Background: an optimization exercise with open tools, aiming at small area. Do not read the settings as production practice. RTL that was checked went through simulation tests only; none was proved equivalent to the original. Some runs may be left out. An edit can pass the tests and still lose a function that they never use. The RTL of runs 1 and 4 to 6 was laid out without a check of its function.

## flow/design.v in outline (module list and top-level ports)
// module cpx_multiply: 57 lines
// module cmul: 629 lines
// module sig_gen: 46 lines
// module sin_cos: 157 lines
// module freq_shift: 78 lines
module freq_shift
  (input                clk,
   input                rst,
   input                m_axis_tvalid,
   input [11:0]         freq_step,
   input                freq_step_valid,
   input                neg_shift,
   input signed [11:0]  xi,
   input signed [11:0]  xq,
   output               s_axis_tready,
   input                m_axis_tready,
   output signed [11:0] i,
   output signed [11:0] q,
   output               s_axis_tvalid);
  // ...
==> flow/flow/run.sh <==
#!/bin/bash
set -uo pipefail
W=$(pwd)
R=$W/orfs/results/$FLOW_PLATFORM/freq_shift/base
OWN=$W/orfs_own/results/$FLOW_PLATFORM/freq_shift/base

bash standard.sh synth > std_synth.log 2>&1 || { echo "standard synthesis failed"; exit 1; }
cp "$R/1_2_yosys.v" ref_1_2_yosys.v

# 2. the same synthesis script without the early abc pass
sed 's/yosys synth -nofsm -noshare /yosys synth -nofsm -noshare -noabc /' synth_recipe.tcl > own_synth.tcl
if grep -q -- '-noabc' own_synth.tcl &&
   make -C "$FLOW_HOME" DESIGN_CONFIG="$W/config.mk" WORK_HOME="$W/orfs_own" CLKGATE_MAP_FILE= \
        SYNTH_SCRIPT="$W/own_synth.tcl" synth > own_synth.log 2>&1 &&
   python3 flow/match_regs.py ref_1_2_yosys.v "$OWN/1_2_yosys.v" own_1_2_yosys.v > match_regs.log 2>&1
then
  echo "using the own synthesis"
  cp own_1_2_yosys.v "$R/1_2_yosys.v"
  rm -f "$R/1_synth.odb" "$R/1_synth.sdc"
else
  echo "own synthesis not used; keeping the standard netlist"
fi

# 3. the rest of the standard layout
bash standard.sh > std_layout.log 2>&1 || { echo "layout failed"; exit 1; }
test -f out/final.def
==> flow/flow/match_regs.py <==
#!/usr/bin/env python3
"""match_regs.py REF.v MINE.v OUT.v

Gives the flip-flops of netlist MINE the instance names that the same
registers have in the reference netlist REF (the standard synthesis).  A
register is identified by its instance name without Yosys's cell-type
suffix ($_DFFE_PP_ and the like).  Exits non-zero, writing nothing, unless
both netlists have the same registers in the same cell types.
"""
import re
import sys

DECL = re.compile(r'^(\s*)sky130_fd_sc_hd__(\w+)\s+(\\\S+|[A-Za-z_]\w*)(\s*\()', re.M)
FLOP = re.compile(r'^(s?e?df\w+)_\d+$')


def flops(text):
    out = {}
    for m in DECL.finditer(text):
        typ, name = m.group(2), m.group(3)
        fm = FLOP.match(typ)
        if not fm:
            continue
        base = name.split('$_')[0]
        if base in out:
            sys.exit('duplicate register base name %s' % base)
        out[base] = (fm.group(1), name)
    return out


ref_text = open(sys.argv[1]).read()
my_text = open(sys.argv[2]).read()
ref = flops(ref_text)
mine = flops(my_text)
print('registers: reference %d, own synthesis %d' % (len(ref), len(mine)))
if set(ref) != set(mine):
    print('only in reference:', sorted(set(ref) - set(mine))[:20])
    print('only in own synthesis:', sorted(set(mine) - set(ref))[:20])
    sys.exit(1)
bad = [b for b in ref if ref[b][0] != mine[b][0]]
if bad:
    print('cell types differ:', [(b, ref[b][0], mine[b][0]) for b in bad[:20]])
    sys.exit(1)
rename = {mine[b][1]: ref[b][1] for b in ref if mine[b][1] != ref[b][1]}
print('renamed %d registers' % len(rename))


def sub(m):
    name = m.group(3)
    if name in rename:
        return '%ssky130_fd_sc_hd__%s %s%s' % (m.group(1), m.group(2), rename[name], m.group(4))
    return m.group(0)


new_text = DECL.sub(sub, my_text)
check = flops(new_text)
assert {b: v for b, v in check.items()} == ref, 'renaming failed'
open(sys.argv[3], 'w').write(new_text)
==> flow/standard.sh <==
#!/bin/bash
# synth_recipe.tcl (not shown) runs the flow's synth.tcl, then flattens the netlist and writes it again
# the make line also repeats each setting of config.mk as NAME=value (left out here)
make -C /OpenROAD-flow-scripts/flow DESIGN_CONFIG=/design/flow/config.mk WORK_HOME=/design/flow/orfs CLKGATE_MAP_FILE= SYNTH_SCRIPT=/design/flow/synth_recipe.tcl "${@:-finish}"
==> flow/config.mk <==
export PLATFORM = sky130hd
export DESIGN_NAME = freq_shift
export DESIGN_NICKNAME = freq_shift
export VERILOG_FILES = /design/flow/design.v
export SDC_FILE = /design/flow/constraint.sdc
export NUM_CORES = 4
export LEC_CHECK = 0
export ABC_AREA = 1
export CAP_MARGIN = 20
export CORE_MARGIN = 2
export CORE_UTILIZATION = 40
export CTS_BUF_LIST = sky130_fd_sc_hd__clkbuf_8
export CTS_CLUSTER_DIAMETER = 100
export CTS_CLUSTER_SIZE = 30
export SLEW_MARGIN = 20
==> flow/constraint.sdc <==
create_clock -name core_clock -period 6.0 [get_ports {clk}]
set_input_delay 1.2000 -clock core_clock [delete_from_list [all_inputs] [get_ports {clk}]]
set_output_delay 1.2000 -clock core_clock [all_outputs]
set_load 0.01 [all_outputs]
### Power grid, run 1

Pins as bars on the die edge. Tap cells in gray.
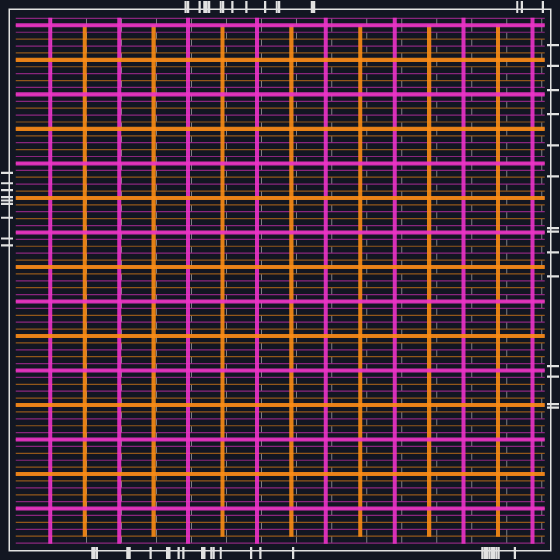
net	color
VDD	orange
VSS	magenta
met5 straps	15
tap cells	585
signal pins	68
met4 straps	15
Die W: 212.8 um

### Placement by cell class, run 1

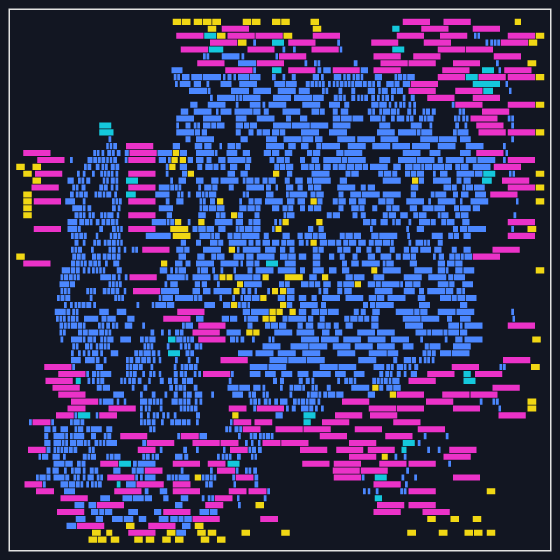
class	color	cells	share of their area
combinational and other logic	blue	1578	63%
clock drivers and dummy loads	cyan	32	2.2%
flops	magenta	186	29%
other buffers and delay cells	yellow	114	5.7%
final core utilization: 44.72%
core area: 43080 sq um
fraction of area in registers: 27.59%
row count: 76
post-route cell area: 19260 sq um

### Routed clock nets over the placement, run 1

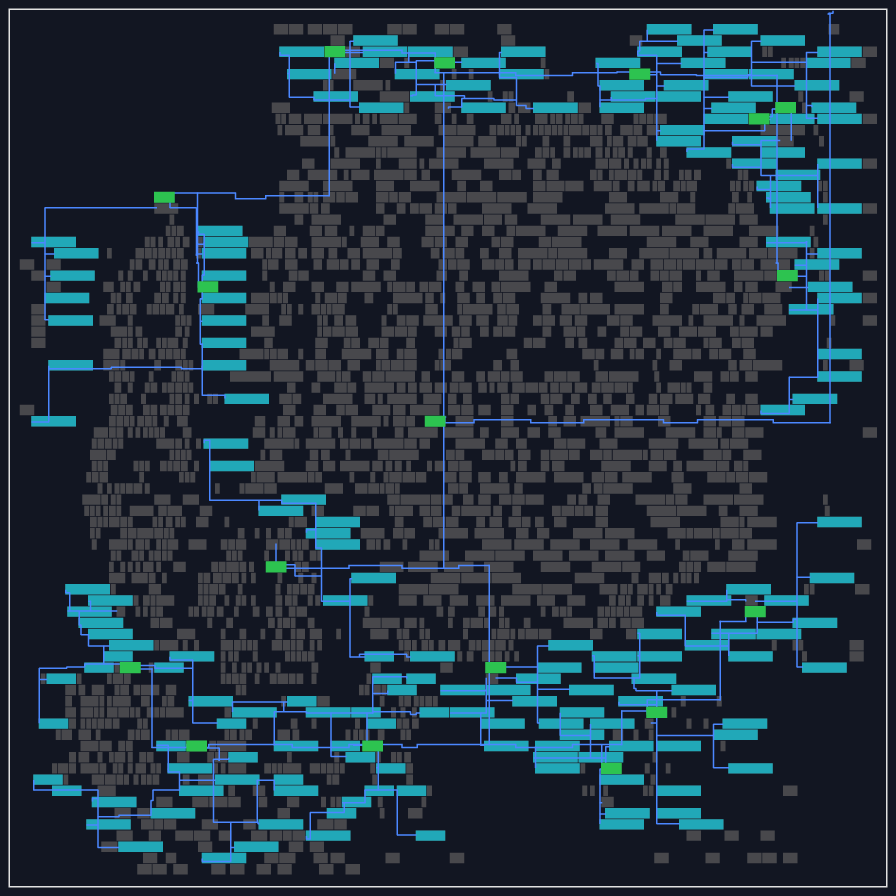
[clock wires] blue | length: 2660 um
[clock drivers] green | count: 17
[flip-flops] cyan | count: 186
routed clock nets	18
flops lie	widely spread
Skew-Pair Late Insertion Delay: 0.56 ns

==> results.txt, run 1 <==
DR vias/cell=5.452; synthesized net count=2151; CTS Hold Bufs=0; CTS resizes=0; Synth Cell Area=roughly 17000 sq um; skew final=~0.021 ns; cells after synthesis=about 1900; final critical-path required period=approximately 5.5 ns; I/O pins=between 60 and 70; antenna violations before repair=0; area grow syn2layout=10.50%; routed length on met3=3119 um; ANT cells=0; final net count=approximately 2200; Detailed Route WL=44750 um; vias=roughly 14000; drt initial violations=~1100; GR Util All Layers=around a fifth; Critical Path RT=about 6.3 ns; Post-DRT Antenna Nets=0; Residual DRC=0; synth warn=4; Hold Path Class=reg2reg; Largest stage delay, worst path=0.62 ns; first-pass GRT wire length=~72000 um; Clock transition at path regs=0.11 ns; vias in the first global route=13730; fin crit share=between 90% and 100%; ratio of cells with drive above 1 in the final layout=around 6.9%; slowest cell on the critical path=edfxtp_1; status=no timing/DRC/antenna violations; Max-Cap Viols=0; RSZ-0062 raised after global routing=false; Critical Path Start Type=flop; pre-CTS setup slack=between 0.5 and 0.6 ns; Die ar.=45270 sq um; CTS Buffer Depth=2; largest net degree at the start of global routing=44; WL/cell=~18 um; Final setup viols=0; Clock Sinks=between 150 and 200; critical path depth in cells=16; post-CTS setup buffer count=0; DP Wirelength=33410 um; Worst-Margin Slew=0.9839 ns; number of buffers created by CTS=17; Setup Total Neg Slack=0 ns; Slew headroom=roughly a third; CTS tree=yes; H-tree levels=4; CTS Root Cell=clkbuf_8; CP arrival=between 5 and 6 ns; fmax=roughly 180 MHz; crit path max fanout=22; Crit. End Element=flop; crit path kind=reg2reg; Final Wtd Congestion=between 0.9 and 1; delay-heaviest family, CP=adder cells; IO buf count=67; CP Cell Sequence=nand2_1 -> o22ai_1 -> xor2_1 -> fa_1 -> fa_1 -> fa_1 -> fa_1 -> ha_1 -> nand2_1 -> nor2_1 -> nand2_1 -> o21ai_0 -> nand3_1 -> nand2_1 -> a21oi_1 -> xor2_1; Met1 Wirelength=approximately 19000 um; Worst R2R Path Depth=16; Avg Cell Area, Syn=9.362 sq um; final hold violations=0; R2R Setup Slk=about 0.5 ns; dpl cells=between 2000 and 2500; grt ovf=0; worst path bufs/invs=0; worst hold margin=around 0.42 ns; final worst slack=between 0.5 and 0.6 ns; Final Max Slew Viols=0; Initial Util=between 40 and 50%; first drt pass iteration count=5; Met2 Routed Length=21450 um; highest routed layer=met4; Hold Crit Depth=0; final cell count without fillers=between 2000 and 2500
[run 1: layer usage]
metal  track usage, %  up-vias
li1                 -     6370
met1            26.76     6616
met2            33.86      540
met3            4.765       76
met4            7.885        0
met5                0        -
[run 1: cells in the final DEF, fill, tap and decap left out, types with 8 or more instances in the layout]
cell type	n
mux2_2	11
ha_1	100
o21ai_1	8
o21ai_0	59
clkdlybuf4s50_1	66
fa_1	147
inv_1	184
inv_2	8
a21oi_1	70
nor3_1	9
nor2_1	114
buf_4	45
dfxtp_1	27
nand4_1	12
clkbuf_8	17
o22ai_1	176
o211ai_1	8
edfxtp_1	159
xnor2_1	38
nand3_1	89
xor2_1	225
nand2_1	248
o21bai_1	12
[run 1: cell type report]
type | instances | area (sq um)
clock buffers | 17 | 234.0
clock inverters | 15 | 168.9
fillers | 4122 | 23810
inverters | 196 | 737.0
multi-input cells | 1382 | 11020
flip-flops and latches | 186 | 5315
well taps | 585 | 732.0
repair buffers | 114 | 1059
[run 1: metrics by stage]
| stage | utilization (%) | area [sq um] |
|---|---|---|
| global route | 44.72 | 19260 |
| global placement | 43.78 | 18860 |
| floorplan | - | 17430 |
| finish | 44.72 | 19260 |
| detailed placement | 43.78 | 18860 |
| CTS | 44.72 | 19260 |
### Metal layers overlaid, run 1

The bar under the picture is 50 um long. Two of the layers only.
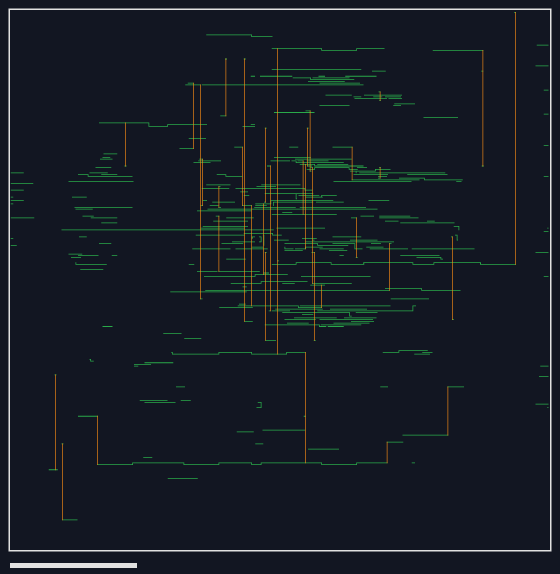

==> run 2: too many edits to list; what changed since run 1 <==
flow/design.v: 970 -> 1015 lines; modules unchanged: 3
  cpx_multiply: edited, 57 -> 80 lines
  cmul: edited, 629 -> 651 lines
==> module cpx_multiply as of run 2 <==
module cpx_multiply
  (input             clk,
   input             rst,
   input             m_axis_tready,
   input             m_axis_tvalid,
   input [11:0]      xi,
   input [11:0]      xq,
   input [6:0]       yi_mag,
   input             yi_neg,
   input [6:0]       yq_mag,
   input             yq_neg,
   input             din_zero,
   output reg        s_axis_tready,
   output [11:0]     i,
   output [11:0]     q,
   output reg        s_axis_tvalid);
   reg [2:0]         pipeline;
   reg [11:0]        sa_ia, sa_ib, sa_qa, sa_qb;
   reg               sa_ic, sa_qc;
   reg [23:0]        sb, sc, sd;
   reg               za, zb, zc;
   wire [11:0]       pi_a, pi_b, pq_a, pq_b;
   wire              pi_c, pq_c;
   wire [12:0]       ci, cq;
   wire [11:0]       si, sq;
   wire              load = m_axis_tvalid & s_axis_tready;
   cmul mul(.x(xi), .y(xq), .cm(yi_mag), .cn(yi_neg), .sm(yq_mag), .sn(yq_neg),
            .i_a(pi_a), .i_b(pi_b), .i_c(pi_c), .q_a(pq_a), .q_b(pq_b), .q_c(pq_c));
   assign ci[0] = sa_ic;
   assign cq[0] = sa_qc;
   genvar            g;
   generate
      for (g = 0; g < 12; g = g + 1) begin : rca
         assign si[g] = sa_ia[g] ^ sa_ib[g] ^ ci[g];
         assign ci[g + 1] = (sa_ia[g] & sa_ib[g]) | (sa_ia[g] & ci[g]) | (sa_ib[g] & ci[g]);
         assign sq[g] = sa_qa[g] ^ sa_qb[g] ^ cq[g];
         assign cq[g + 1] = (sa_qa[g] & sa_qb[g]) | (sa_qa[g] & cq[g]) | (sa_qb[g] & cq[g]);
      end
   endgenerate
   assign i = sd[23:12];
   assign q = sd[11:0];
   always @(posedge clk) begin
      if (rst) begin
         pipeline <= 3'b0;
         s_axis_tvalid <= 1'b0;
         s_axis_tready <= 1'b0;
         za <= 1'b1;
         zb <= 1'b1;
         zc <= 1'b1;
      end else begin
         if (load)
           pipeline <= {pipeline[1:0], m_axis_tready};
         else if (m_axis_tready)
           pipeline <= {pipeline[1:0], 1'b0};
         s_axis_tvalid <= pipeline[2];
         s_axis_tready <= m_axis_tready | ~pipeline[0];
         if (load)
           za <= din_zero;
         if (m_axis_tready) begin
            zb <= za;
            zc <= zb;
         end
      end
   end
   always @(posedge clk) begin
      if (load) begin
         sa_ia <= pi_a;
         sa_ib <= pi_b;
         sa_ic <= pi_c;
         sa_qa <= pq_a;
         sa_qb <= pq_b;
         sa_qc <= pq_c;
      end
      if (m_axis_tready) begin
         sb <= {si, sq};
         sc <= sb;
         sd <= zc ? 24'd0 : sc;
      end
   end
endmodule
--- a/flow/flow/run.sh
+++ b/flow/flow/run.sh
@@ -8,7 +8,13 @@
 cp "$R/1_2_yosys.v" ref_1_2_yosys.v
 
-# 2. the same synthesis script without the early abc pass
-sed 's/yosys synth -nofsm -noshare /yosys synth -nofsm -noshare -noabc /' synth_recipe.tcl > own_synth.tcl
-if grep -q -- '-noabc' own_synth.tcl &&
+# 2. the same synthesis scripts, without the early abc pass and with the
+#    area-only ABC script
+sed "s#^source \$::env(SCRIPTS_DIR)/synth_preamble.tcl#&\nset abc_args [lreplace \$abc_args 1 1 $W/flow/area.abc]#" \
+    "$FLOW_HOME/scripts/synth.tcl" > own_synth_main.tcl
+sed -e 's/yosys synth -nofsm -noshare /yosys synth -nofsm -noshare -noabc /' \
+    -e "s#^source \$::env(SCRIPTS_DIR)/synth.tcl#source $W/own_synth_main.tcl#" \
+    synth_recipe.tcl > own_synth.tcl
+if grep -q -- '-noabc' own_synth.tcl && grep -q own_synth_main own_synth.tcl &&
+   grep -q 'flow/area.abc' own_synth_main.tcl &&
    make -C "$FLOW_HOME" DESIGN_CONFIG="$W/config.mk" WORK_HOME="$W/orfs_own" CLKGATE_MAP_FILE= \
         SYNTH_SCRIPT="$W/own_synth.tcl" synth > own_synth.log 2>&1 &&
==> flow/flow/area.abc (new file) <==
strash
dch -f
amap
topo
stime -c
--- a/flow/config.mk
+++ b/flow/config.mk
@@ -11,5 +11,5 @@
 export CORE_UTILIZATION = 40
 export CTS_BUF_LIST = sky130_fd_sc_hd__clkbuf_8
-export CTS_CLUSTER_DIAMETER = 100
-export CTS_CLUSTER_SIZE = 30
+export CTS_CLUSTER_DIAMETER = 80
+export CTS_CLUSTER_SIZE = 16
 export SLEW_MARGIN = 20
### Metal layers overlaid, run 2

The bar under the picture is 50 um long. Two of the layers only.
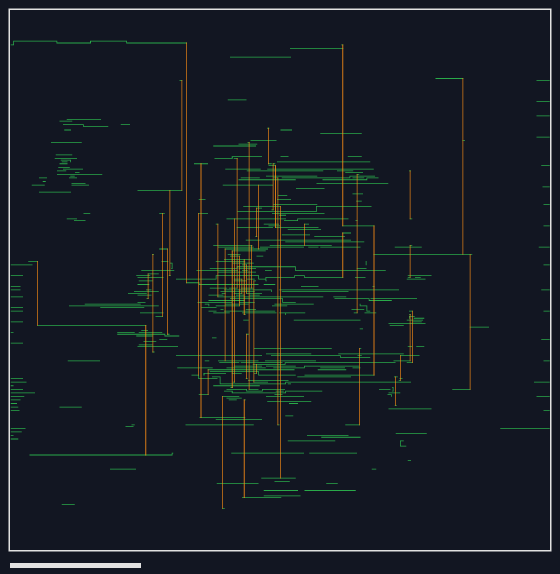
layer	color	wire length
metal 3	green	3590 um
metal 4	orange	1800 um

### The clock network, run 2

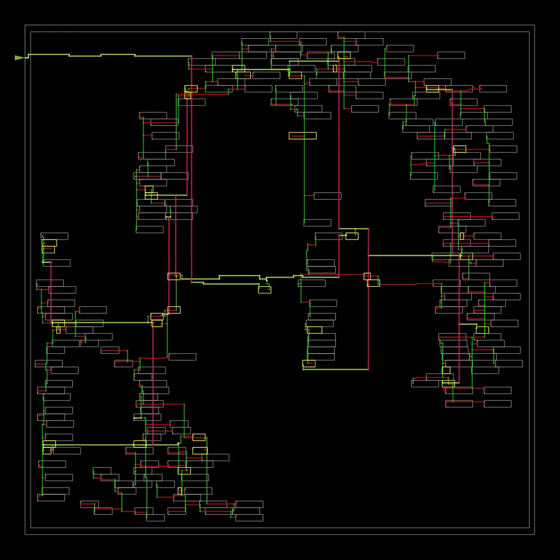
Skew-Pair Late Insertion Delay: 0.59 ns
number of buffers created by CTS: 22
clock buf count: 23
Clock Sinks: 212
Seq cells: 212

### Wires after detailed routing, run 2

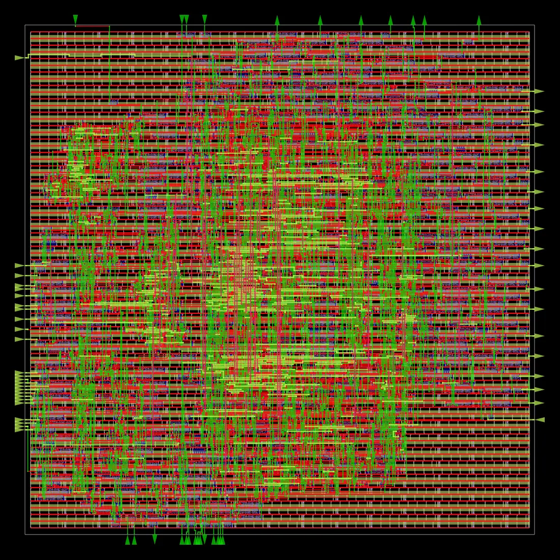
highest routed layer: met4
routed length on met3: 3589 um
Detailed Route WL: 45520 um
vias: 13790

==> run 2 against run 1 <==
  * Still clean on timing, DRC and antenna
  * Sequential share of layout area grew 5.0 points
  * Cell count decreased by 4.6%
  * Count of clock-buffer cells in the layout rose by 6
  * Critical path depth down 1
  * Final area down 3.0%
  * Routed wire length grew 1.7%
  * Core utilization rose by 1.1 points
  * Synthesized area shrank 5.7%
  * Register-to-register slack worse by 0.28 ns
  * Via count is 1.4% higher
==> results.txt, run 2 <==
met3 Usage GRT=just over 3%; drt initial violations=~1200; Setup Total Neg Slack=0 ns; Max-Cap Viols=0; first-pass GRT wire length=between 70000 and 80000 um; Largest stage delay, worst path=around 0.48 ns; final hold violations=0; Die W=206.8 um; cells after synthesis=approximately 1700; CTS tree=yes; CTS Hold Bufs=0; core area=40740 sq um; row count=74; pre-CTS setup slack=-0.1800 ns; critical path depth in cells=15; CTS Root Cell=clkbuf_8; multi-input logic area=9733 sq um; dpl cells=between 2000 and 2500; crit path kind=reg2reg; WL/cell=around 19 um; final worst slack=0.2324 ns; Die ar.=42760 sq um; ratio of cells with drive above 1 in the final layout=~5.5%; fmax=173.4 MHz; Final setup viols=0; Residual DRC=0; Storage cell area=a little over 6000 sq um; CP arrival=slightly above 6 ns; first drt pass iteration count=5; CTS Buffer Depth=3; busiest layer in global routing=met2; GR Layer Usage met1=~28%; worst path bufs/invs=0; CP Cell Sequence=fa_2 -> fa_2 -> fa_1 -> fa_1 -> fa_2 -> fa_2 -> fa_1 -> fa_1 -> fa_2 -> fa_2 -> fa_1 -> nor2_1 -> a21oi_1 -> nor2_1 -> a21oi_1; DP Wirelength=around 31000 um; Clock transition at path regs=~0.1 ns; post-route cell area=between 15000 and 20000 sq um; H-tree levels=1; grt ovf=0; area grow syn2layout=13.58%; status=no timing/DRC/antenna violations; final critical-path required period=approximately 5.8 ns; final cell count without fillers=around 2400; Worst R2R Path Depth=15; I/O pins=68; antenna violations before repair=0; vias in the first global route=approximately 14000; slowest cell on the critical path=fa_1; Die Y=~210 um; Post-DRT Antenna Nets=0; GR Util All Layers=roughly 22%; Crit. End Element=flop; final net count=2109; Avg Cell Area, Syn=roughly 9.7 sq um; synthesized net count=roughly 2000; Hold Crit Depth=0; DR vias/cell=roughly 5.8; Initial Util=between 40% and 50%; delay-heaviest family, CP=adder cells; IO buf count=67; Final Max Slew Viols=0; fin crit share=between 90 and 100%; largest net degree at the start of global routing=between 60 and 70; M2 GR Usage=~36%; Synth Cell Area=around 16000 sq um; Worst-Margin Slew=between 0.9 and 1 ns; post-CTS setup buffer count=0; synth warn=4; area post-placement=18170 sq um; skew final=around 0.048 ns; most frequent cells in the layout=o21ai_0, nand2_1, o22ai_1; Hold Path Class=reg2reg; Critical Path Start Type=flop; R2R Setup Slk=0.23 ns; Critical Path RT=around 6.3 ns; # fillers=3875; ANT cells=0; RSZ-0062 raised after global routing=false; Final Wtd Congestion=approximately 0.90; crit path max fanout=2; Slew headroom=approximately 34%; Most common cell on crit path=fa_2; commonest non-fill, non-tap cell in the layout=o21ai_0
## run 2: area by class of cell
type                    instances  area share (%)
multi-input cells            1301           52.10
repair buffers                114           5.466
inverters                     183           3.677
flip-flops and latches        212           32.63
clock inverters                15          0.8640
well taps                     532           3.563
clock buffers                  23           1.695
## run 2: worst reg2reg max path, stage by stage, from the launching register on
cell,delay (ns)
edfxtp_1,0.42
fa_2,0.43
fa_2,0.41
fa_1,0.45
fa_1,0.48
fa_2,0.42
fa_2,0.43
fa_1,0.46
fa_1,0.47
fa_2,0.41
fa_2,0.41
fa_1,0.44
nor2_1,0.11
a21oi_1,0.06
nor2_1,0.10
a21oi_1,0.04
## run 2: per-layer routing
layer  vias up  part of all wire, %
li1       6507                    -
met1      6520                   41
met2       651                   47
met3       111                  7.9
met4         0                  4.0
met5         -                    0
## run 2: what timing repair did
action,CTS,global route
gates cloned,0,0
endpoints found under the setup margin,2,2
resized for setup,5,7
## run 2: stage by stage
| stage | utilization, % | hold WS, ns |
|---|---|---|
| 2_1_floorplan | - | 0.3984 |
| 3_3_place_gp | 44.61 | 0.4006 |
| 3_5_place_dp | 44.61 | 0.4056 |
| 4_1_cts | 45.81 | 0.4190 |
| 5_1_grt | 45.85 | 0.4343 |
| 6_report | 45.85 | 0.4193 |
### Routed clock nets over the placement, run 2

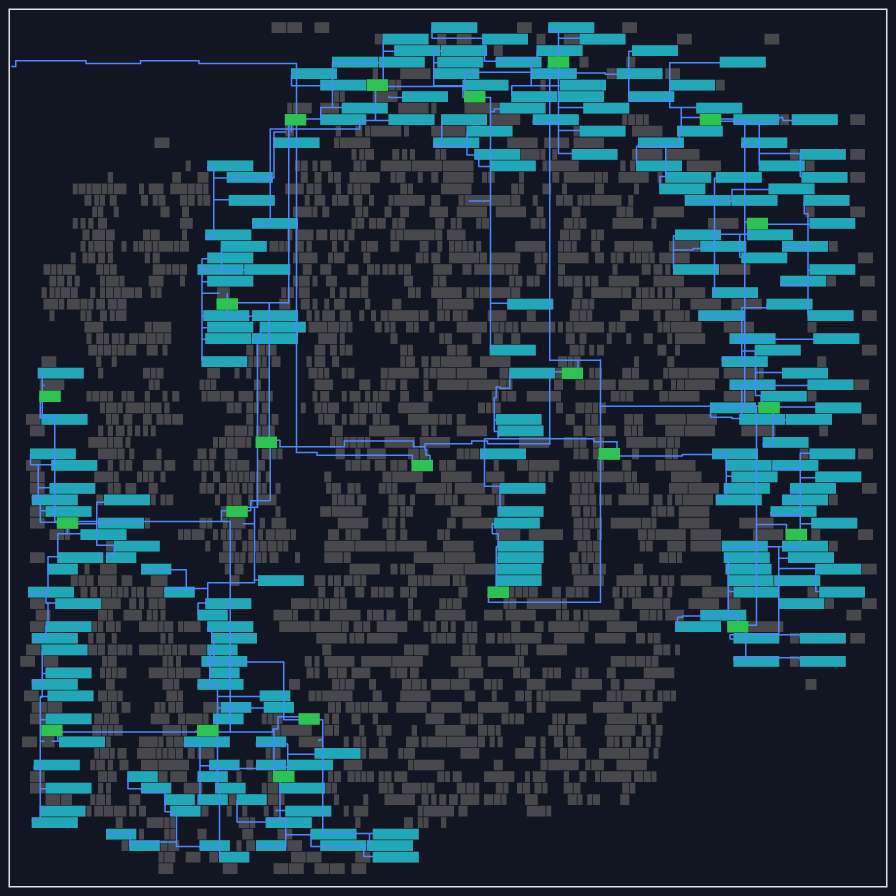

--- run 3 (diff from run 2) ---
--- a/flow/config.mk
+++ b/flow/config.mk
@@ -10,6 +10,6 @@
 export CORE_MARGIN = 2
 export CORE_UTILIZATION = 40
-export CTS_BUF_LIST = sky130_fd_sc_hd__clkbuf_8
-export CTS_CLUSTER_DIAMETER = 80
-export CTS_CLUSTER_SIZE = 16
+export CTS_BUF_LIST = sky130_fd_sc_hd__clkbuf_16
+export CTS_CLUSTER_DIAMETER = 100
+export CTS_CLUSTER_SIZE = 30
 export SLEW_MARGIN = 20
### Routed clock nets over the placement, run 3

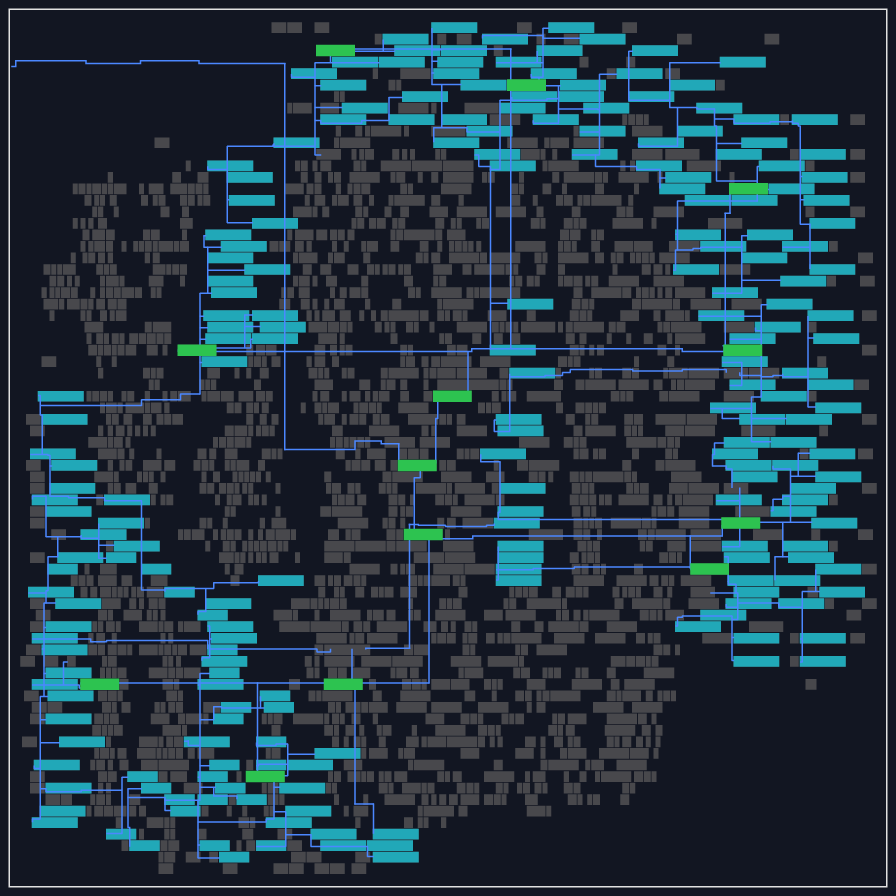
[flip-flops] cyan | count: 212
[clock wires] blue | length: 2880 um
[clock drivers] green | count: 13
flops lie	widely spread
routed clock nets	14

### The clock network, run 3

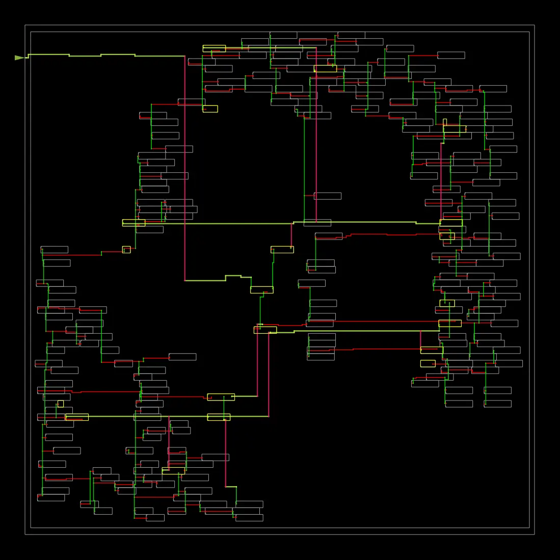
skew final: 0.02849 ns
Skew-Pair Late Insertion Delay: 0.50 ns
number of buffers created by CTS: 13
clock buf count: 13

### Wires after detailed routing, run 3

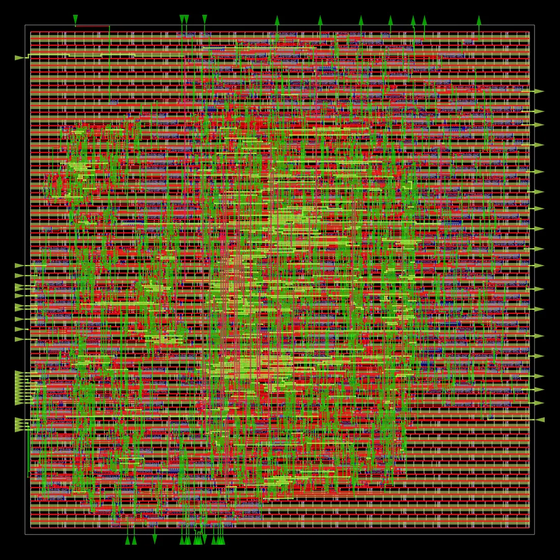
Met2 Routed Length: 21310 um
GR Util All Layers: 21.69%
routed length on met3: 3404 um

==> run 3 against run 2 <==
  * Count of clock-buffer cells in the layout decreased by 10
  * Synthesized cell count unchanged
  * Clock skew decreased by 0.020 ns
  * Still clean on timing, DRC and antenna
  * Critical endpoint unchanged
  * Hold slack improved by 0.010 ns
  * Cell count decreased by 0.71%
==> results.txt, run 3 <==
vias=around 14000; ANT cells=0; Critical Path Start Type=flop; # fillers=approximately 3900; first drt pass iteration count=6; Initial Util=about two fifths; final net count=2100; Die Y=206.8 um; R2R Setup Slk=0.24 ns; WL/cell=between 15 and 20 um; fmax=between 150 and 200 MHz; DR vias/cell=5.814; CTS Root Cell=clkbuf_16; post-CTS setup buffer count=0; row count=between 70 and 80; antenna violations before repair=0; commonest non-fill, non-tap cell in the layout=o21ai_0; Final setup viols=0; most frequent cells in the layout=o21ai_0, nand2_1, o22ai_1; CP arrival=around 6.0 ns; status=no timing/DRC/antenna violations; area post-placement=18170 sq um; Critical Path RT=roughly 6.2 ns; CTS Buffer Depth=3; Detailed Route WL=around 46000 um; synth warn=4; core area=just over 40000 sq um; synthesized net count=1971; Clock Sinks=212; largest net degree at the start of global routing=65; crit path kind=reg2reg; Hold Crit Depth=0; I/O pins=68; CTS tree=yes; final critical-path required period=just under 6 ns; crit path max fanout=2; vias in the first global route=between 10000 and 15000; Die ar.=approximately 43000 sq um; Slew headroom=roughly a third; Avg Cell Area, Syn=9.698 sq um; grt ovf=0; Hold Path Class=reg2reg; first-pass GRT wire length=72310 um; Crit. End Element=flop; Final Max Slew Viols=0; Residual DRC=0; multi-input logic area=slightly below 10000 sq um; ratio of cells with drive above 1 in the final layout=approximately 4.8%; drt initial violations=between 1000 and 1500; DP Wirelength=~31000 um; Clock transition at path regs=roughly 0.11 ns; worst hold margin=approximately 0.43 ns; Storage cell area=slightly above 6000 sq um; IO buf count=between 60 and 70; fin crit share=96.02%; Synth Cell Area=around 16000 sq um; area grow syn2layout=13.34%; final hold violations=0; Setup Total Neg Slack=0 ns; cells after synthesis=about 1700; Worst-Margin Slew=around 1.0 ns; post-route cell area=18640 sq um; Post-DRT Antenna Nets=0; H-tree levels=1; CTS Hold Bufs=0; Max-Cap Viols=0; Final Wtd Congestion=about 0.9; Die W=between 200 and 250 um; Worst R2R Path Depth=15
run 3: changes by cell type in the layout (fill, tap and decap cells not counted), sizes merged:
cell	previous run	this run
bufinv	1	0
clkinvlp	1	0
inv	9	4
clkbuf	23	13
run 3: final cells by class:
type | count | area share [%]
Tap cell | 532 | 3.571
Sequential cell | 212 | 32.70
Timing Repair Buffer | 114 | 5.477
Inverter | 183 | 3.685
Clock buffer | 13 | 1.745
Clock inverter | 8 | 0.6108
Multi-Input combinational cell | 1301 | 52.21
run 3: critical path, cell delays in order, from the launching register on:
cell and delay (ns):
edfxtp_1 0.42, fa_2 0.43, fa_2 0.41, fa_1 0.45
fa_1 0.48, fa_2 0.42, fa_2 0.43, fa_1 0.46
fa_1 0.46, fa_2 0.41, fa_2 0.41, fa_1 0.44
nor2_1 0.11, a21oi_1 0.06, nor2_1 0.10, a21oi_1 0.04
run 3: per-layer routing:
metal | routed length (um) | vias to the layer above | GRT usage [%]
met4 | 1721 | 0 | 8.485
met5 | 0 | - | 0
li1 | - | 6477 | -
met2 | 21310 | 625 | 36.69
met1 | 19120 | 6519 | 28.42
met3 | 3404 | 117 | 2.779
run 3: repair_timing:
action                                  4_1_cts  5_1_grt
resized for setup                             5        7
gates cloned                                  0        0
endpoints found under the setup margin        2        2
endpoints found under the hold margin         0        0
pin swaps                                     0        0
run 3: stage by stage:
step	instances	utilization (%)	setup slack (ns)
4_1_cts	2363	45.72	0.006573
3_3_place_gp	2342	44.61	-0.1458
3_5_place_dp	2342	44.61	-0.1800
6_report	2363	45.76	0.2387
2_1_floorplan	1696	-	0.09065
5_1_grt	2363	45.76	-0.002251
### Power grid, run 3

Pins as bars on the die edge. Tap cells in gray.
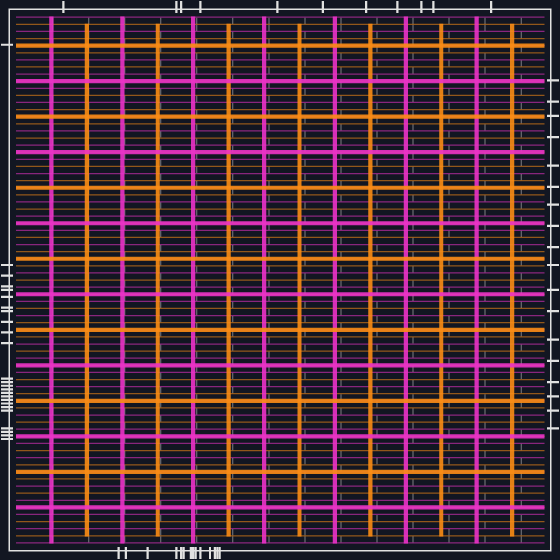

## Run 4: large edit since run 3, in outline
flow/design.v: 1015 -> 1019 lines; modules unchanged: 4
  cmul: edited, 651 -> 655 lines
--- a/flow/config.mk
+++ b/flow/config.mk
@@ -7,5 +7,5 @@
 export LEC_CHECK = 0
 export ABC_AREA = 1
-export CAP_MARGIN = 20
+export CAP_MARGIN = 0
 export CORE_MARGIN = 2
 export CORE_UTILIZATION = 40
@@ -13,3 +13,3 @@
 export CTS_CLUSTER_DIAMETER = 100
 export CTS_CLUSTER_SIZE = 30
-export SLEW_MARGIN = 20
+export SLEW_MARGIN = 0
### Power grid, run 4

Pins as bars on the die edge. Tap cells in gray.
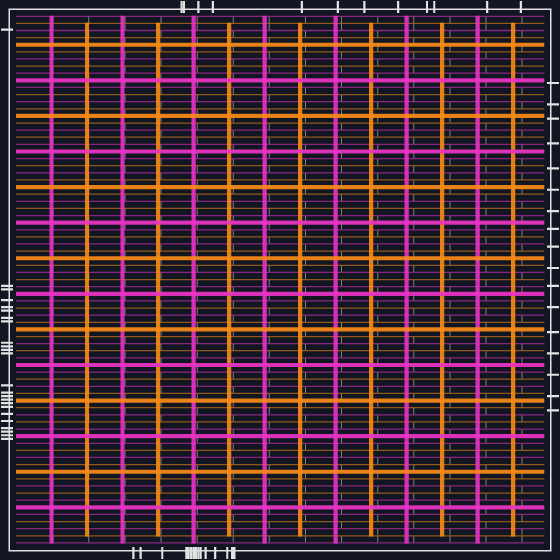
net	color
VSS	magenta
VDD	orange
met5 straps	14
signal pins	68
met1 rails	75
rows	74

### Metal layers overlaid, run 4

The bar under the picture is 50 um long. Two of the layers only.
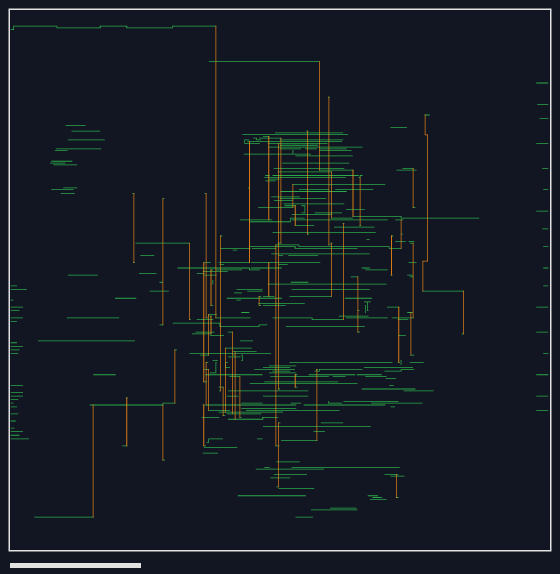
GR Util All Layers: 21.45%
Detailed Route WL: 44740 um
vias: 13560
WL/cell: 18.99 um

### The clock network, run 4

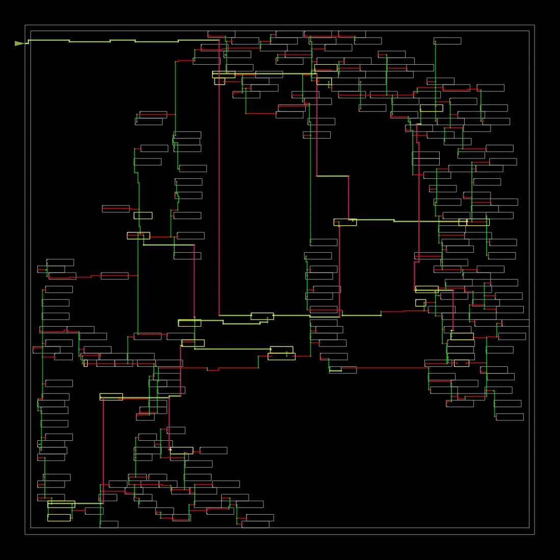
Skew-Pair Late Insertion Delay: 0.51 ns
number of buffers created by CTS: 14

==> run 4 against run 3 <==
  * Synthesized cell count decreased by 0.35%
  * Critical endpoint unchanged
  * Die area shrank 0.37%
  * First-iteration DRC count fell by 0.87%
  * Sequential share of layout area hardly changed
  * Still clean
==> results.txt, run 4 <==
status=no timing/DRC/antenna violations; Hold Crit Depth=0; final hold violations=0; synthesized net count=1960; Clock Sinks=approximately 210; core area=approximately 41000 sq um; Final setup viols=0; drt initial violations=between 1000 and 1500; final net count=2086; DP Wirelength=about 31000 um; Worst-Margin Slew=1.024 ns; CTS Hold Bufs=0; Storage cell area=6096 sq um; Avg Cell Area, Syn=between 9 and 10 sq um; Die Y=206.4 um; Critical Path Start Type=flop; CTS tree=yes; most frequent cells in the layout=o21ai_0, o22ai_1, nand2_1; post-CTS setup buffer count=0; Die W=between 200 and 250 um; row count=between 70 and 80; Final Max Slew Viols=0; Hold Path Class=reg2reg; cells after synthesis=~1700; area grow syn2layout=13.75%; Die ar.=between 40000 and 50000 sq um; Initial Util=between 40% and 50%; H-tree levels=1; fin crit share=between 90% and 100%; Clock transition at path regs=approximately 0.1 ns; final critical-path required period=approximately 5.8 ns; IO buf count=67; final cell count without fillers=around 2400; slowest cell on the critical path=fa_1; ANT cells=0; CTS Root Cell=clkbuf_16; commonest non-fill, non-tap cell in the layout=o21ai_0; multi-input logic area=a little under 10000 sq um; CP arrival=roughly 6.1 ns; Max-Cap Viols=0; skew final=slightly below 0.03 ns; vias in the first global route=between 10000 and 15000; Final Wtd Congestion=0.8684; Post-DRT Antenna Nets=0; fmax=approximately 170 MHz; final worst slack=approximately 0.22 ns; I/O pins=between 60 and 70; Setup Total Neg Slack=0 ns; Residual DRC=0; pre-CTS setup slack=-0.1272 ns; R2R Setup Slk=about 0.22 ns; synth warn=4; Most common cell on crit path=fa_1; ratio of cells with drive above 1 in the final layout=under 10%; Synth Cell Area=16390 sq um; Worst R2R Path Depth=15; CP Cell Sequence=fa_1 -> fa_1 -> fa_1 -> fa_2 -> fa_1 -> fa_2 -> fa_2 -> fa_1 -> fa_1 -> fa_2 -> fa_1 -> nor2_1 -> a21oi_1 -> nor2_1 -> a21oi_1; DR vias/cell=roughly 5.8; first-pass GRT wire length=roughly 72000 um; crit path max fanout=2; grt ovf=0; crit path kind=reg2reg; RSZ-0062 raised after global routing=false; antenna violations before repair=0; largest net degree at the start of global routing=54; Crit. End Element=flop; dpl cells=2332; Slew headroom=between 30% and 40%; Largest stage delay, worst path=between 0.4 and 0.5 ns; CTS Buffer Depth=3; # fillers=roughly 3800; first drt pass iteration count=5; Critical Path RT=between 6 and 7 ns
run 4: cell count changes in the layout (fill, tap and decap cells not counted), sizes merged, moves of 3 or more:
cell and delta:
or3 -3, a31oi +5, a21oi -3, nand2 -7, clkinv +5, buf -4, inv +3, o21a +3
o32a -4, ha -5, o21ai -5
run 4: area by class of cell:
class / instances / share of cell area (%)
Sequential cell: 212 / 32.70
Inverter: 190 / 3.826
Clock inverter: 9 / 0.7921
Timing Repair Buffer: 110 / 5.384
Multi-Input combinational cell: 1288 / 51.71
Tap cell: 532 / 3.571
Clock buffer: 15 / 2.014
run 4: what timing repair did:
item,CTS,global route
resized for setup,3,6
setup endpoints to repair,2,2
pin swaps,1,0
run 4: worst max-delay path, delay by kind of cell (launching register included):
family	cells	cell delay [ns]
AND/OR/NAND/NOR	2	0.20
flip-flops	1	0.41
AO/OA/AOI/OAI	2	0.11
adder cells (fa/ha/maj)	11	4.83
run 4: routing by layer:
layer,GRT usage [%],routed length [um]
met1,27.50,18520
met2,36.43,21590
met4,8.724,1511
met5,0,0
met3,3.059,3122
run 4: metrics by stage:
stage	instance area (sq um)	utilization, %	hold WS [ns]
floorplan	16410	-	0.3984
global placement	18090	44.51	0.4010
detailed placement	18090	44.51	0.4045
CTS	18620	45.82	0.4285
global route	18640	45.86	0.4346
finish	18640	45.86	0.4267
### Wires after detailed routing, run 4

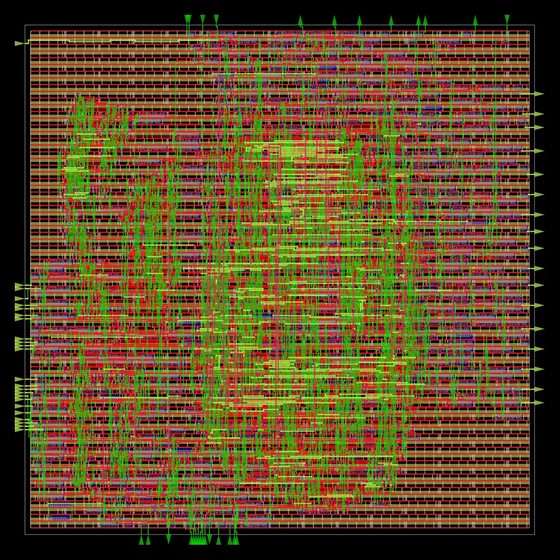

--- run 5 (diff from run 4) ---
--- a/flow/config.mk
+++ b/flow/config.mk
@@ -7,9 +7,9 @@
 export LEC_CHECK = 0
 export ABC_AREA = 1
-export CAP_MARGIN = 0
+export CAP_MARGIN = 20
 export CORE_MARGIN = 2
-export CORE_UTILIZATION = 40
+export CORE_UTILIZATION = 60
 export CTS_BUF_LIST = sky130_fd_sc_hd__clkbuf_16
 export CTS_CLUSTER_DIAMETER = 100
 export CTS_CLUSTER_SIZE = 30
-export SLEW_MARGIN = 0
+export SLEW_MARGIN = 20
### Wires after detailed routing, run 5

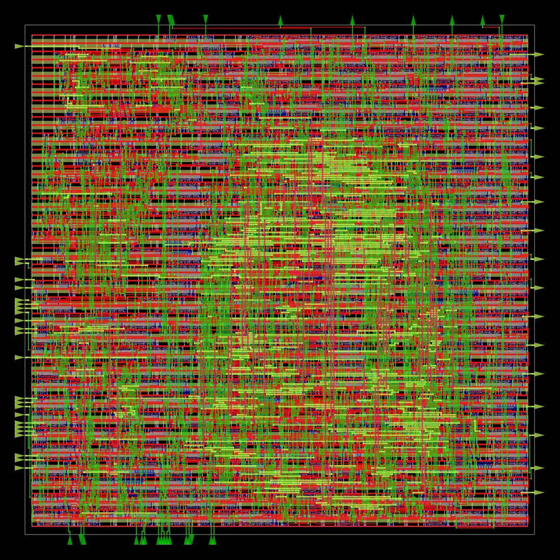
vias: 13790
Met1 Wirelength: 17420 um
Met2 Routed Length: 20430 um

### Power grid, run 5

Pins as bars on the die edge. Tap cells in gray.
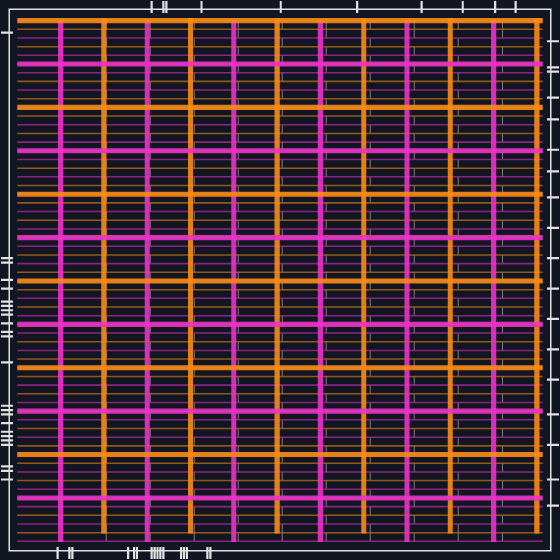
net	color
VDD	orange
VSS	magenta
met5 straps	12
tap cells	341
met1 rails	61
core area: 26880 sq um
Die W: 169.3 um
Die Y: 169.3 um

==> run 5 against run 4 <==
  * Count of clock-buffer cells in the layout is 2 lower
  * Hold slack better by 0.00053 ns
  * Synthesized cell count stayed put
  * Via count increased by 1.7%
  * Maximum frequency grew 0.54%
  * Synthesized area is the same
  * Final area is 1.6% lower
  * Critical endpoint unchanged
  * Highest routed layer unchanged
==> results.txt, run 5 <==
Storage cell area=about 6100 sq um; Synth Cell Area=around 16000 sq um; # fillers=2090; Clock Sinks=around 210; H-tree levels=1; antenna violations before repair=0; Max-Cap Viols=0; Worst R2R Path Depth=15; Die ar.=28650 sq um; CTS Hold Bufs=0; synthesized net count=1960; final hold violations=0; Clock transition at path regs=~0.11 ns; ratio of cells with drive above 1 in the final layout=a little under 5%; worst path bufs/invs=0; final core utilization=a little under 70%; dpl cells=between 2000 and 2500; Residual DRC=0; critical path depth in cells=15; first-pass GRT wire length=about 70000 um; CP arrival=around 6.0 ns; Setup Total Neg Slack=0 ns; GR Util All Layers=a little under a third; CTS Buffer Depth=3; Slew headroom=between 30% and 40%; slowest cell on the critical path=fa_1; Avg Cell Area, Syn=9.696 sq um; Skew-Pair Late Insertion Delay=approximately 0.50 ns; Detailed Route WL=43640 um; CTS Root Cell=clkbuf_16; final cell count without fillers=2163; Most common cell on crit path=fa_2; IO buf count=67; Final Wtd Congestion=about 0.95; DR vias/cell=6.374; Post-DRT Antenna Nets=0; synth warn=4; fmax=~170 MHz; CP Cell Sequence=fa_2 -> fa_2 -> fa_1 -> fa_2 -> fa_2 -> fa_2 -> fa_1 -> fa_2 -> fa_2 -> fa_1 -> fa_1 -> nor2_1 -> a21oi_1 -> nor2_1 -> a21oi_1; crit path kind=reg2reg; commonest non-fill, non-tap cell in the layout=o21ai_0; row count=60; final critical-path required period=5.750 ns; RSZ-0062 raised after global routing=false; I/O pins=68; multi-input logic area=9651 sq um; Largest stage delay, worst path=~0.47 ns; Hold Path Class=reg2reg; worst hold margin=roughly 0.43 ns; delay-heaviest family, CP=adder cells; largest net degree at the start of global routing=just under 60; skew final=about 0.024 ns; Worst-Margin Slew=1.023 ns; grt ovf=0; most frequent cells in the layout=o21ai_0, o22ai_1, nand2_1; cells after synthesis=1690; DP Wirelength=around 31000 um; Crit. End Element=flop; area grow syn2layout=11.94%; Final setup viols=0; Hold Crit Depth=0; fin crit share=95.83%; Initial Util=around three fifths; final net count=between 2000 and 2500; ANT cells=0; status=no timing/DRC/antenna violations; number of buffers created by CTS=12; Critical Path Start Type=flop; first drt pass iteration count=6; vias in the first global route=about 14000; R2R Setup Slk=around 0.25 ns; Critical Path RT=between 6 and 7 ns; WL/cell=between 20 and 25 um; CTS tree=yes; crit path max fanout=2; drt initial violations=1371; Final Max Slew Viols=0
### Placement by cell class, run 5

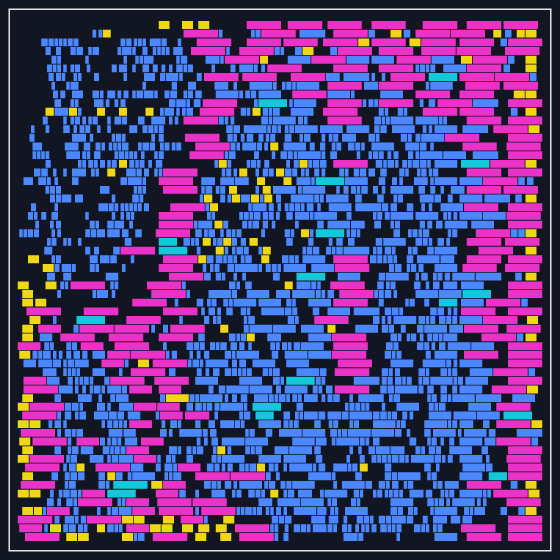
class	color	cells	share of their area
combinational and other logic	blue	1478	58%
other buffers and delay cells	yellow	114	5.8%
flops	magenta	212	34%
clock drivers and dummy loads	cyan	18	2.3%

-- run 5: changes by cell type in the layout (fill, tap and decap cells not counted), moves of 2 or more --
| cell | delta |
|---|---|
| inv_8 | -2 |
| fa_1 | -5 |
| fa_2 | +5 |
| buf_4 | +4 |
| clkbuf_16 | -2 |
| clkinv_16 | -2 |
-- run 5: per-stage QoR --
step                setup WS [ns]  instance area (sq um)
floorplan                 0.07893                  16410
CTS                       0.04967                  18300
global route              0.04379                  18340
detailed placement        -0.1830                  17860
global placement          -0.1059                  17860
finish                     0.2500                  18340
-- run 5: what timing repair did --
action	4_1_cts	5_1_grt
buffers inserted	0	0
setup endpoints to repair	2	2
pin swaps	0	0
gates resized for setup	7	7
-- run 5: final cells by class --
type | count | share of cell area (%)
multi-input cells | 1288 | 52.61
clock inverters | 5 | 0.5184
well taps | 341 | 2.326
inverters | 190 | 3.895
flip-flops and latches | 212 | 33.24
clock buffers | 13 | 1.774
repair buffers | 114 | 5.634
-- run 5: per-layer routing --
metal | global-route usage [%] | up-vias | part of all wire [%]
met5 | 0 | - | 0
met4 | 13.42 | 0 | 4.1
met3 | 5.597 | 166 | 9.2
met2 | 51.11 | 747 | 47
met1 | 40.80 | 6409 | 40
li1 | - | 6464 | -
### Metal layers overlaid, run 5

The bar under the picture is 50 um long. Two of the layers only.
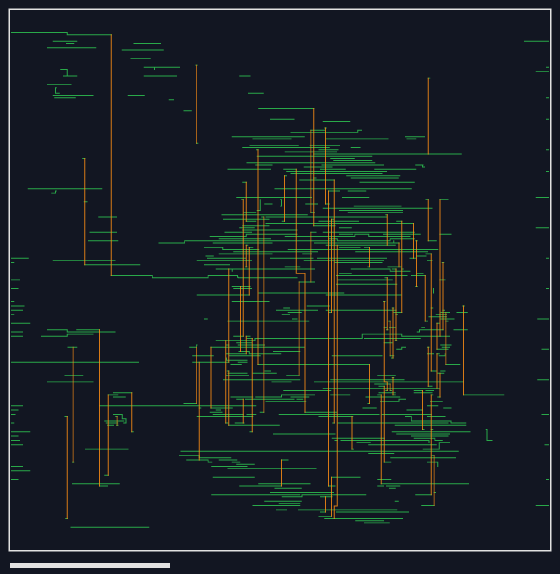

## Run 6: large edit since run 5, in outline
flow/design.v: 1019 -> 1041 lines; modules unchanged: 3
  cpx_multiply: edited, 80 -> 90 lines
  cmul: edited, 655 -> 667 lines
==> module cpx_multiply as of run 6 <==
module cpx_multiply
  (input             clk,
   input             rst,
   input             m_axis_tready,
   input             m_axis_tvalid,
   input [11:0]      xi,
   input [11:0]      xq,
   input [6:0]       yi_mag,
   input             yi_neg,
   input [6:0]       yq_mag,
   input             yq_neg,
   input             din_zero,
   output reg        s_axis_tready,
   output [11:0]     i,
   output [11:0]     q,
   output reg        s_axis_tvalid);
   reg [2:0]         pipeline;
   localparam        LO = 2;
   reg [11-LO:0]     sa_ia, sa_qa;
   reg [10-LO:0]     sa_ib, sa_qb;
   reg               sa_ic, sa_qc;
   reg [LO-1:0]      sa_is, sa_qs;
   reg [23:0]        sb, sc, sd;
   reg               za, zb, zc;
   wire [11-LO:0]    pi_a, pq_a;
   wire [10-LO:0]    pi_b, pq_b;
   wire              pi_c, pq_c;
   wire [LO-1:0]     pi_s, pq_s;
   wire [11-LO:0]    ci, cq;
   wire [11-LO:0]    si, sq;
   wire              load = m_axis_tvalid & s_axis_tready;
   cmul mul(.x(xi), .y(xq), .cm(yi_mag), .cn(yi_neg), .sm(yq_mag), .sn(yq_neg),
            .i_a(pi_a), .i_b(pi_b), .i_c(pi_c), .i_s(pi_s),
            .q_a(pq_a), .q_b(pq_b), .q_c(pq_c), .q_s(pq_s));
   assign ci[0] = sa_ic;
   assign cq[0] = sa_qc;
   genvar            g;
   generate
      for (g = 0; g < 11 - LO; g = g + 1) begin : rca
         assign si[g] = sa_ia[g] ^ sa_ib[g] ^ ci[g];
         assign ci[g + 1] = (sa_ia[g] & sa_ib[g]) | (sa_ia[g] & ci[g]) | (sa_ib[g] & ci[g]);
         assign sq[g] = sa_qa[g] ^ sa_qb[g] ^ cq[g];
         assign cq[g + 1] = (sa_qa[g] & sa_qb[g]) | (sa_qa[g] & cq[g]) | (sa_qb[g] & cq[g]);
      end
   endgenerate
   assign si[11-LO] = sa_ia[11-LO] ^ ci[11-LO];
   assign sq[11-LO] = sa_qa[11-LO] ^ cq[11-LO];
   assign i = sd[23:12];
   assign q = sd[11:0];
   always @(posedge clk) begin
      if (rst) begin
         pipeline <= 3'b0;
         s_axis_tvalid <= 1'b0;
         s_axis_tready <= 1'b0;
         za <= 1'b1;
         zb <= 1'b1;
         zc <= 1'b1;
      end else begin
         if (load)
           pipeline <= {pipeline[1:0], m_axis_tready};
         else if (m_axis_tready)
           pipeline <= {pipeline[1:0], 1'b0};
         s_axis_tvalid <= pipeline[2];
         s_axis_tready <= m_axis_tready | ~pipeline[0];
         if (load)
           za <= din_zero;
         if (m_axis_tready) begin
            zb <= za;
            zc <= zb;
         end
      end
   end
   always @(posedge clk) begin
      if (load) begin
         sa_ia <= pi_a;
         sa_ib <= pi_b;
         sa_ic <= pi_c;
         sa_qa <= pq_a;
         sa_qb <= pq_b;
         sa_qc <= pq_c;
         sa_is <= pi_s;
         sa_qs <= pq_s;
      end
      if (m_axis_tready) begin
         sb <= {si, sa_is, sq, sa_qs};
         sc <= sb;
         sd <= zc ? 24'd0 : sc;
      end
   end
endmodule
--- a/flow/config.mk
+++ b/flow/config.mk
@@ -7,9 +7,9 @@
 export LEC_CHECK = 0
 export ABC_AREA = 1
-export CAP_MARGIN = 20
+export CAP_MARGIN = 0
 export CORE_MARGIN = 2
-export CORE_UTILIZATION = 60
+export CORE_UTILIZATION = 40
 export CTS_BUF_LIST = sky130_fd_sc_hd__clkbuf_16
 export CTS_CLUSTER_DIAMETER = 100
 export CTS_CLUSTER_SIZE = 30
-export SLEW_MARGIN = 20
+export SLEW_MARGIN = 0
### Metal layers overlaid, run 6

The bar under the picture is 50 um long. Two of the layers only.
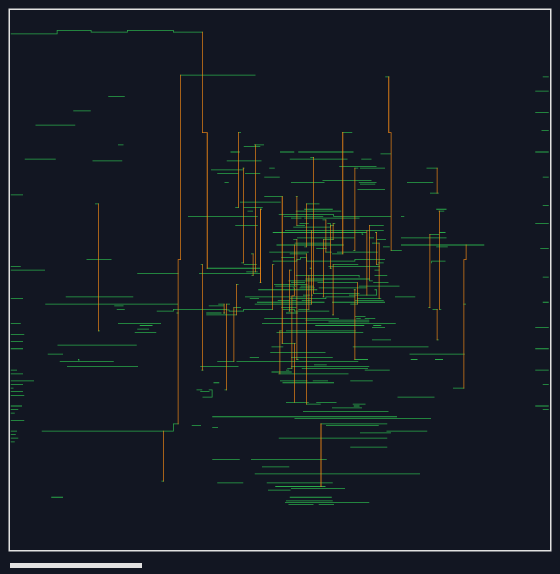
Detailed Route WL: 45560 um
WL/cell: 19.41 um

### Wires after detailed routing, run 6

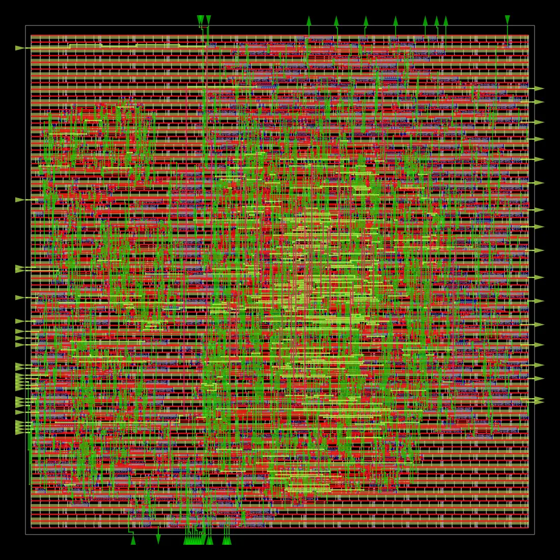
Met2 Routed Length: 21450 um
routed length on met3: 3071 um
GR Util All Layers: 22.08%

### The clock network, run 6

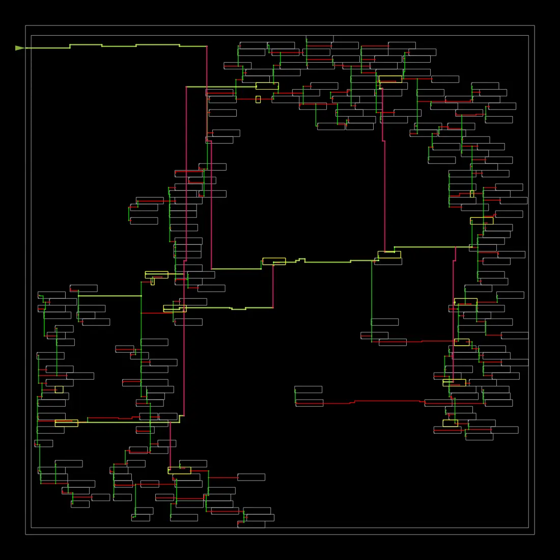
Skew-Pair Late Insertion Delay: 0.49 ns
clock buf count: 11

==> run 6 against run 5 <==
  * Still clean on timing, DRC and antenna
  * Synthesized area decreased by 1.1%
  * Critical path type unchanged
  * Hold slack better by 0.0029 ns
  * Clock skew fell by 0.0018 ns
  * Largest cell class unchanged
==> results.txt, run 6 <==
Die ar.=about 42000 sq um; Worst-Margin Slew=~1.1 ns; Clock transition at path regs=0.11 ns; final critical-path required period=about 5.5 ns; core area=39820 sq um; number of buffers created by CTS=11; Die W=between 200 and 250 um; fin crit share=between 90% and 100%; Initial Util=40.69%; first-pass GRT wire length=between 70000 and 80000 um; Die Y=about 210 um; DR vias/cell=5.744; commonest non-fill, non-tap cell in the layout=o21ai_0; Setup Total Neg Slack=0 ns; Clock Sinks=between 200 and 250; area grow syn2layout=13.22%; Crit. End Element=flop; final core utilization=a little under half; Slew headroom=around a quarter; pre-CTS setup slack=approximately 0.62 ns; Hold Path Class=reg2reg; CTS Hold Bufs=0; Final setup viols=0; Avg Cell Area, Syn=between 9 and 10 sq um; synth warn=4; Synth Cell Area=~16000 sq um; status=no timing/DRC/antenna violations; first drt pass iteration count=7; DP Wirelength=around 33000 um; vias=between 10000 and 15000; Post-DRT Antenna Nets=0; final hold violations=0; ratio of cells with drive above 1 in the final layout=4.391%; Final Wtd Congestion=a little over 0.9; CTS Root Cell=clkbuf_16; drt initial violations=1033; crit path kind=reg2reg; final net count=about 2100; CP arrival=between 5 and 6 ns; CTS resizes=0; Worst R2R Path Depth=14; final worst slack=0.5291 ns; I/O pins=68; Max-Cap Viols=0; area post-placement=between 15000 and 20000 sq um; post-CTS setup buffer count=0; crit path max fanout=11; largest net degree at the start of global routing=58; R2R Setup Slk=approximately 0.53 ns; vias in the first global route=around 13000; CTS tree=yes; Residual DRC=0; skew final=approximately 0.022 ns; synthesized net count=between 1500 and 2000; # fillers=3848; grt ovf=0; post-route cell area=18350 sq um; Critical Path RT=slightly above 6 ns; Hold Crit Depth=0; antenna violations before repair=0; H-tree levels=1; Final Max Slew Viols=0; CTS Buffer Depth=3; RSZ-0062 raised after global routing=false; cells after synthesis=1681; most frequent cells in the layout=o21ai_0, nand2_1, o22ai_1; IO buf count=67; ANT cells=0; Critical Path Start Type=flop; row count=73; fmax=between 150 and 200 MHz
## run 6: critical path, cell delays in order, from the launching register on
cell	delay (ns)
edfxtp_1	0.53
clkinv_1	0.20
o22ai_1	0.29
clkinv_1	0.42
o22ai_1	0.30
nand2_1	0.08
o21ai_0	0.16
fa_1	0.49
fa_1	0.41
fa_1	0.54
fa_1	0.43
and2_0	0.17
o32a_1	0.36
fa_1	0.39
fa_1	0.44
## run 6: layer usage
metal	track usage (%)	share of wire, %	vias to the layer above
met1	29.79	43	6412
met2	37.22	47	516
met5	0	0	-
met4	6.346	3.2	0
met3	3.009	6.7	108
li1	-	-	6445
## run 6: final cells by class
class / count / area, sq um / share of cell area, %
Clock buffer: 11 / 275.3 / 1.500
Clock inverter: 6 / 53.80 / 0.2932
Inverter: 180 / 676.9 / 3.689
Multi-Input combinational cell: 1295 / 9673 / 52.72
Sequential cell: 206 / 5916 / 32.24
Tap cell: 525 / 656.9 / 3.580
Timing Repair Buffer: 124 / 1096 / 5.974
## run 6: stage by stage
step | std cells | hold WS, ns
after floorplan | 1681 | 0.3982
after global placement | 2330 | 0.4004
after detailed placement | 2330 | 0.4045
after CTS | 2347 | 0.4306
after global routing | 2347 | 0.4379
final | 2347 | 0.4301
### Routed clock nets over the placement, run 6

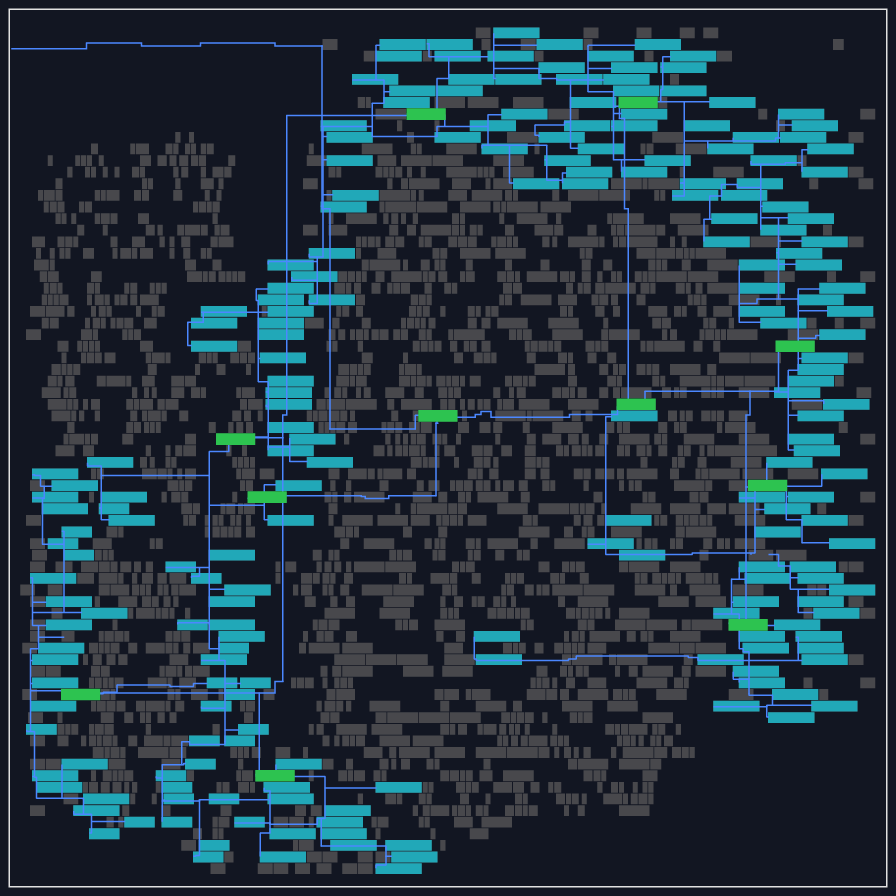

--- run 7: outline of the changes from run 6 ---
flow/design.v: 1041 -> 1045 lines; modules unchanged: 3
  cpx_multiply: edited, 90 -> 90 lines
  cmul: edited, 667 -> 671 lines
==> module cpx_multiply as of run 7 <==
module cpx_multiply
  (input             clk,
   input             rst,
   input             m_axis_tready,
   input             m_axis_tvalid,
   input [11:0]      xi,
   input [11:0]      xq,
   input [6:0]       yi_mag,
   input             yi_neg,
   input [6:0]       yq_mag,
   input             yq_neg,
   input             din_zero,
   output reg        s_axis_tready,
   output [11:0]     i,
   output [11:0]     q,
   output reg        s_axis_tvalid);
   reg [2:0]         pipeline;
   localparam        LO = 3;
   reg [11-LO:0]     sa_ia, sa_qa;
   reg [10-LO:0]     sa_ib, sa_qb;
   reg               sa_ic, sa_qc;
   reg [LO-1:0]      sa_is, sa_qs;
   reg [23:0]        sb, sc, sd;
   reg               za, zb, zc;
   wire [11-LO:0]    pi_a, pq_a;
   wire [10-LO:0]    pi_b, pq_b;
   wire              pi_c, pq_c;
   wire [LO-1:0]     pi_s, pq_s;
   wire [11-LO:0]    ci, cq;
   wire [11-LO:0]    si, sq;
   wire              load = m_axis_tvalid & s_axis_tready;
   cmul mul(.x(xi), .y(xq), .cm(yi_mag), .cn(yi_neg), .sm(yq_mag), .sn(yq_neg),
            .i_a(pi_a), .i_b(pi_b), .i_c(pi_c), .i_s(pi_s),
            .q_a(pq_a), .q_b(pq_b), .q_c(pq_c), .q_s(pq_s));
   assign ci[0] = sa_ic;
   assign cq[0] = sa_qc;
   genvar            g;
   generate
      for (g = 0; g < 11 - LO; g = g + 1) begin : rca
         assign si[g] = sa_ia[g] ^ sa_ib[g] ^ ci[g];
         assign ci[g + 1] = (sa_ia[g] & sa_ib[g]) | (sa_ia[g] & ci[g]) | (sa_ib[g] & ci[g]);
         assign sq[g] = sa_qa[g] ^ sa_qb[g] ^ cq[g];
         assign cq[g + 1] = (sa_qa[g] & sa_qb[g]) | (sa_qa[g] & cq[g]) | (sa_qb[g] & cq[g]);
      end
   endgenerate
   assign si[11-LO] = sa_ia[11-LO] ^ ci[11-LO];
   assign sq[11-LO] = sa_qa[11-LO] ^ cq[11-LO];
   assign i = sd[23:12];
   assign q = sd[11:0];
   always @(posedge clk) begin
      if (rst) begin
         pipeline <= 3'b0;
         s_axis_tvalid <= 1'b0;
         s_axis_tready <= 1'b0;
         za <= 1'b1;
         zb <= 1'b1;
         zc <= 1'b1;
      end else begin
         if (load)
           pipeline <= {pipeline[1:0], m_axis_tready};
         else if (m_axis_tready)
           pipeline <= {pipeline[1:0], 1'b0};
         s_axis_tvalid <= pipeline[2];
         s_axis_tready <= m_axis_tready | ~pipeline[0];
         if (load)
           za <= din_zero;
         if (m_axis_tready) begin
            zb <= za;
            zc <= zb;
         end
      end
   end
   always @(posedge clk) begin
      if (load) begin
         sa_ia <= pi_a;
         sa_ib <= pi_b;
         sa_ic <= pi_c;
         sa_qa <= pq_a;
         sa_qb <= pq_b;
         sa_qc <= pq_c;
         sa_is <= pi_s;
         sa_qs <= pq_s;
      end
      if (m_axis_tready) begin
         sb <= {si, sa_is, sq, sa_qs};
         sc <= sb;
         sd <= zc ? 24'd0 : sc;
      end
   end
endmodule
--- a/flow/config.mk
+++ b/flow/config.mk
@@ -13,3 +13,4 @@
 export CTS_CLUSTER_DIAMETER = 100
 export CTS_CLUSTER_SIZE = 30
+export PLACE_DENSITY = 0.8
 export SLEW_MARGIN = 0
### Routed clock nets over the placement, run 7

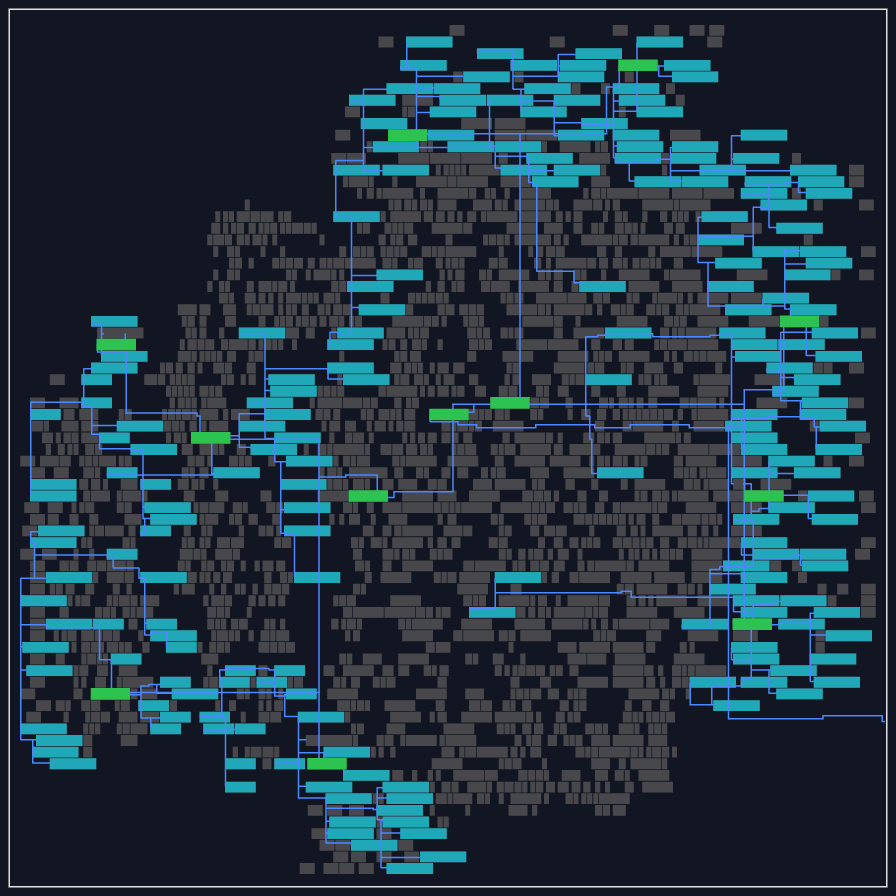
skew final: 0.04702 ns

### Placement by cell class, run 7

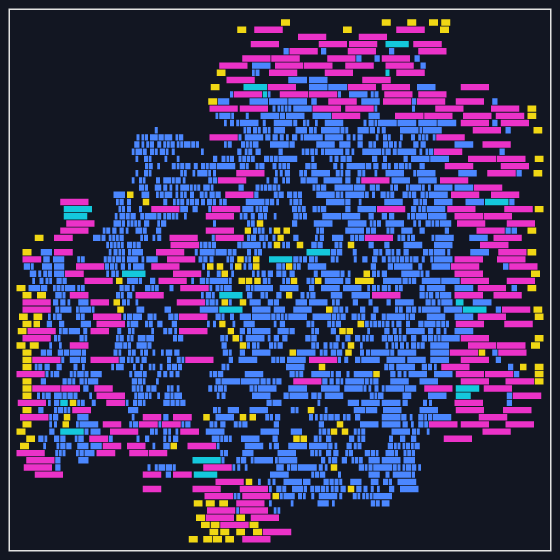
class	color	cells	share of their area
other buffers and delay cells	yellow	130	6.5%
clock drivers and dummy loads	cyan	20	2.4%
combinational and other logic	blue	1470	58%
flops	magenta	204	33%

### Wires after detailed routing, run 7

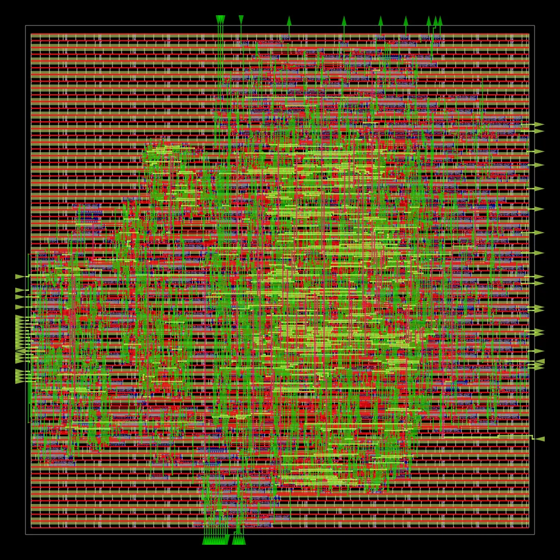
GR Util All Layers: 21.54%
Detailed Route WL: 44210 um

==> run 7 against run 6 <==
  * Flip-flop and latch count fell by 2
  * Core utilization up 0.33 points
  * Critical path depth grew 1
  * Sequential share of layout area shrank 0.48 points
  * Worst setup slack got worse by 0.17 ns
  * Non-clock buffer count grew 6
  * Via count increased by 1.0%
  * Global-route usage is 0.54 points lower
==> results.txt, run 7 <==
CP arrival=between 5 and 6 ns; I/O pins=between 60 and 70; ANT cells=0; Critical Path Start Type=flop; core area=slightly below 40000 sq um; CTS tree=yes; Avg Cell Area, Syn=roughly 9.6 sq um; Slew headroom=approximately 23%; Residual DRC=0; Final Max Slew Viols=0; final cell count without fillers=between 2000 and 2500; pre-CTS setup slack=~0.41 ns; crit path max fanout=7; Clock Sinks=204; fin crit share=94.10%; Worst-Margin Slew=1.152 ns; CTS Hold Bufs=0; synth warn=4; final critical-path required period=5.646 ns; dpl cells=2329; Critical Path RT=~6.2 ns; Crit. End Element=flop; ratio of cells with drive above 1 in the final layout=5.154%; vias in the first global route=between 10000 and 15000; CTS resizes=0; DP Wirelength=about 32000 um; Final setup viols=0; Post-DRT Antenna Nets=0; worst hold margin=around 0.42 ns; largest net degree at the start of global routing=between 50 and 60; number of buffers created by CTS=12; row count=73; first-pass GRT wire length=~72000 um; vias=around 14000; CTS Root Cell=clkbuf_16; area grow syn2layout=14.44%; Die Y=204.7 um; drt initial violations=between 1000 and 1500; post-CTS setup buffer count=0; area post-placement=between 15000 and 20000 sq um; IO buf count=67; grt ovf=0; Skew-Pair Late Insertion Delay=0.50 ns; crit path kind=reg2reg; CTS Buffer Depth=3; Initial Util=about two fifths; Synth Cell Area=16110 sq um; status=no timing/DRC/antenna violations; fmax=between 150 and 200 MHz; final net count=2088; Worst R2R Path Depth=15; Hold Crit Depth=0; Clock transition at path regs=~0.11 ns; R2R Setup Slk=~0.35 ns; Hold Path Class=reg2reg; # fillers=approximately 3700; RSZ-0062 raised after global routing=false; Final Wtd Congestion=0.9752; final hold violations=0; WL/cell=18.82 um; post-route cell area=around 18000 sq um; H-tree levels=1; synthesized net count=1944; final worst slack=~0.35 ns; Die ar.=about 42000 sq um; antenna violations before repair=0; Max-Cap Viols=0; first drt pass iteration count=6; most frequent cells in the layout=o21ai_0, nand2_1, o22ai_1; commonest non-fill, non-tap cell in the layout=o21ai_0; cells after synthesis=1674; Die W=~200 um; DR vias/cell=5.797
-- run 7: critical path, cell delays in order (launching register included) --
cell      delay, ns
edfxtp_1       0.51
or2_0          0.27
o22ai_1        0.21
clkinv_1       0.30
o22ai_1        0.22
nand2_1        0.07
o21ai_0        0.10
fa_1           0.48
fa_1           0.41
fa_1           0.55
fa_1           0.46
and2_0         0.19
o32a_1         0.37
fa_1           0.40
fa_1           0.41
fa_1           0.44
-- run 7: stage by stage --
| step | util, % | TNS [ns] |
|---|---|---|
| after floorplan | - | -0.006963 |
| after global placement | 45.32 | 0 |
| after detailed placement | 45.32 | 0 |
| after CTS | 46.40 | 0 |
| after global routing | 46.40 | 0 |
| final | 46.40 | 0 |
-- run 7: layout make-up --
type | instances | area (sq um) | area share [%]
Sequential cell | 204 | 5856 | 31.76
Timing Repair Buffer | 130 | 1154 | 6.258
Clock buffer | 13 | 325.3 | 1.765
Multi-Input combinational cell | 1293 | 9663 | 52.42
Clock inverter | 7 | 103.9 | 0.5633
Inverter | 177 | 676.9 | 3.672
Tap cell | 525 | 656.9 | 3.563
-- run 7: routing by layer --
metal / vias to the layer above / part of all wire [%] / GRT usage [%] / routed length [um]
li1: 6428 / - / - / -
met1: 6364 / 38 / 26.64 / 17010
met2: 681 / 49 / 37.73 / 21830
met3: 144 / 8.1 / 3.261 / 3603
met4: 0 / 4.0 / 8.463 / 1762
met5: - / 0 / 0 / 0
### The clock network, run 7

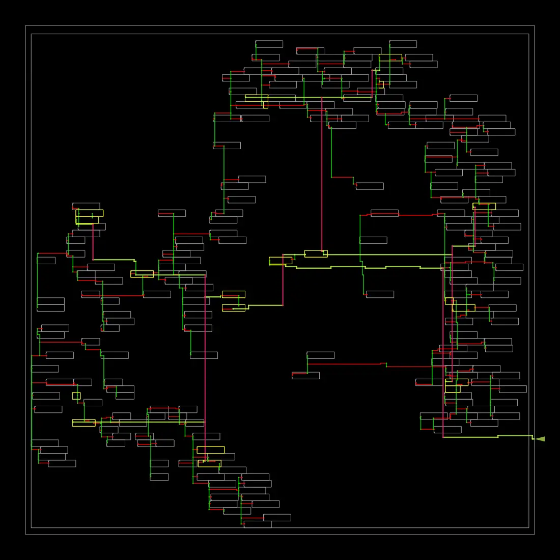

--- run 8 (diff from run 7) ---
--- a/flow/config.mk
+++ b/flow/config.mk
@@ -13,4 +13,3 @@
 export CTS_CLUSTER_DIAMETER = 100
 export CTS_CLUSTER_SIZE = 30
-export PLACE_DENSITY = 0.8
 export SLEW_MARGIN = 0
### The clock network, run 8

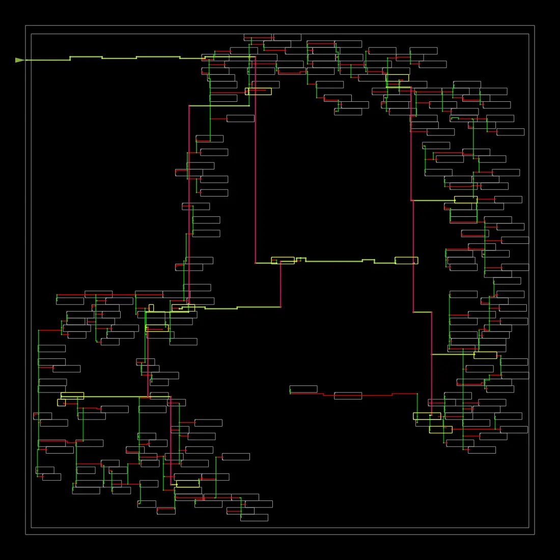
skew final: 0.02626 ns

### Wires after detailed routing, run 8

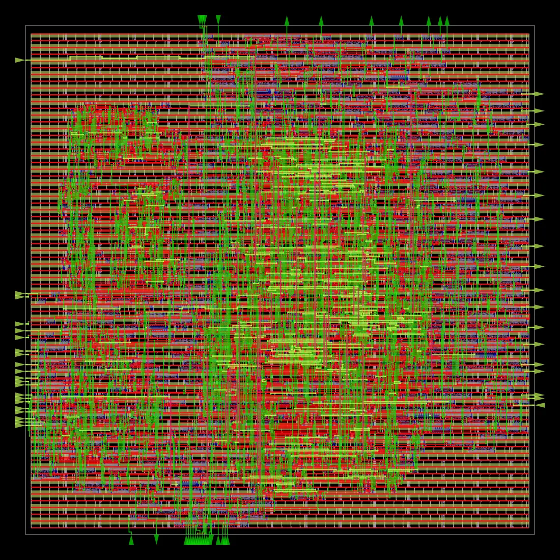
GR Util All Layers: 21.99%
routed length on met3: 2935 um
Met2 Routed Length: 21630 um

==> run 8 against run 7 <==
  * Sequential share of layout area is 0.21 points higher
  * Non-clock buffer count stayed put
  * Count of clock-buffer cells in the layout is 2 lower
  * Worst setup slack better by 0.010 ns
  * Hold slack worse by 0.013 ns
  * Register-to-register slack hardly changed
  * First-iteration DRC count is 1.5% higher
  * Critical endpoint is now freq_mult.sa_qs[2]
  * Highest routed layer unchanged
==> results.txt, run 8 <==
Post-DRT Antenna Nets=0; most frequent cells in the layout=o21ai_0, nand2_1, o22ai_1; Final Max Slew Viols=0; CTS tree=yes; status=no timing/DRC/antenna violations; Critical Path Start Type=flop; I/O pins=about 70; Skew-Pair Late Insertion Delay=between 0.4 and 0.5 ns; post-CTS setup buffer count=0; crit path max fanout=5; synthesized net count=1944; Final Wtd Congestion=between 0.9 and 1; area grow syn2layout=13.70%; antenna violations before repair=0; drt initial violations=around 1400; slowest cell on the critical path=fa_1; CP Cell Sequence=or2_0 -> o22ai_1 -> clkinv_1 -> o22ai_1 -> nand2_1 -> o21ai_0 -> fa_1 -> fa_1 -> fa_1 -> fa_1 -> and2_0 -> o32a_1 -> fa_1 -> fa_1 -> fa_1; CTS resizes=0; largest net degree at the start of global routing=66; post-route cell area=approximately 18000 sq um; critical path depth in cells=15; Crit. End Element=flop; vias=between 10000 and 15000; Final setup viols=0; grt ovf=0; Die W=between 200 and 250 um; DP Wirelength=between 30000 and 40000 um; # fillers=around 3800; area post-placement=roughly 18000 sq um; pre-CTS setup slack=~0.38 ns; final core utilization=a little under half; Residual DRC=0; final worst slack=0.3641 ns; Clock transition at path regs=approximately 0.10 ns; synth warn=4; number of buffers created by CTS=11; ANT cells=0; Initial Util=40.54%; R2R Setup Slk=about 0.36 ns; WL/cell=around 19 um; Clock Sinks=around 200; Detailed Route WL=approximately 46000 um; worst path bufs/invs=1; DR vias/cell=roughly 5.7; CTS Hold Bufs=0; delay-heaviest family, CP=adder cells; CTS Root Cell=clkbuf_16; first drt pass iteration count=7; first-pass GRT wire length=just over 70000 um; Synth Cell Area=16110 sq um; fin crit share=about 94%; commonest non-fill, non-tap cell in the layout=o21ai_0; CTS Buffer Depth=3; vias in the first global route=13220; RSZ-0062 raised after global routing=false; CP arrival=5.85 ns; final cell count without fillers=approximately 2300; Worst-Margin Slew=1.180 ns; H-tree levels=1; Largest stage delay, worst path=0.54 ns; Die ar.=around 42000 sq um; core area=39730 sq um; final hold violations=0; Worst R2R Path Depth=15; Hold Path Class=reg2reg; Hold Crit Depth=0; Setup Total Neg Slack=0 ns; final net count=approximately 2100; Max-Cap Viols=0; dpl cells=between 2000 and 2500; Slew headroom=roughly a fifth; fmax=177.4 MHz; Avg Cell Area, Syn=9.623 sq um; Most common cell on crit path=fa_1; IO buf count=67; row count=73; crit path kind=reg2reg; Critical Path RT=slightly above 6 ns; cells after synthesis=roughly 1700; Die Y=approximately 200 um; ratio of cells with drive above 1 in the final layout=a little under 5%; final critical-path required period=roughly 5.6 ns
### Metal layers overlaid, run 8

The bar under the picture is 50 um long. Two of the layers only.
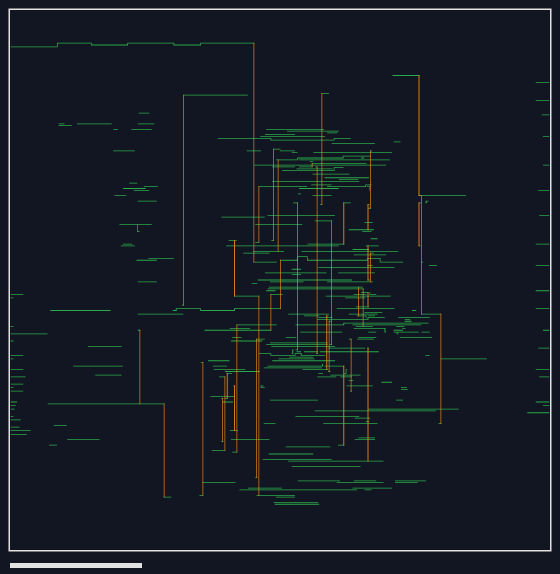
layer	color	wire length
metal 4	orange	1270 um
metal 3	green	2940 um

[run 8: stage by stage]
step	hold WS, ns
2_1_floorplan	0.3982
3_3_place_gp	0.4011
3_5_place_dp	0.4045
4_1_cts	0.4087
5_1_grt	0.4288
6_report	0.4106
[run 8: metal layers]
metal	vias up	wire (um)	track usage, %
li1	6423	-	-
met4	0	1265	6.599
met3	83	2935	3.166
met2	506	21630	37.08
met5	-	0	0
met1	6437	19720	29.36
[run 8: cell type report]
type / count / area [sq um] / area share (%)
Clock buffer: 11 / 275.3 / 1.503
Clock inverter: 4 / 47.55 / 0.2596
Inverter: 177 / 676.9 / 3.696
Multi-Input combinational cell: 1293 / 9663 / 52.76
Sequential cell: 204 / 5856 / 31.97
Tap cell: 525 / 656.9 / 3.586
Timing Repair Buffer: 130 / 1141 / 6.230
### Power grid, run 8

Pins as bars on the die edge. Tap cells in gray.
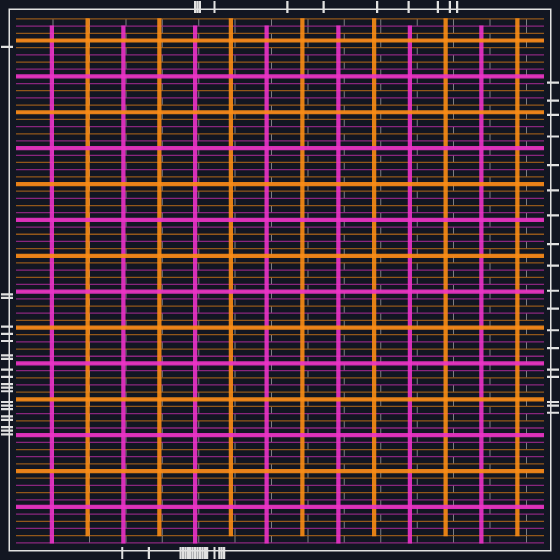

--- run 9 (diff from run 8) ---
--- a/flow/design.v
+++ b/flow/design.v
@@ -11,5 +11,4 @@
    input [6:0]       yq_mag,
    input             yq_neg,
-   input             din_zero,
    output reg        s_axis_tready,
    output [11:0]     i,
@@ -65,5 +64,5 @@
          s_axis_tready <= m_axis_tready | ~pipeline[0];
          if (load)
-           za <= din_zero;
+           za <= 1'b0;
          if (m_axis_tready) begin
             zb <= za;
@@ -987,12 +986,10 @@
    wire                 sine_neg, cosine_neg;
    wire                 mult_tready;
-   reg                  sig_tvalid_buff;
+   reg                  load_buff;
    reg                  mult_tready_buff;
-   reg                  tvalid_buff;
    reg                  neg_shift_buff;
    reg [11:0]           xi_buff, xq_buff;
    reg [6:0]            cosine_buff, sine_buff;
    reg                  cosine_neg_buff, sine_neg_buff;
-   reg                  buff_zero;
    sig_gen fq_sig_gen(.clk(clk), .rst(rst),
                       .m_axis_freq_step_tvalid(freq_step_valid),
@@ -1005,17 +1002,11 @@
                       .smag(sine_mag), .sneg(sine_neg),
                       .cmag(cosine_mag), .cneg(cosine_neg));
-   wire                 load = sig_tvalid & m_axis_tvalid;
    always @(posedge clk) begin
       if (rst) begin
-         sig_tvalid_buff <= 1'b0;
+         load_buff <= 1'b0;
          mult_tready_buff <= 1'b0;
-         tvalid_buff <= 1'b0;
-         buff_zero <= 1'b1;
       end else begin
-         sig_tvalid_buff <= sig_tvalid;
+         load_buff <= sig_tvalid & m_axis_tvalid;
          mult_tready_buff <= mult_tready;
-         tvalid_buff <= m_axis_tvalid;
-         if (load)
-           buff_zero <= 1'b0;
       end
    end
@@ -1023,21 +1014,20 @@
       if (freq_step_valid)
         neg_shift_buff <= neg_shift;
-      if (load) begin
-         xi_buff <= xi;
-         xq_buff <= xq;
-         cosine_buff <= cosine_mag;
-         cosine_neg_buff <= cosine_neg;
-         sine_buff <= sine_mag;
-         sine_neg_buff <= sine_neg;
-      end
+   end
+   always @(posedge clk) begin
+      xi_buff <= xi;
+      xq_buff <= xq;
+      cosine_buff <= cosine_mag;
+      cosine_neg_buff <= cosine_neg;
+      sine_buff <= sine_mag;
+      sine_neg_buff <= sine_neg;
    end
    assign s_axis_tready = mult_tready_buff & freq_step_set;
    cpx_multiply freq_mult(.clk(clk), .rst(rst),
                           .m_axis_tready(m_axis_tready),
-                          .m_axis_tvalid(sig_tvalid_buff & tvalid_buff),
+                          .m_axis_tvalid(load_buff),
                           .xi(xi_buff), .xq(xq_buff),
                           .yi_mag(cosine_buff), .yi_neg(cosine_neg_buff),
                           .yq_mag(sine_buff), .yq_neg(sine_neg_buff),
-                          .din_zero(buff_zero),
                           .s_axis_tready(mult_tready),
                           .i(i), .q(q),
--- a/flow/config.mk
+++ b/flow/config.mk
@@ -9,5 +9,5 @@
 export CAP_MARGIN = 0
 export CORE_MARGIN = 2
-export CORE_UTILIZATION = 40
+export CORE_UTILIZATION = 50
 export CTS_BUF_LIST = sky130_fd_sc_hd__clkbuf_16
 export CTS_CLUSTER_DIAMETER = 100
### Power grid, run 9

Pins as bars on the die edge. Tap cells in gray.
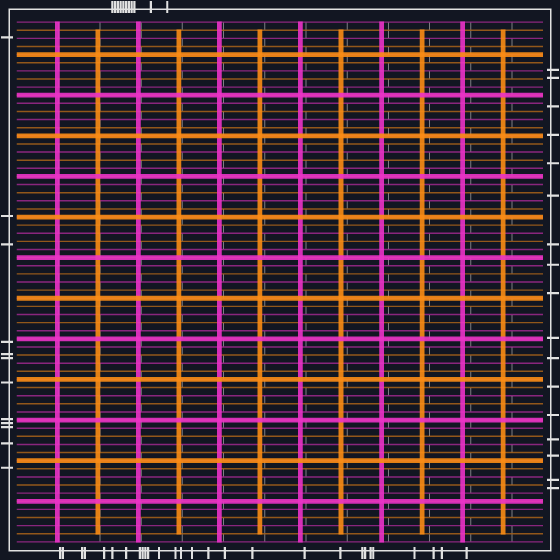
net	color
VSS	magenta
VDD	orange
met5 straps	12
signal pins	68
met1 rails	65

### Routed clock nets over the placement, run 9

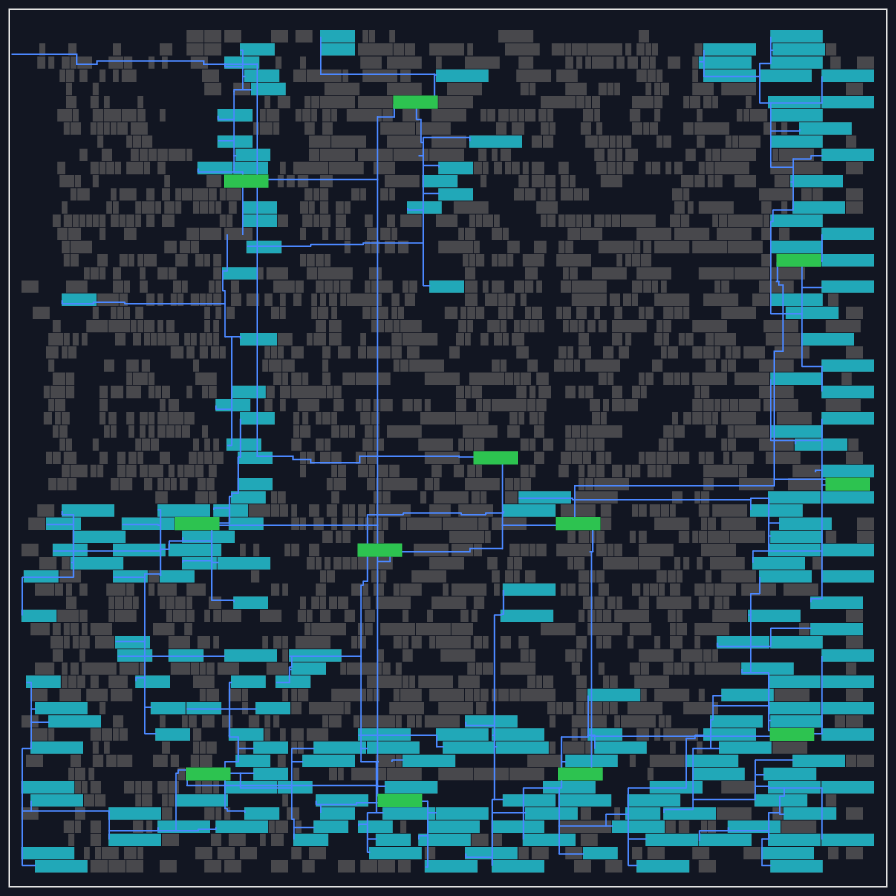
[clock wires] blue | length: 2450 um
[clock drivers] green | count: 12
[flip-flops] cyan | count: 202
flops lie	widely spread
routed clock nets	13
skew final: 0.02314 ns
Skew-Pair Late Insertion Delay: 0.50 ns

==> run 9 against run 8 <==
  * Critical path type unchanged
  * Cell count down 5.8%
  * Still clean on timing, DRC and antenna
  * First-iteration DRC count down 29%
  * Sequential share of layout area shrank 1.5 points
  * Die area is 22% lower
  * Maximum frequency grew 0.66%
  * Core utilization increased by 12 points
==> results.txt, run 9 <==
Die W=~180 um; Die Y=180.9 um; Critical Path RT=6.23 ns; I/O pins=between 60 and 70; most frequent cells in the layout=o21ai_0, nand2_1, o22ai_1; crit path max fanout=22; met3 Usage GRT=3.205%; ANT cells=0; M2 GR Usage=about 45%; Slew headroom=between 30% and 40%; Clock transition at path regs=about 0.1 ns; fin crit share=between 90% and 100%; commonest non-fill, non-tap cell in the layout=o21ai_0; WL/cell=roughly 20 um; Avg Cell Area, Syn=between 9 and 10 sq um; Initial Util=51.00%; Worst-Margin Slew=just over 1 ns; area grow syn2layout=13.68%; cells after synthesis=approximately 1700; number of buffers created by CTS=12; first-pass GRT wire length=68970 um; Critical Path Start Type=flop; vias in the first global route=~13000; grt ovf=0; Clock Sinks=202; busiest layer in global routing=met2; Detailed Route WL=between 40000 and 50000 um; crit path kind=reg2reg; Post-DRT Antenna Nets=0; first drt pass iteration count=5; IO buf count=67; Final setup viols=0; Final Max Slew Viols=0; CTS Buffer Depth=3; CTS resizes=0; ratio of cells with drive above 1 in the final layout=under 10%; DR vias/cell=5.935; RSZ-0062 raised after global routing=false; antenna violations before repair=0; R2R Setup Slk=0.40 ns; CTS Root Cell=clkbuf_16; Hold Crit Depth=0; final critical-path required period=about 5.6 ns; fmax=~180 MHz; row count=64; Residual DRC=0; Max-Cap Viols=0; Worst R2R Path Depth=16; synthesized net count=roughly 1900; post-CTS setup buffer count=0; CTS Hold Bufs=0; post-route cell area=roughly 18000 sq um; final net count=a little over 2000; DP Wirelength=about 32000 um; Setup Total Neg Slack=0 ns; GR Layer Usage met1=between 30 and 40%; H-tree levels=1; largest net degree at the start of global routing=78; synth warn=4; Synth Cell Area=15640 sq um; final worst slack=between 0.4 and 0.5 ns; Die ar.=between 30000 and 40000 sq um; CP arrival=around 5.8 ns; area post-placement=~17000 sq um; status=no timing/DRC/antenna violations; pre-CTS setup slack=~0.5 ns; drt initial violations=981; final hold violations=0; Crit. End Element=flop; Final Wtd Congestion=~0.90; core area=~31000 sq um; Hold Path Class=reg2reg; CTS tree=yes
### Wires after detailed routing, run 9

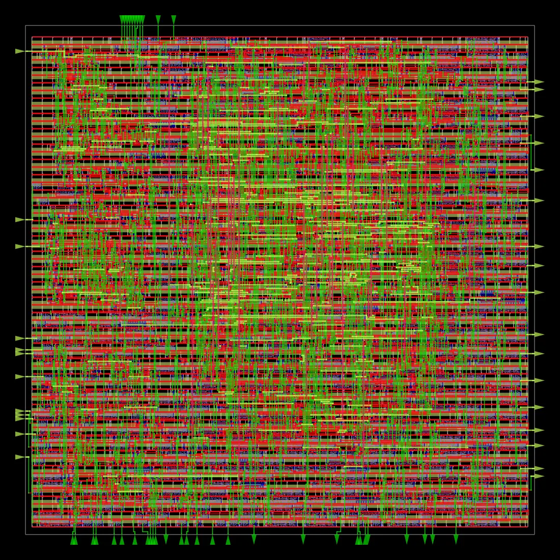
GR Util All Layers: 26.57%
vias: 13100
Met1 Wirelength: 18220 um

run 9: area by class of cell:
| class | instances | area [sq um] |
|---|---|---|
| Fill cell | 2678 | 12890 |
| Multi-Input combinational cell | 1294 | 9653 |
| Sequential cell | 202 | 5416 |
| Timing Repair Buffer | 129 | 1134 |
| Inverter | 166 | 626.9 |
| Tap cell | 396 | 495.5 |
| Clock buffer | 13 | 325.3 |
| Clock inverter | 7 | 128.9 |
run 9: routing by layer:
metal	up-vias	part of all wire, %
li1	6381	-
met1	6093	42
met2	525	48
met3	99	6.8
met4	0	3.3
met5	-	0
run 9: stage by stage:
stage / hold WS [ns] / std cells / util, %
final: 0.4302 / 2207 / 57.97
after global routing: 0.4354 / 2207 / 57.97
after CTS: 0.4310 / 2207 / 57.97
after detailed placement: 0.4045 / 2187 / 56.49
after global placement: 0.4011 / 2187 / 56.49
after floorplan: 0.4003 / 1662 / -
run 9: critical path, cell delays in order (launching register included):
cell	delay, ns
dfxtp_1	0.45
clkinv_1	0.17
o22ai_1	0.26
clkinv_1	0.10
buf_4	0.23
o22ai_1	0.26
nand2_1	0.08
o21ai_0	0.12
fa_1	0.49
fa_1	0.41
fa_1	0.56
fa_1	0.44
and2_0	0.18
o32a_1	0.36
fa_1	0.38
fa_1	0.40
fa_1	0.44
### Metal layers overlaid, run 9

The bar under the picture is 50 um long. Two of the layers only.
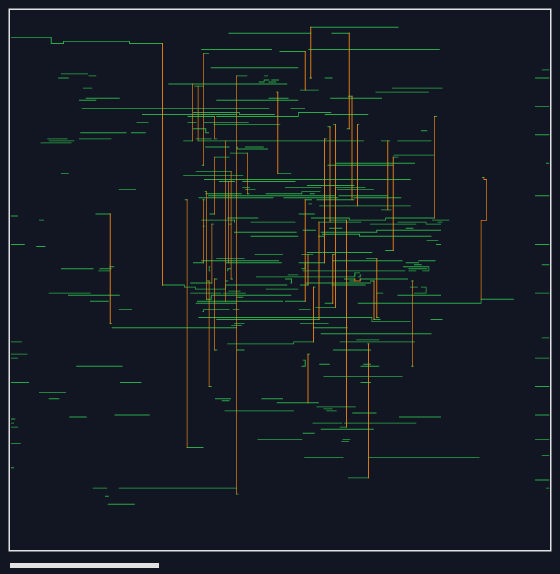

--- run 10 (diff from run 9) ---
--- a/flow/config.mk
+++ b/flow/config.mk
@@ -9,5 +9,5 @@
 export CAP_MARGIN = 0
 export CORE_MARGIN = 2
-export CORE_UTILIZATION = 50
+export CORE_UTILIZATION = 40
 export CTS_BUF_LIST = sky130_fd_sc_hd__clkbuf_16
 export CTS_CLUSTER_DIAMETER = 100
### Metal layers overlaid, run 10

The bar under the picture is 50 um long. Two of the layers only.
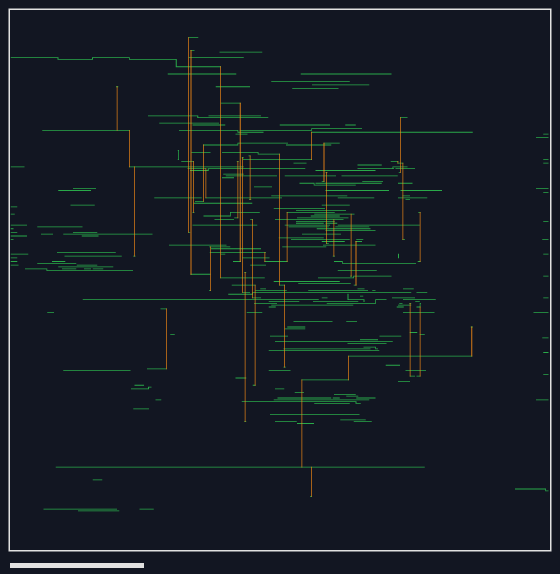
Detailed Route WL: 43700 um
WL/cell: 18.75 um
GR Util All Layers: 21.82%
vias: 13170

### Placement by cell class, run 10

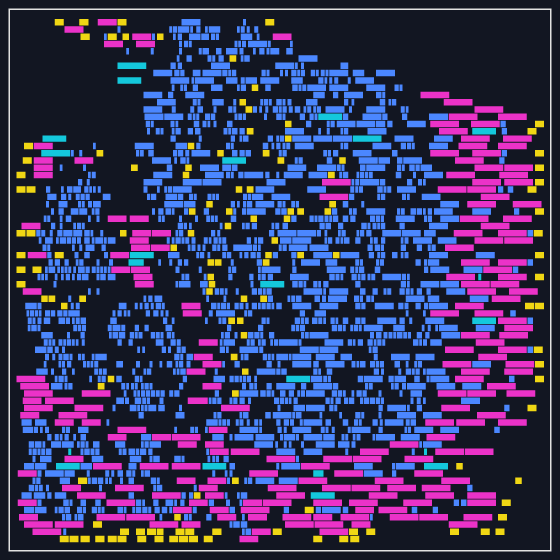
fraction of area in registers: 30.19%
final core utilization: 46.42%

### Wires after detailed routing, run 10

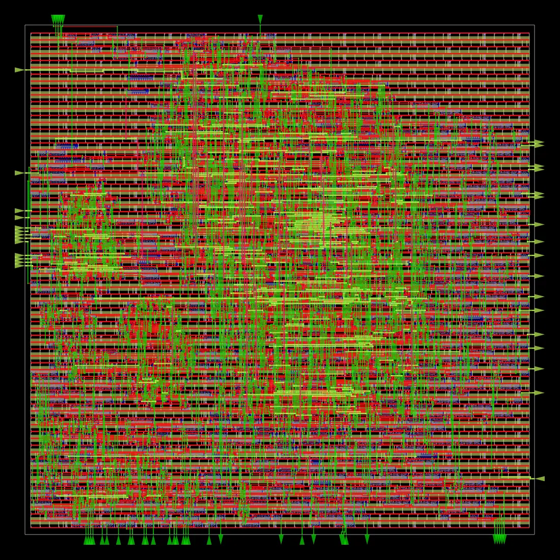
routed length on met3: 3250 um
Met1 Wirelength: 19200 um
Met2 Routed Length: 20210 um

==> run 10 against run 9 <==
  * Flip-flop and latch count is the same
  * Non-clock buffer count increased by 1
  * Core utilization is 12 points lower
==> results.txt, run 10 <==
antenna violations before repair=0; fmax=around 170 MHz; Die W=slightly above 200 um; # fillers=3680; CTS Root Cell=clkbuf_16; Final Wtd Congestion=1.007; Slew headroom=between 30% and 40%; drt initial violations=around 1200; CTS tree=yes; Critical Path RT=slightly above 6 ns; vias in the first global route=around 13000; Hold Path Class=reg2reg; first drt pass iteration count=8; most frequent cells in the layout=o21ai_0, nand2_1, o22ai_1; Post-DRT Antenna Nets=0; first-pass GRT wire length=between 70000 and 80000 um; largest net degree at the start of global routing=49; R2R Setup Slk=0.28 ns; I/O pins=68; core area=38650 sq um; slowest cell on the critical path=fa_1; area grow syn2layout=14.70%; ANT cells=0; H-tree levels=1; row count=72; Avg Cell Area, Syn=9.410 sq um; Most common cell on crit path=fa_1; grt ovf=0; crit path max fanout=9; final net count=approximately 2100; Setup Total Neg Slack=0 ns; Critical Path Start Type=flop; Final Max Slew Viols=0; Initial Util=40.47%; Final setup viols=0; CTS resizes=0; highest routed layer=met4; skew final=0.02915 ns; DR vias/cell=between 5 and 6; worst hold margin=0.4155 ns; CP Cell Sequence=clkinv_1 -> o22ai_1 -> clkinv_1 -> o22ai_1 -> nand2_1 -> o21ai_0 -> fa_1 -> fa_1 -> fa_1 -> fa_1 -> and2_0 -> o32a_1 -> fa_1 -> fa_1 -> fa_1; commonest non-fill, non-tap cell in the layout=o21ai_0; synthesized net count=just under 2000; CP arrival=roughly 6 ns; pre-CTS setup slack=0.3759 ns; Largest stage delay, worst path=between 0.5 and 0.6 ns; Worst R2R Path Depth=15; Hold Crit Depth=0; worst path bufs/invs=2; final hold violations=0; number of buffers created by CTS=13; DP Wirelength=32010 um; ratio of cells with drive above 1 in the final layout=~5%; Skew-Pair Late Insertion Delay=about 0.50 ns; Die ar.=40700 sq um; Clock Sinks=a little over 200; post-CTS setup buffer count=0; critical path depth in cells=15; Crit. End Element=flop; CTS Hold Bufs=0; final critical-path required period=between 5 and 6 ns; cells after synthesis=1662; crit path kind=reg2reg; final worst slack=0.2816 ns; Clock transition at path regs=around 0.11 ns; Worst-Margin Slew=roughly 0.96 ns; Residual DRC=0; delay-heaviest family, CP=adder cells; CTS Buffer Depth=3; fin crit share=95.31%; RSZ-0062 raised after global routing=false; Die Y=201.7 um; Synth Cell Area=15640 sq um; IO buf count=67; Max-Cap Viols=0; synth warn=4; status=no timing/DRC/antenna violations
[run 10: cell count changes in the layout (fill, tap and decap cells not counted), sizes merged]
cell	previous run	this run
buf	63	64
bufinv	2	0
clkinv	168	170
inv	3	4
[run 10: layout make-up]
type / count / area, sq um / area share [%]
repair buffers: 130 / 1141 / 6.361
flip-flops and latches: 202 / 5416 / 30.19
clock inverters: 8 / 128.9 / 0.7184
clock buffers: 13 / 325.3 / 1.813
inverters: 166 / 626.9 / 3.494
multi-input cells: 1294 / 9653 / 53.81
well taps: 518 / 648.1 / 3.613
[run 10: routing by layer]
layer	vias up	track usage, %
li1	6373	-
met1	6236	30.25
met2	483	35.59
met3	81	3.466
met4	0	6.014
met5	-	0
[run 10: worst register-to-register path, stage by stage (launching register included)]
cell and delay, ns:
dfxtp_1 0.47, clkinv_1 0.19, o22ai_1 0.26, clkinv_1 0.38, o22ai_1 0.27, nand2_1 0.08, o21ai_0 0.12, fa_1 0.47
fa_1 0.40, fa_1 0.55, fa_1 0.45, and2_0 0.18, o32a_1 0.39, fa_1 0.41, fa_1 0.40, fa_1 0.44
[run 10: per-stage QoR]
step	cell area (sq um)	utilization [%]	std cells
floorplan	15700	-	1662
global placement	17490	45.24	2310
detailed placement	17490	45.24	2310
CTS	17940	46.42	2331
global route	17940	46.42	2331
finish	17940	46.42	2331
### Routed clock nets over the placement, run 10

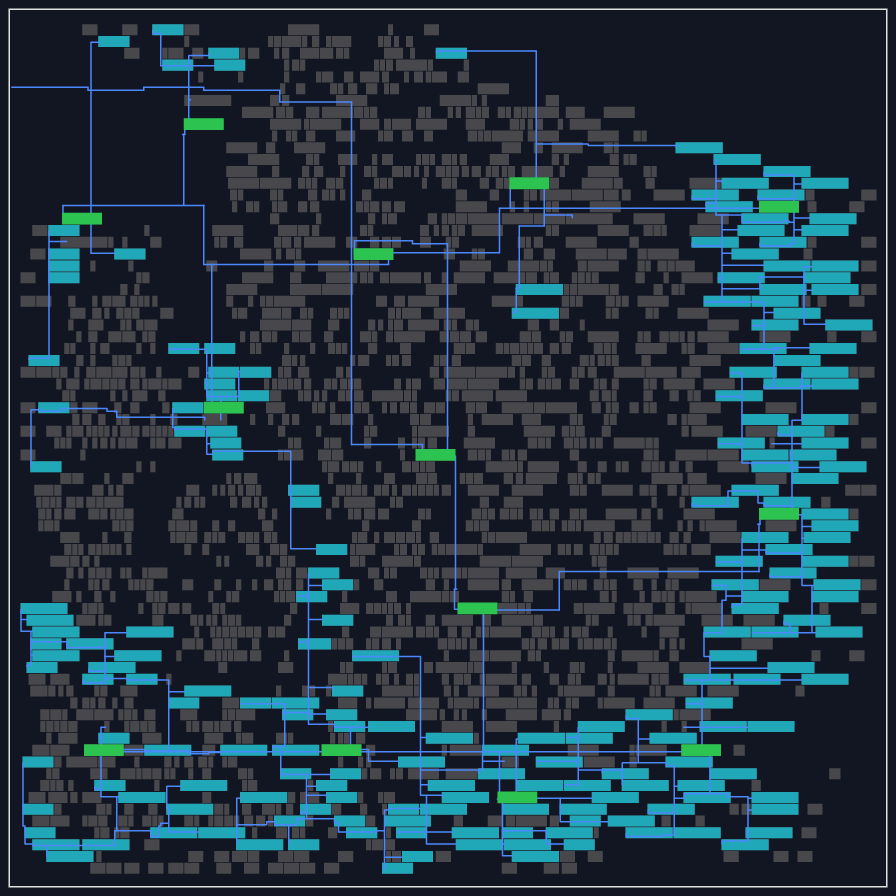

--- run 11 (diff from run 10) ---
--- a/flow/config.mk
+++ b/flow/config.mk
@@ -11,5 +11,5 @@
 export CORE_UTILIZATION = 40
 export CTS_BUF_LIST = sky130_fd_sc_hd__clkbuf_16
-export CTS_CLUSTER_DIAMETER = 100
-export CTS_CLUSTER_SIZE = 30
+export CTS_CLUSTER_DIAMETER = 150
+export CTS_CLUSTER_SIZE = 24
 export SLEW_MARGIN = 0
### Routed clock nets over the placement, run 11

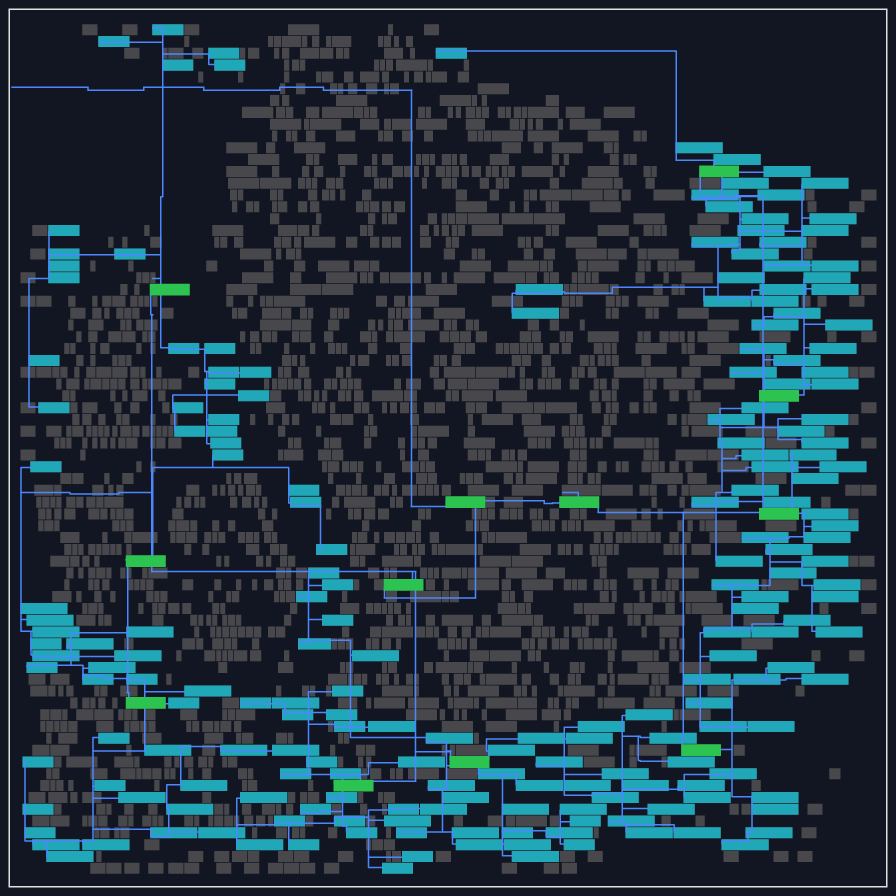
[flip-flops] cyan | count: 202
[clock wires] blue | length: 2700 um
[clock drivers] green | count: 12
flops lie	widely spread

### Power grid, run 11

Pins as bars on the die edge. Tap cells in gray.
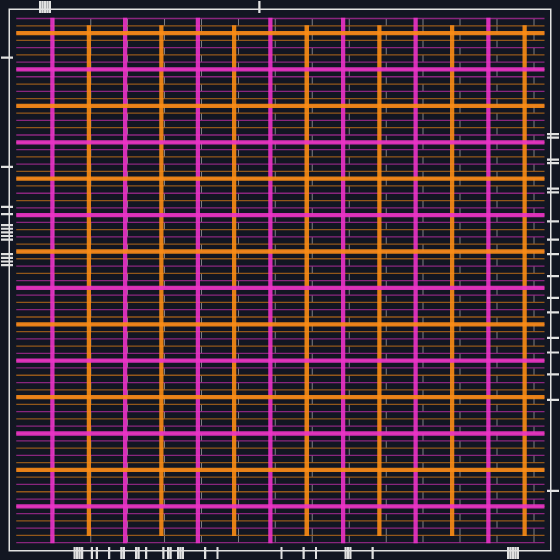
net	color
VDD	orange
VSS	magenta
met5 straps	14
rows	72
met1 rails	73

==> run 11 against run 10 <==
  * Still clean
  * Cell count hardly changed
  * Register-to-register slack hardly changed
  * Worst setup slack better by 0.0088 ns
  * Hold slack better by 0.0093 ns
  * Global-route usage hardly changed
  * Clock skew is 0.013 ns lower
  * Highest routed layer unchanged
==> results.txt, run 11 <==
status=no timing/DRC/antenna violations; Storage cell area=~5400 sq um; DR vias/cell=approximately 5.7; crit path max fanout=9; Post-DRT Antenna Nets=0; CTS Hold Bufs=0; Worst-Margin Slew=~0.97 ns; RSZ-0062 raised after global routing=false; Initial Util=slightly above 40%; vias in the first global route=~13000; Avg Cell Area, Syn=about 9.4 sq um; post-route cell area=roughly 18000 sq um; Max-Cap Viols=0; Detailed Route WL=43820 um; most frequent cells in the layout=o21ai_0, nand2_1, o22ai_1; Worst R2R Path Depth=15; area post-placement=between 15000 and 20000 sq um; Die W=201.7 um; Synth Cell Area=roughly 16000 sq um; post-CTS setup buffer count=0; cells after synthesis=~1700; DP Wirelength=between 30000 and 40000 um; Hold Path Class=reg2reg; crit path kind=reg2reg; vias=approximately 13000; CTS Buffer Depth=3; I/O pins=68; CTS resizes=0; skew final=approximately 0.016 ns; first-pass GRT wire length=70700 um; Setup Total Neg Slack=0 ns; Final setup viols=0; synth warn=4; area grow syn2layout=14.13%; CP Cell Sequence=clkinv_1 -> o22ai_1 -> clkinv_1 -> o22ai_1 -> nand2_1 -> o21ai_0 -> fa_1 -> fa_1 -> fa_1 -> fa_1 -> and2_0 -> o32a_1 -> fa_1 -> fa_1 -> fa_1; final net count=2076; H-tree levels=1; Final Max Slew Viols=0; WL/cell=approximately 19 um; ANT cells=0; first drt pass iteration count=6; slowest cell on the critical path=fa_1; CTS Root Cell=clkbuf_16; final critical-path required period=between 5 and 6 ns; CTS tree=yes; worst hold margin=0.4248 ns; antenna violations before repair=0; row count=slightly above 70; Hold Crit Depth=0; R2R Setup Slk=0.29 ns; multi-input logic area=9653 sq um; GR Util All Layers=a little over a fifth; fmax=~180 MHz; ratio of cells with drive above 1 in the final layout=4.801%; synthesized net count=a little under 2000; Clock transition at path regs=around 0.10 ns; IO buf count=67; core area=between 30000 and 40000 sq um; largest net degree at the start of global routing=just under 50; drt initial violations=~1100; Slew headroom=roughly 36%; Final Wtd Congestion=slightly above 1; Skew-Pair Late Insertion Delay=~0.48 ns; commonest non-fill, non-tap cell in the layout=o21ai_0; Most common cell on crit path=fa_1; Residual DRC=0; Largest stage delay, worst path=0.54 ns; Critical Path RT=6.23 ns; fin crit share=between 90% and 100%; Die ar.=40700 sq um; grt ovf=0; Crit. End Element=flop; Critical Path Start Type=flop; final hold violations=0; CP arrival=between 5 and 6 ns; # fillers=between 3000 and 4000; Die Y=approximately 200 um
### The clock network, run 11

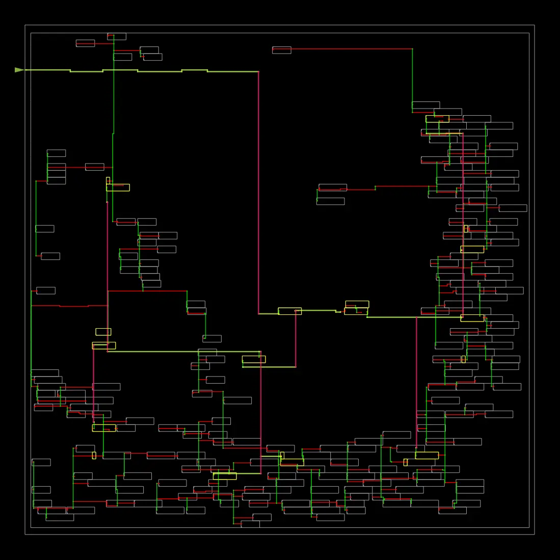
number of buffers created by CTS: 12
Clock Sinks: 202

[run 11: critical path: cells and delay by family, from the launching register on]
kind,cells,cell delay (ns)
buffers and inverters,2,0.56
adders and majority gates,7,3.13
AOI/OAI and AO/OA,4,1.04
and+or+nand+nor,2,0.24
DFF,1,0.47
[run 11: cell type report]
type,count,area share (%)
multi-input combinational,1294,54.08
sequential,202,30.34
timing repair buffer,130,6.393
tap,518,3.631
inverter,166,3.512
clock buffer,13,1.823
clock inverter,7,0.2173
[run 11: per-layer routing]
metal | global-route usage [%] | vias to the layer above | share of wire [%]
met5 | 0 | - | 0
met4 | 5.987 | 0 | 2.7
met3 | 3.158 | 80 | 7.0
met2 | 35.62 | 503 | 47
met1 | 30.38 | 6227 | 44
li1 | - | 6376 | -
[run 11: per-stage QoR]
step                      setup WS (ns)  instances  util, %
after floorplan               0.0009086       1662        -
after global placement           0.4794       2310    45.24
after detailed placement         0.3759       2310    45.24
after CTS                        0.3567       2330    46.19
after global routing            0.06691       2330    46.19
final                            0.2904       2330    46.19

==> gallery <==
Placement by cell class.
image #1
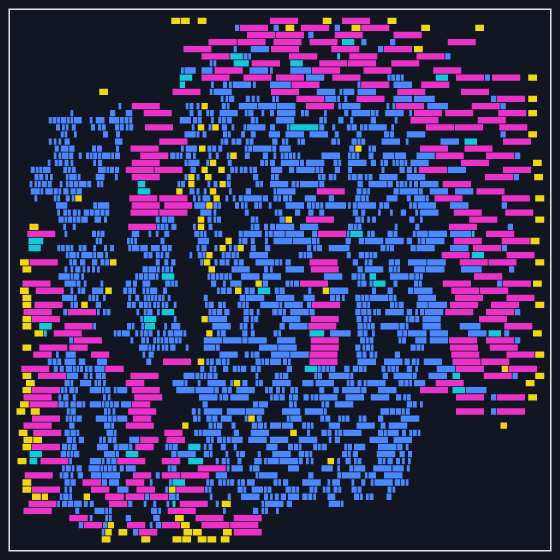
image #2
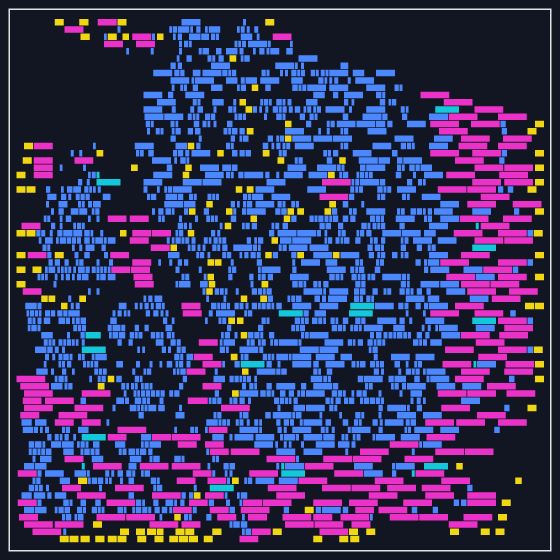
image #3
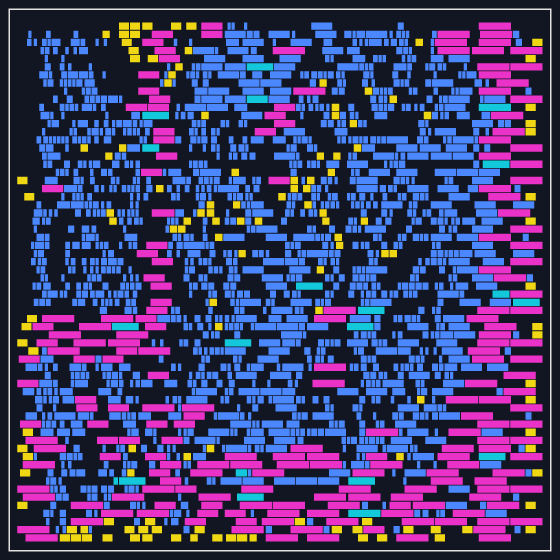
| picture | from |
|---|---|
| image #2 | run 11 |
| image #3 | run 9 |
| image #1 | run 2 |
- highest utilization: image #3


==> gallery <==
The clock network.
(a)
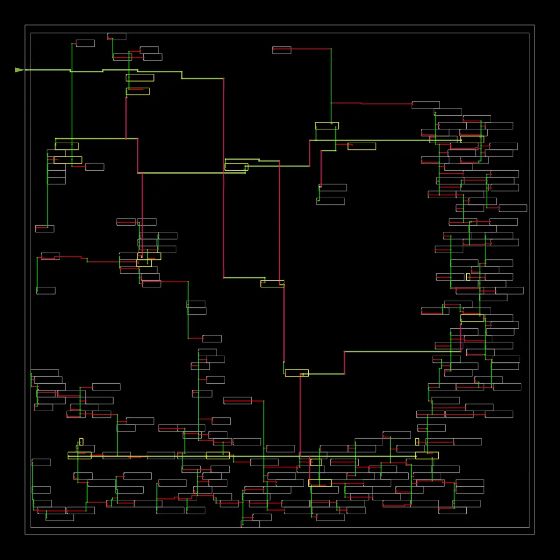
(b)
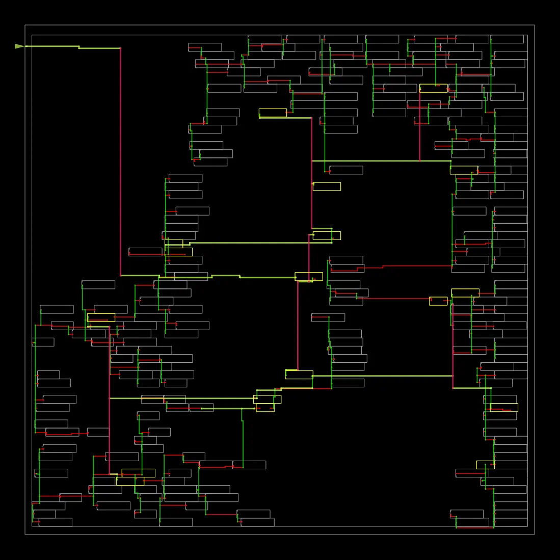
(c)
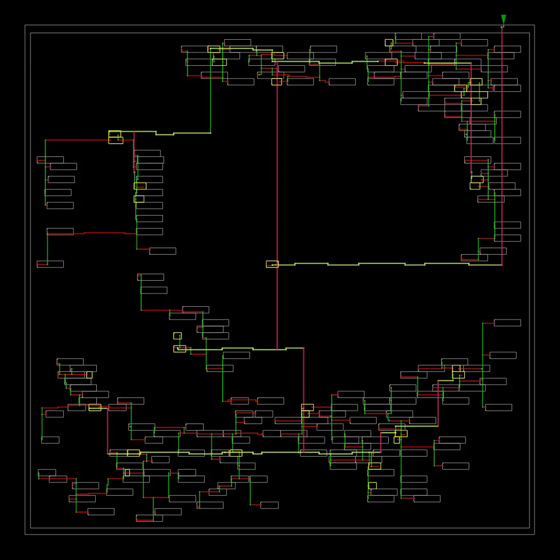
(d)
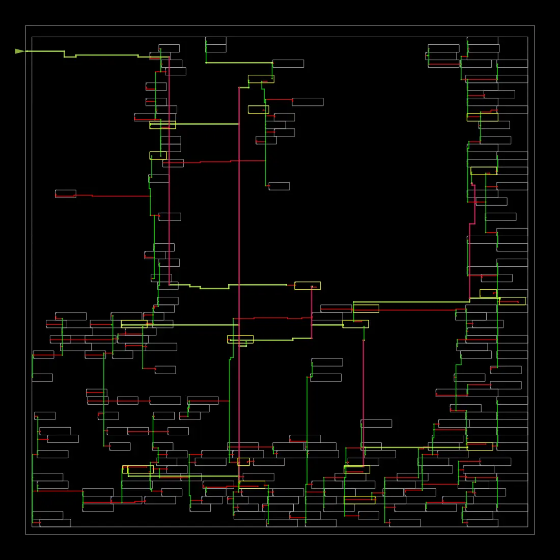
- most clock buffers: (c)
run 1: (c)
run 10: (a)
run 9: (d)
run 5: (b)

-- re-timing with driven ports --
How much do the figures lean on ideal ports? The routed layouts below were timed once more, with nothing changed but the port constraints. Step 1 sets driving cells, clkbuf_16 on the clock port and buf_2 on the other inputs (assumed; they add their load-dependent delay and slew). Step 2 moves the port delays by t, midway between the first and last clock arrival at a register: inputs arrive t later, outputs are due t later. That takes back most of the time a late clock gives input paths. Slacks: no drivers / after step 1 / after step 2; pairs: no drivers / after step 1.
| run | t, ns | slack for setup (ns) | worst setup path after step 2 | latest minus earliest clock arrival (ns) | worst data-port slew with drivers (ns) |
|---|---|---|---|---|---|
| run 1 | 0.599 | 0.514 / 0.514 / 0.514 | register to register | 0.023 / 0.024 | 0.04 |
| run 2 | 0.612 | 0.232 / 0.232 / 0.232 | register to register | 0.049 / 0.048 | 0.05 |
| run 3 | 0.534 | 0.239 / 0.239 / 0.239 | register to register | 0.030 / 0.030 | 0.05 |
| run 4 | 0.551 | 0.219 / 0.219 / 0.219 | register to register | 0.031 / 0.032 | 0.04 |
| run 5 | 0.538 | 0.250 / 0.250 / 0.250 | register to register | 0.024 / 0.025 | 0.05 |
| run 6 | 0.532 | 0.529 / 0.529 / 0.529 | register to register | 0.023 / 0.023 | 0.06 |
| run 7 | 0.530 | 0.354 / 0.354 / 0.354 | register to register | 0.047 / 0.047 | 0.04 |
| run 8 | 0.534 | 0.364 / 0.364 / 0.364 | register to register | 0.028 / 0.027 | 0.05 |
| run 9 | 0.536 | 0.401 / 0.401 / 0.401 | register to register | 0.026 / 0.025 | 0.04 |
| run 10 | 0.542 | 0.282 / 0.282 / 0.282 | register to register | 0.035 / 0.035 | 0.04 |
| run 11 | 0.532 | 0.290 / 0.290 / 0.290 | register to register | 0.025 / 0.025 | 0.05 |
After both steps every run listed still meets setup and hold.
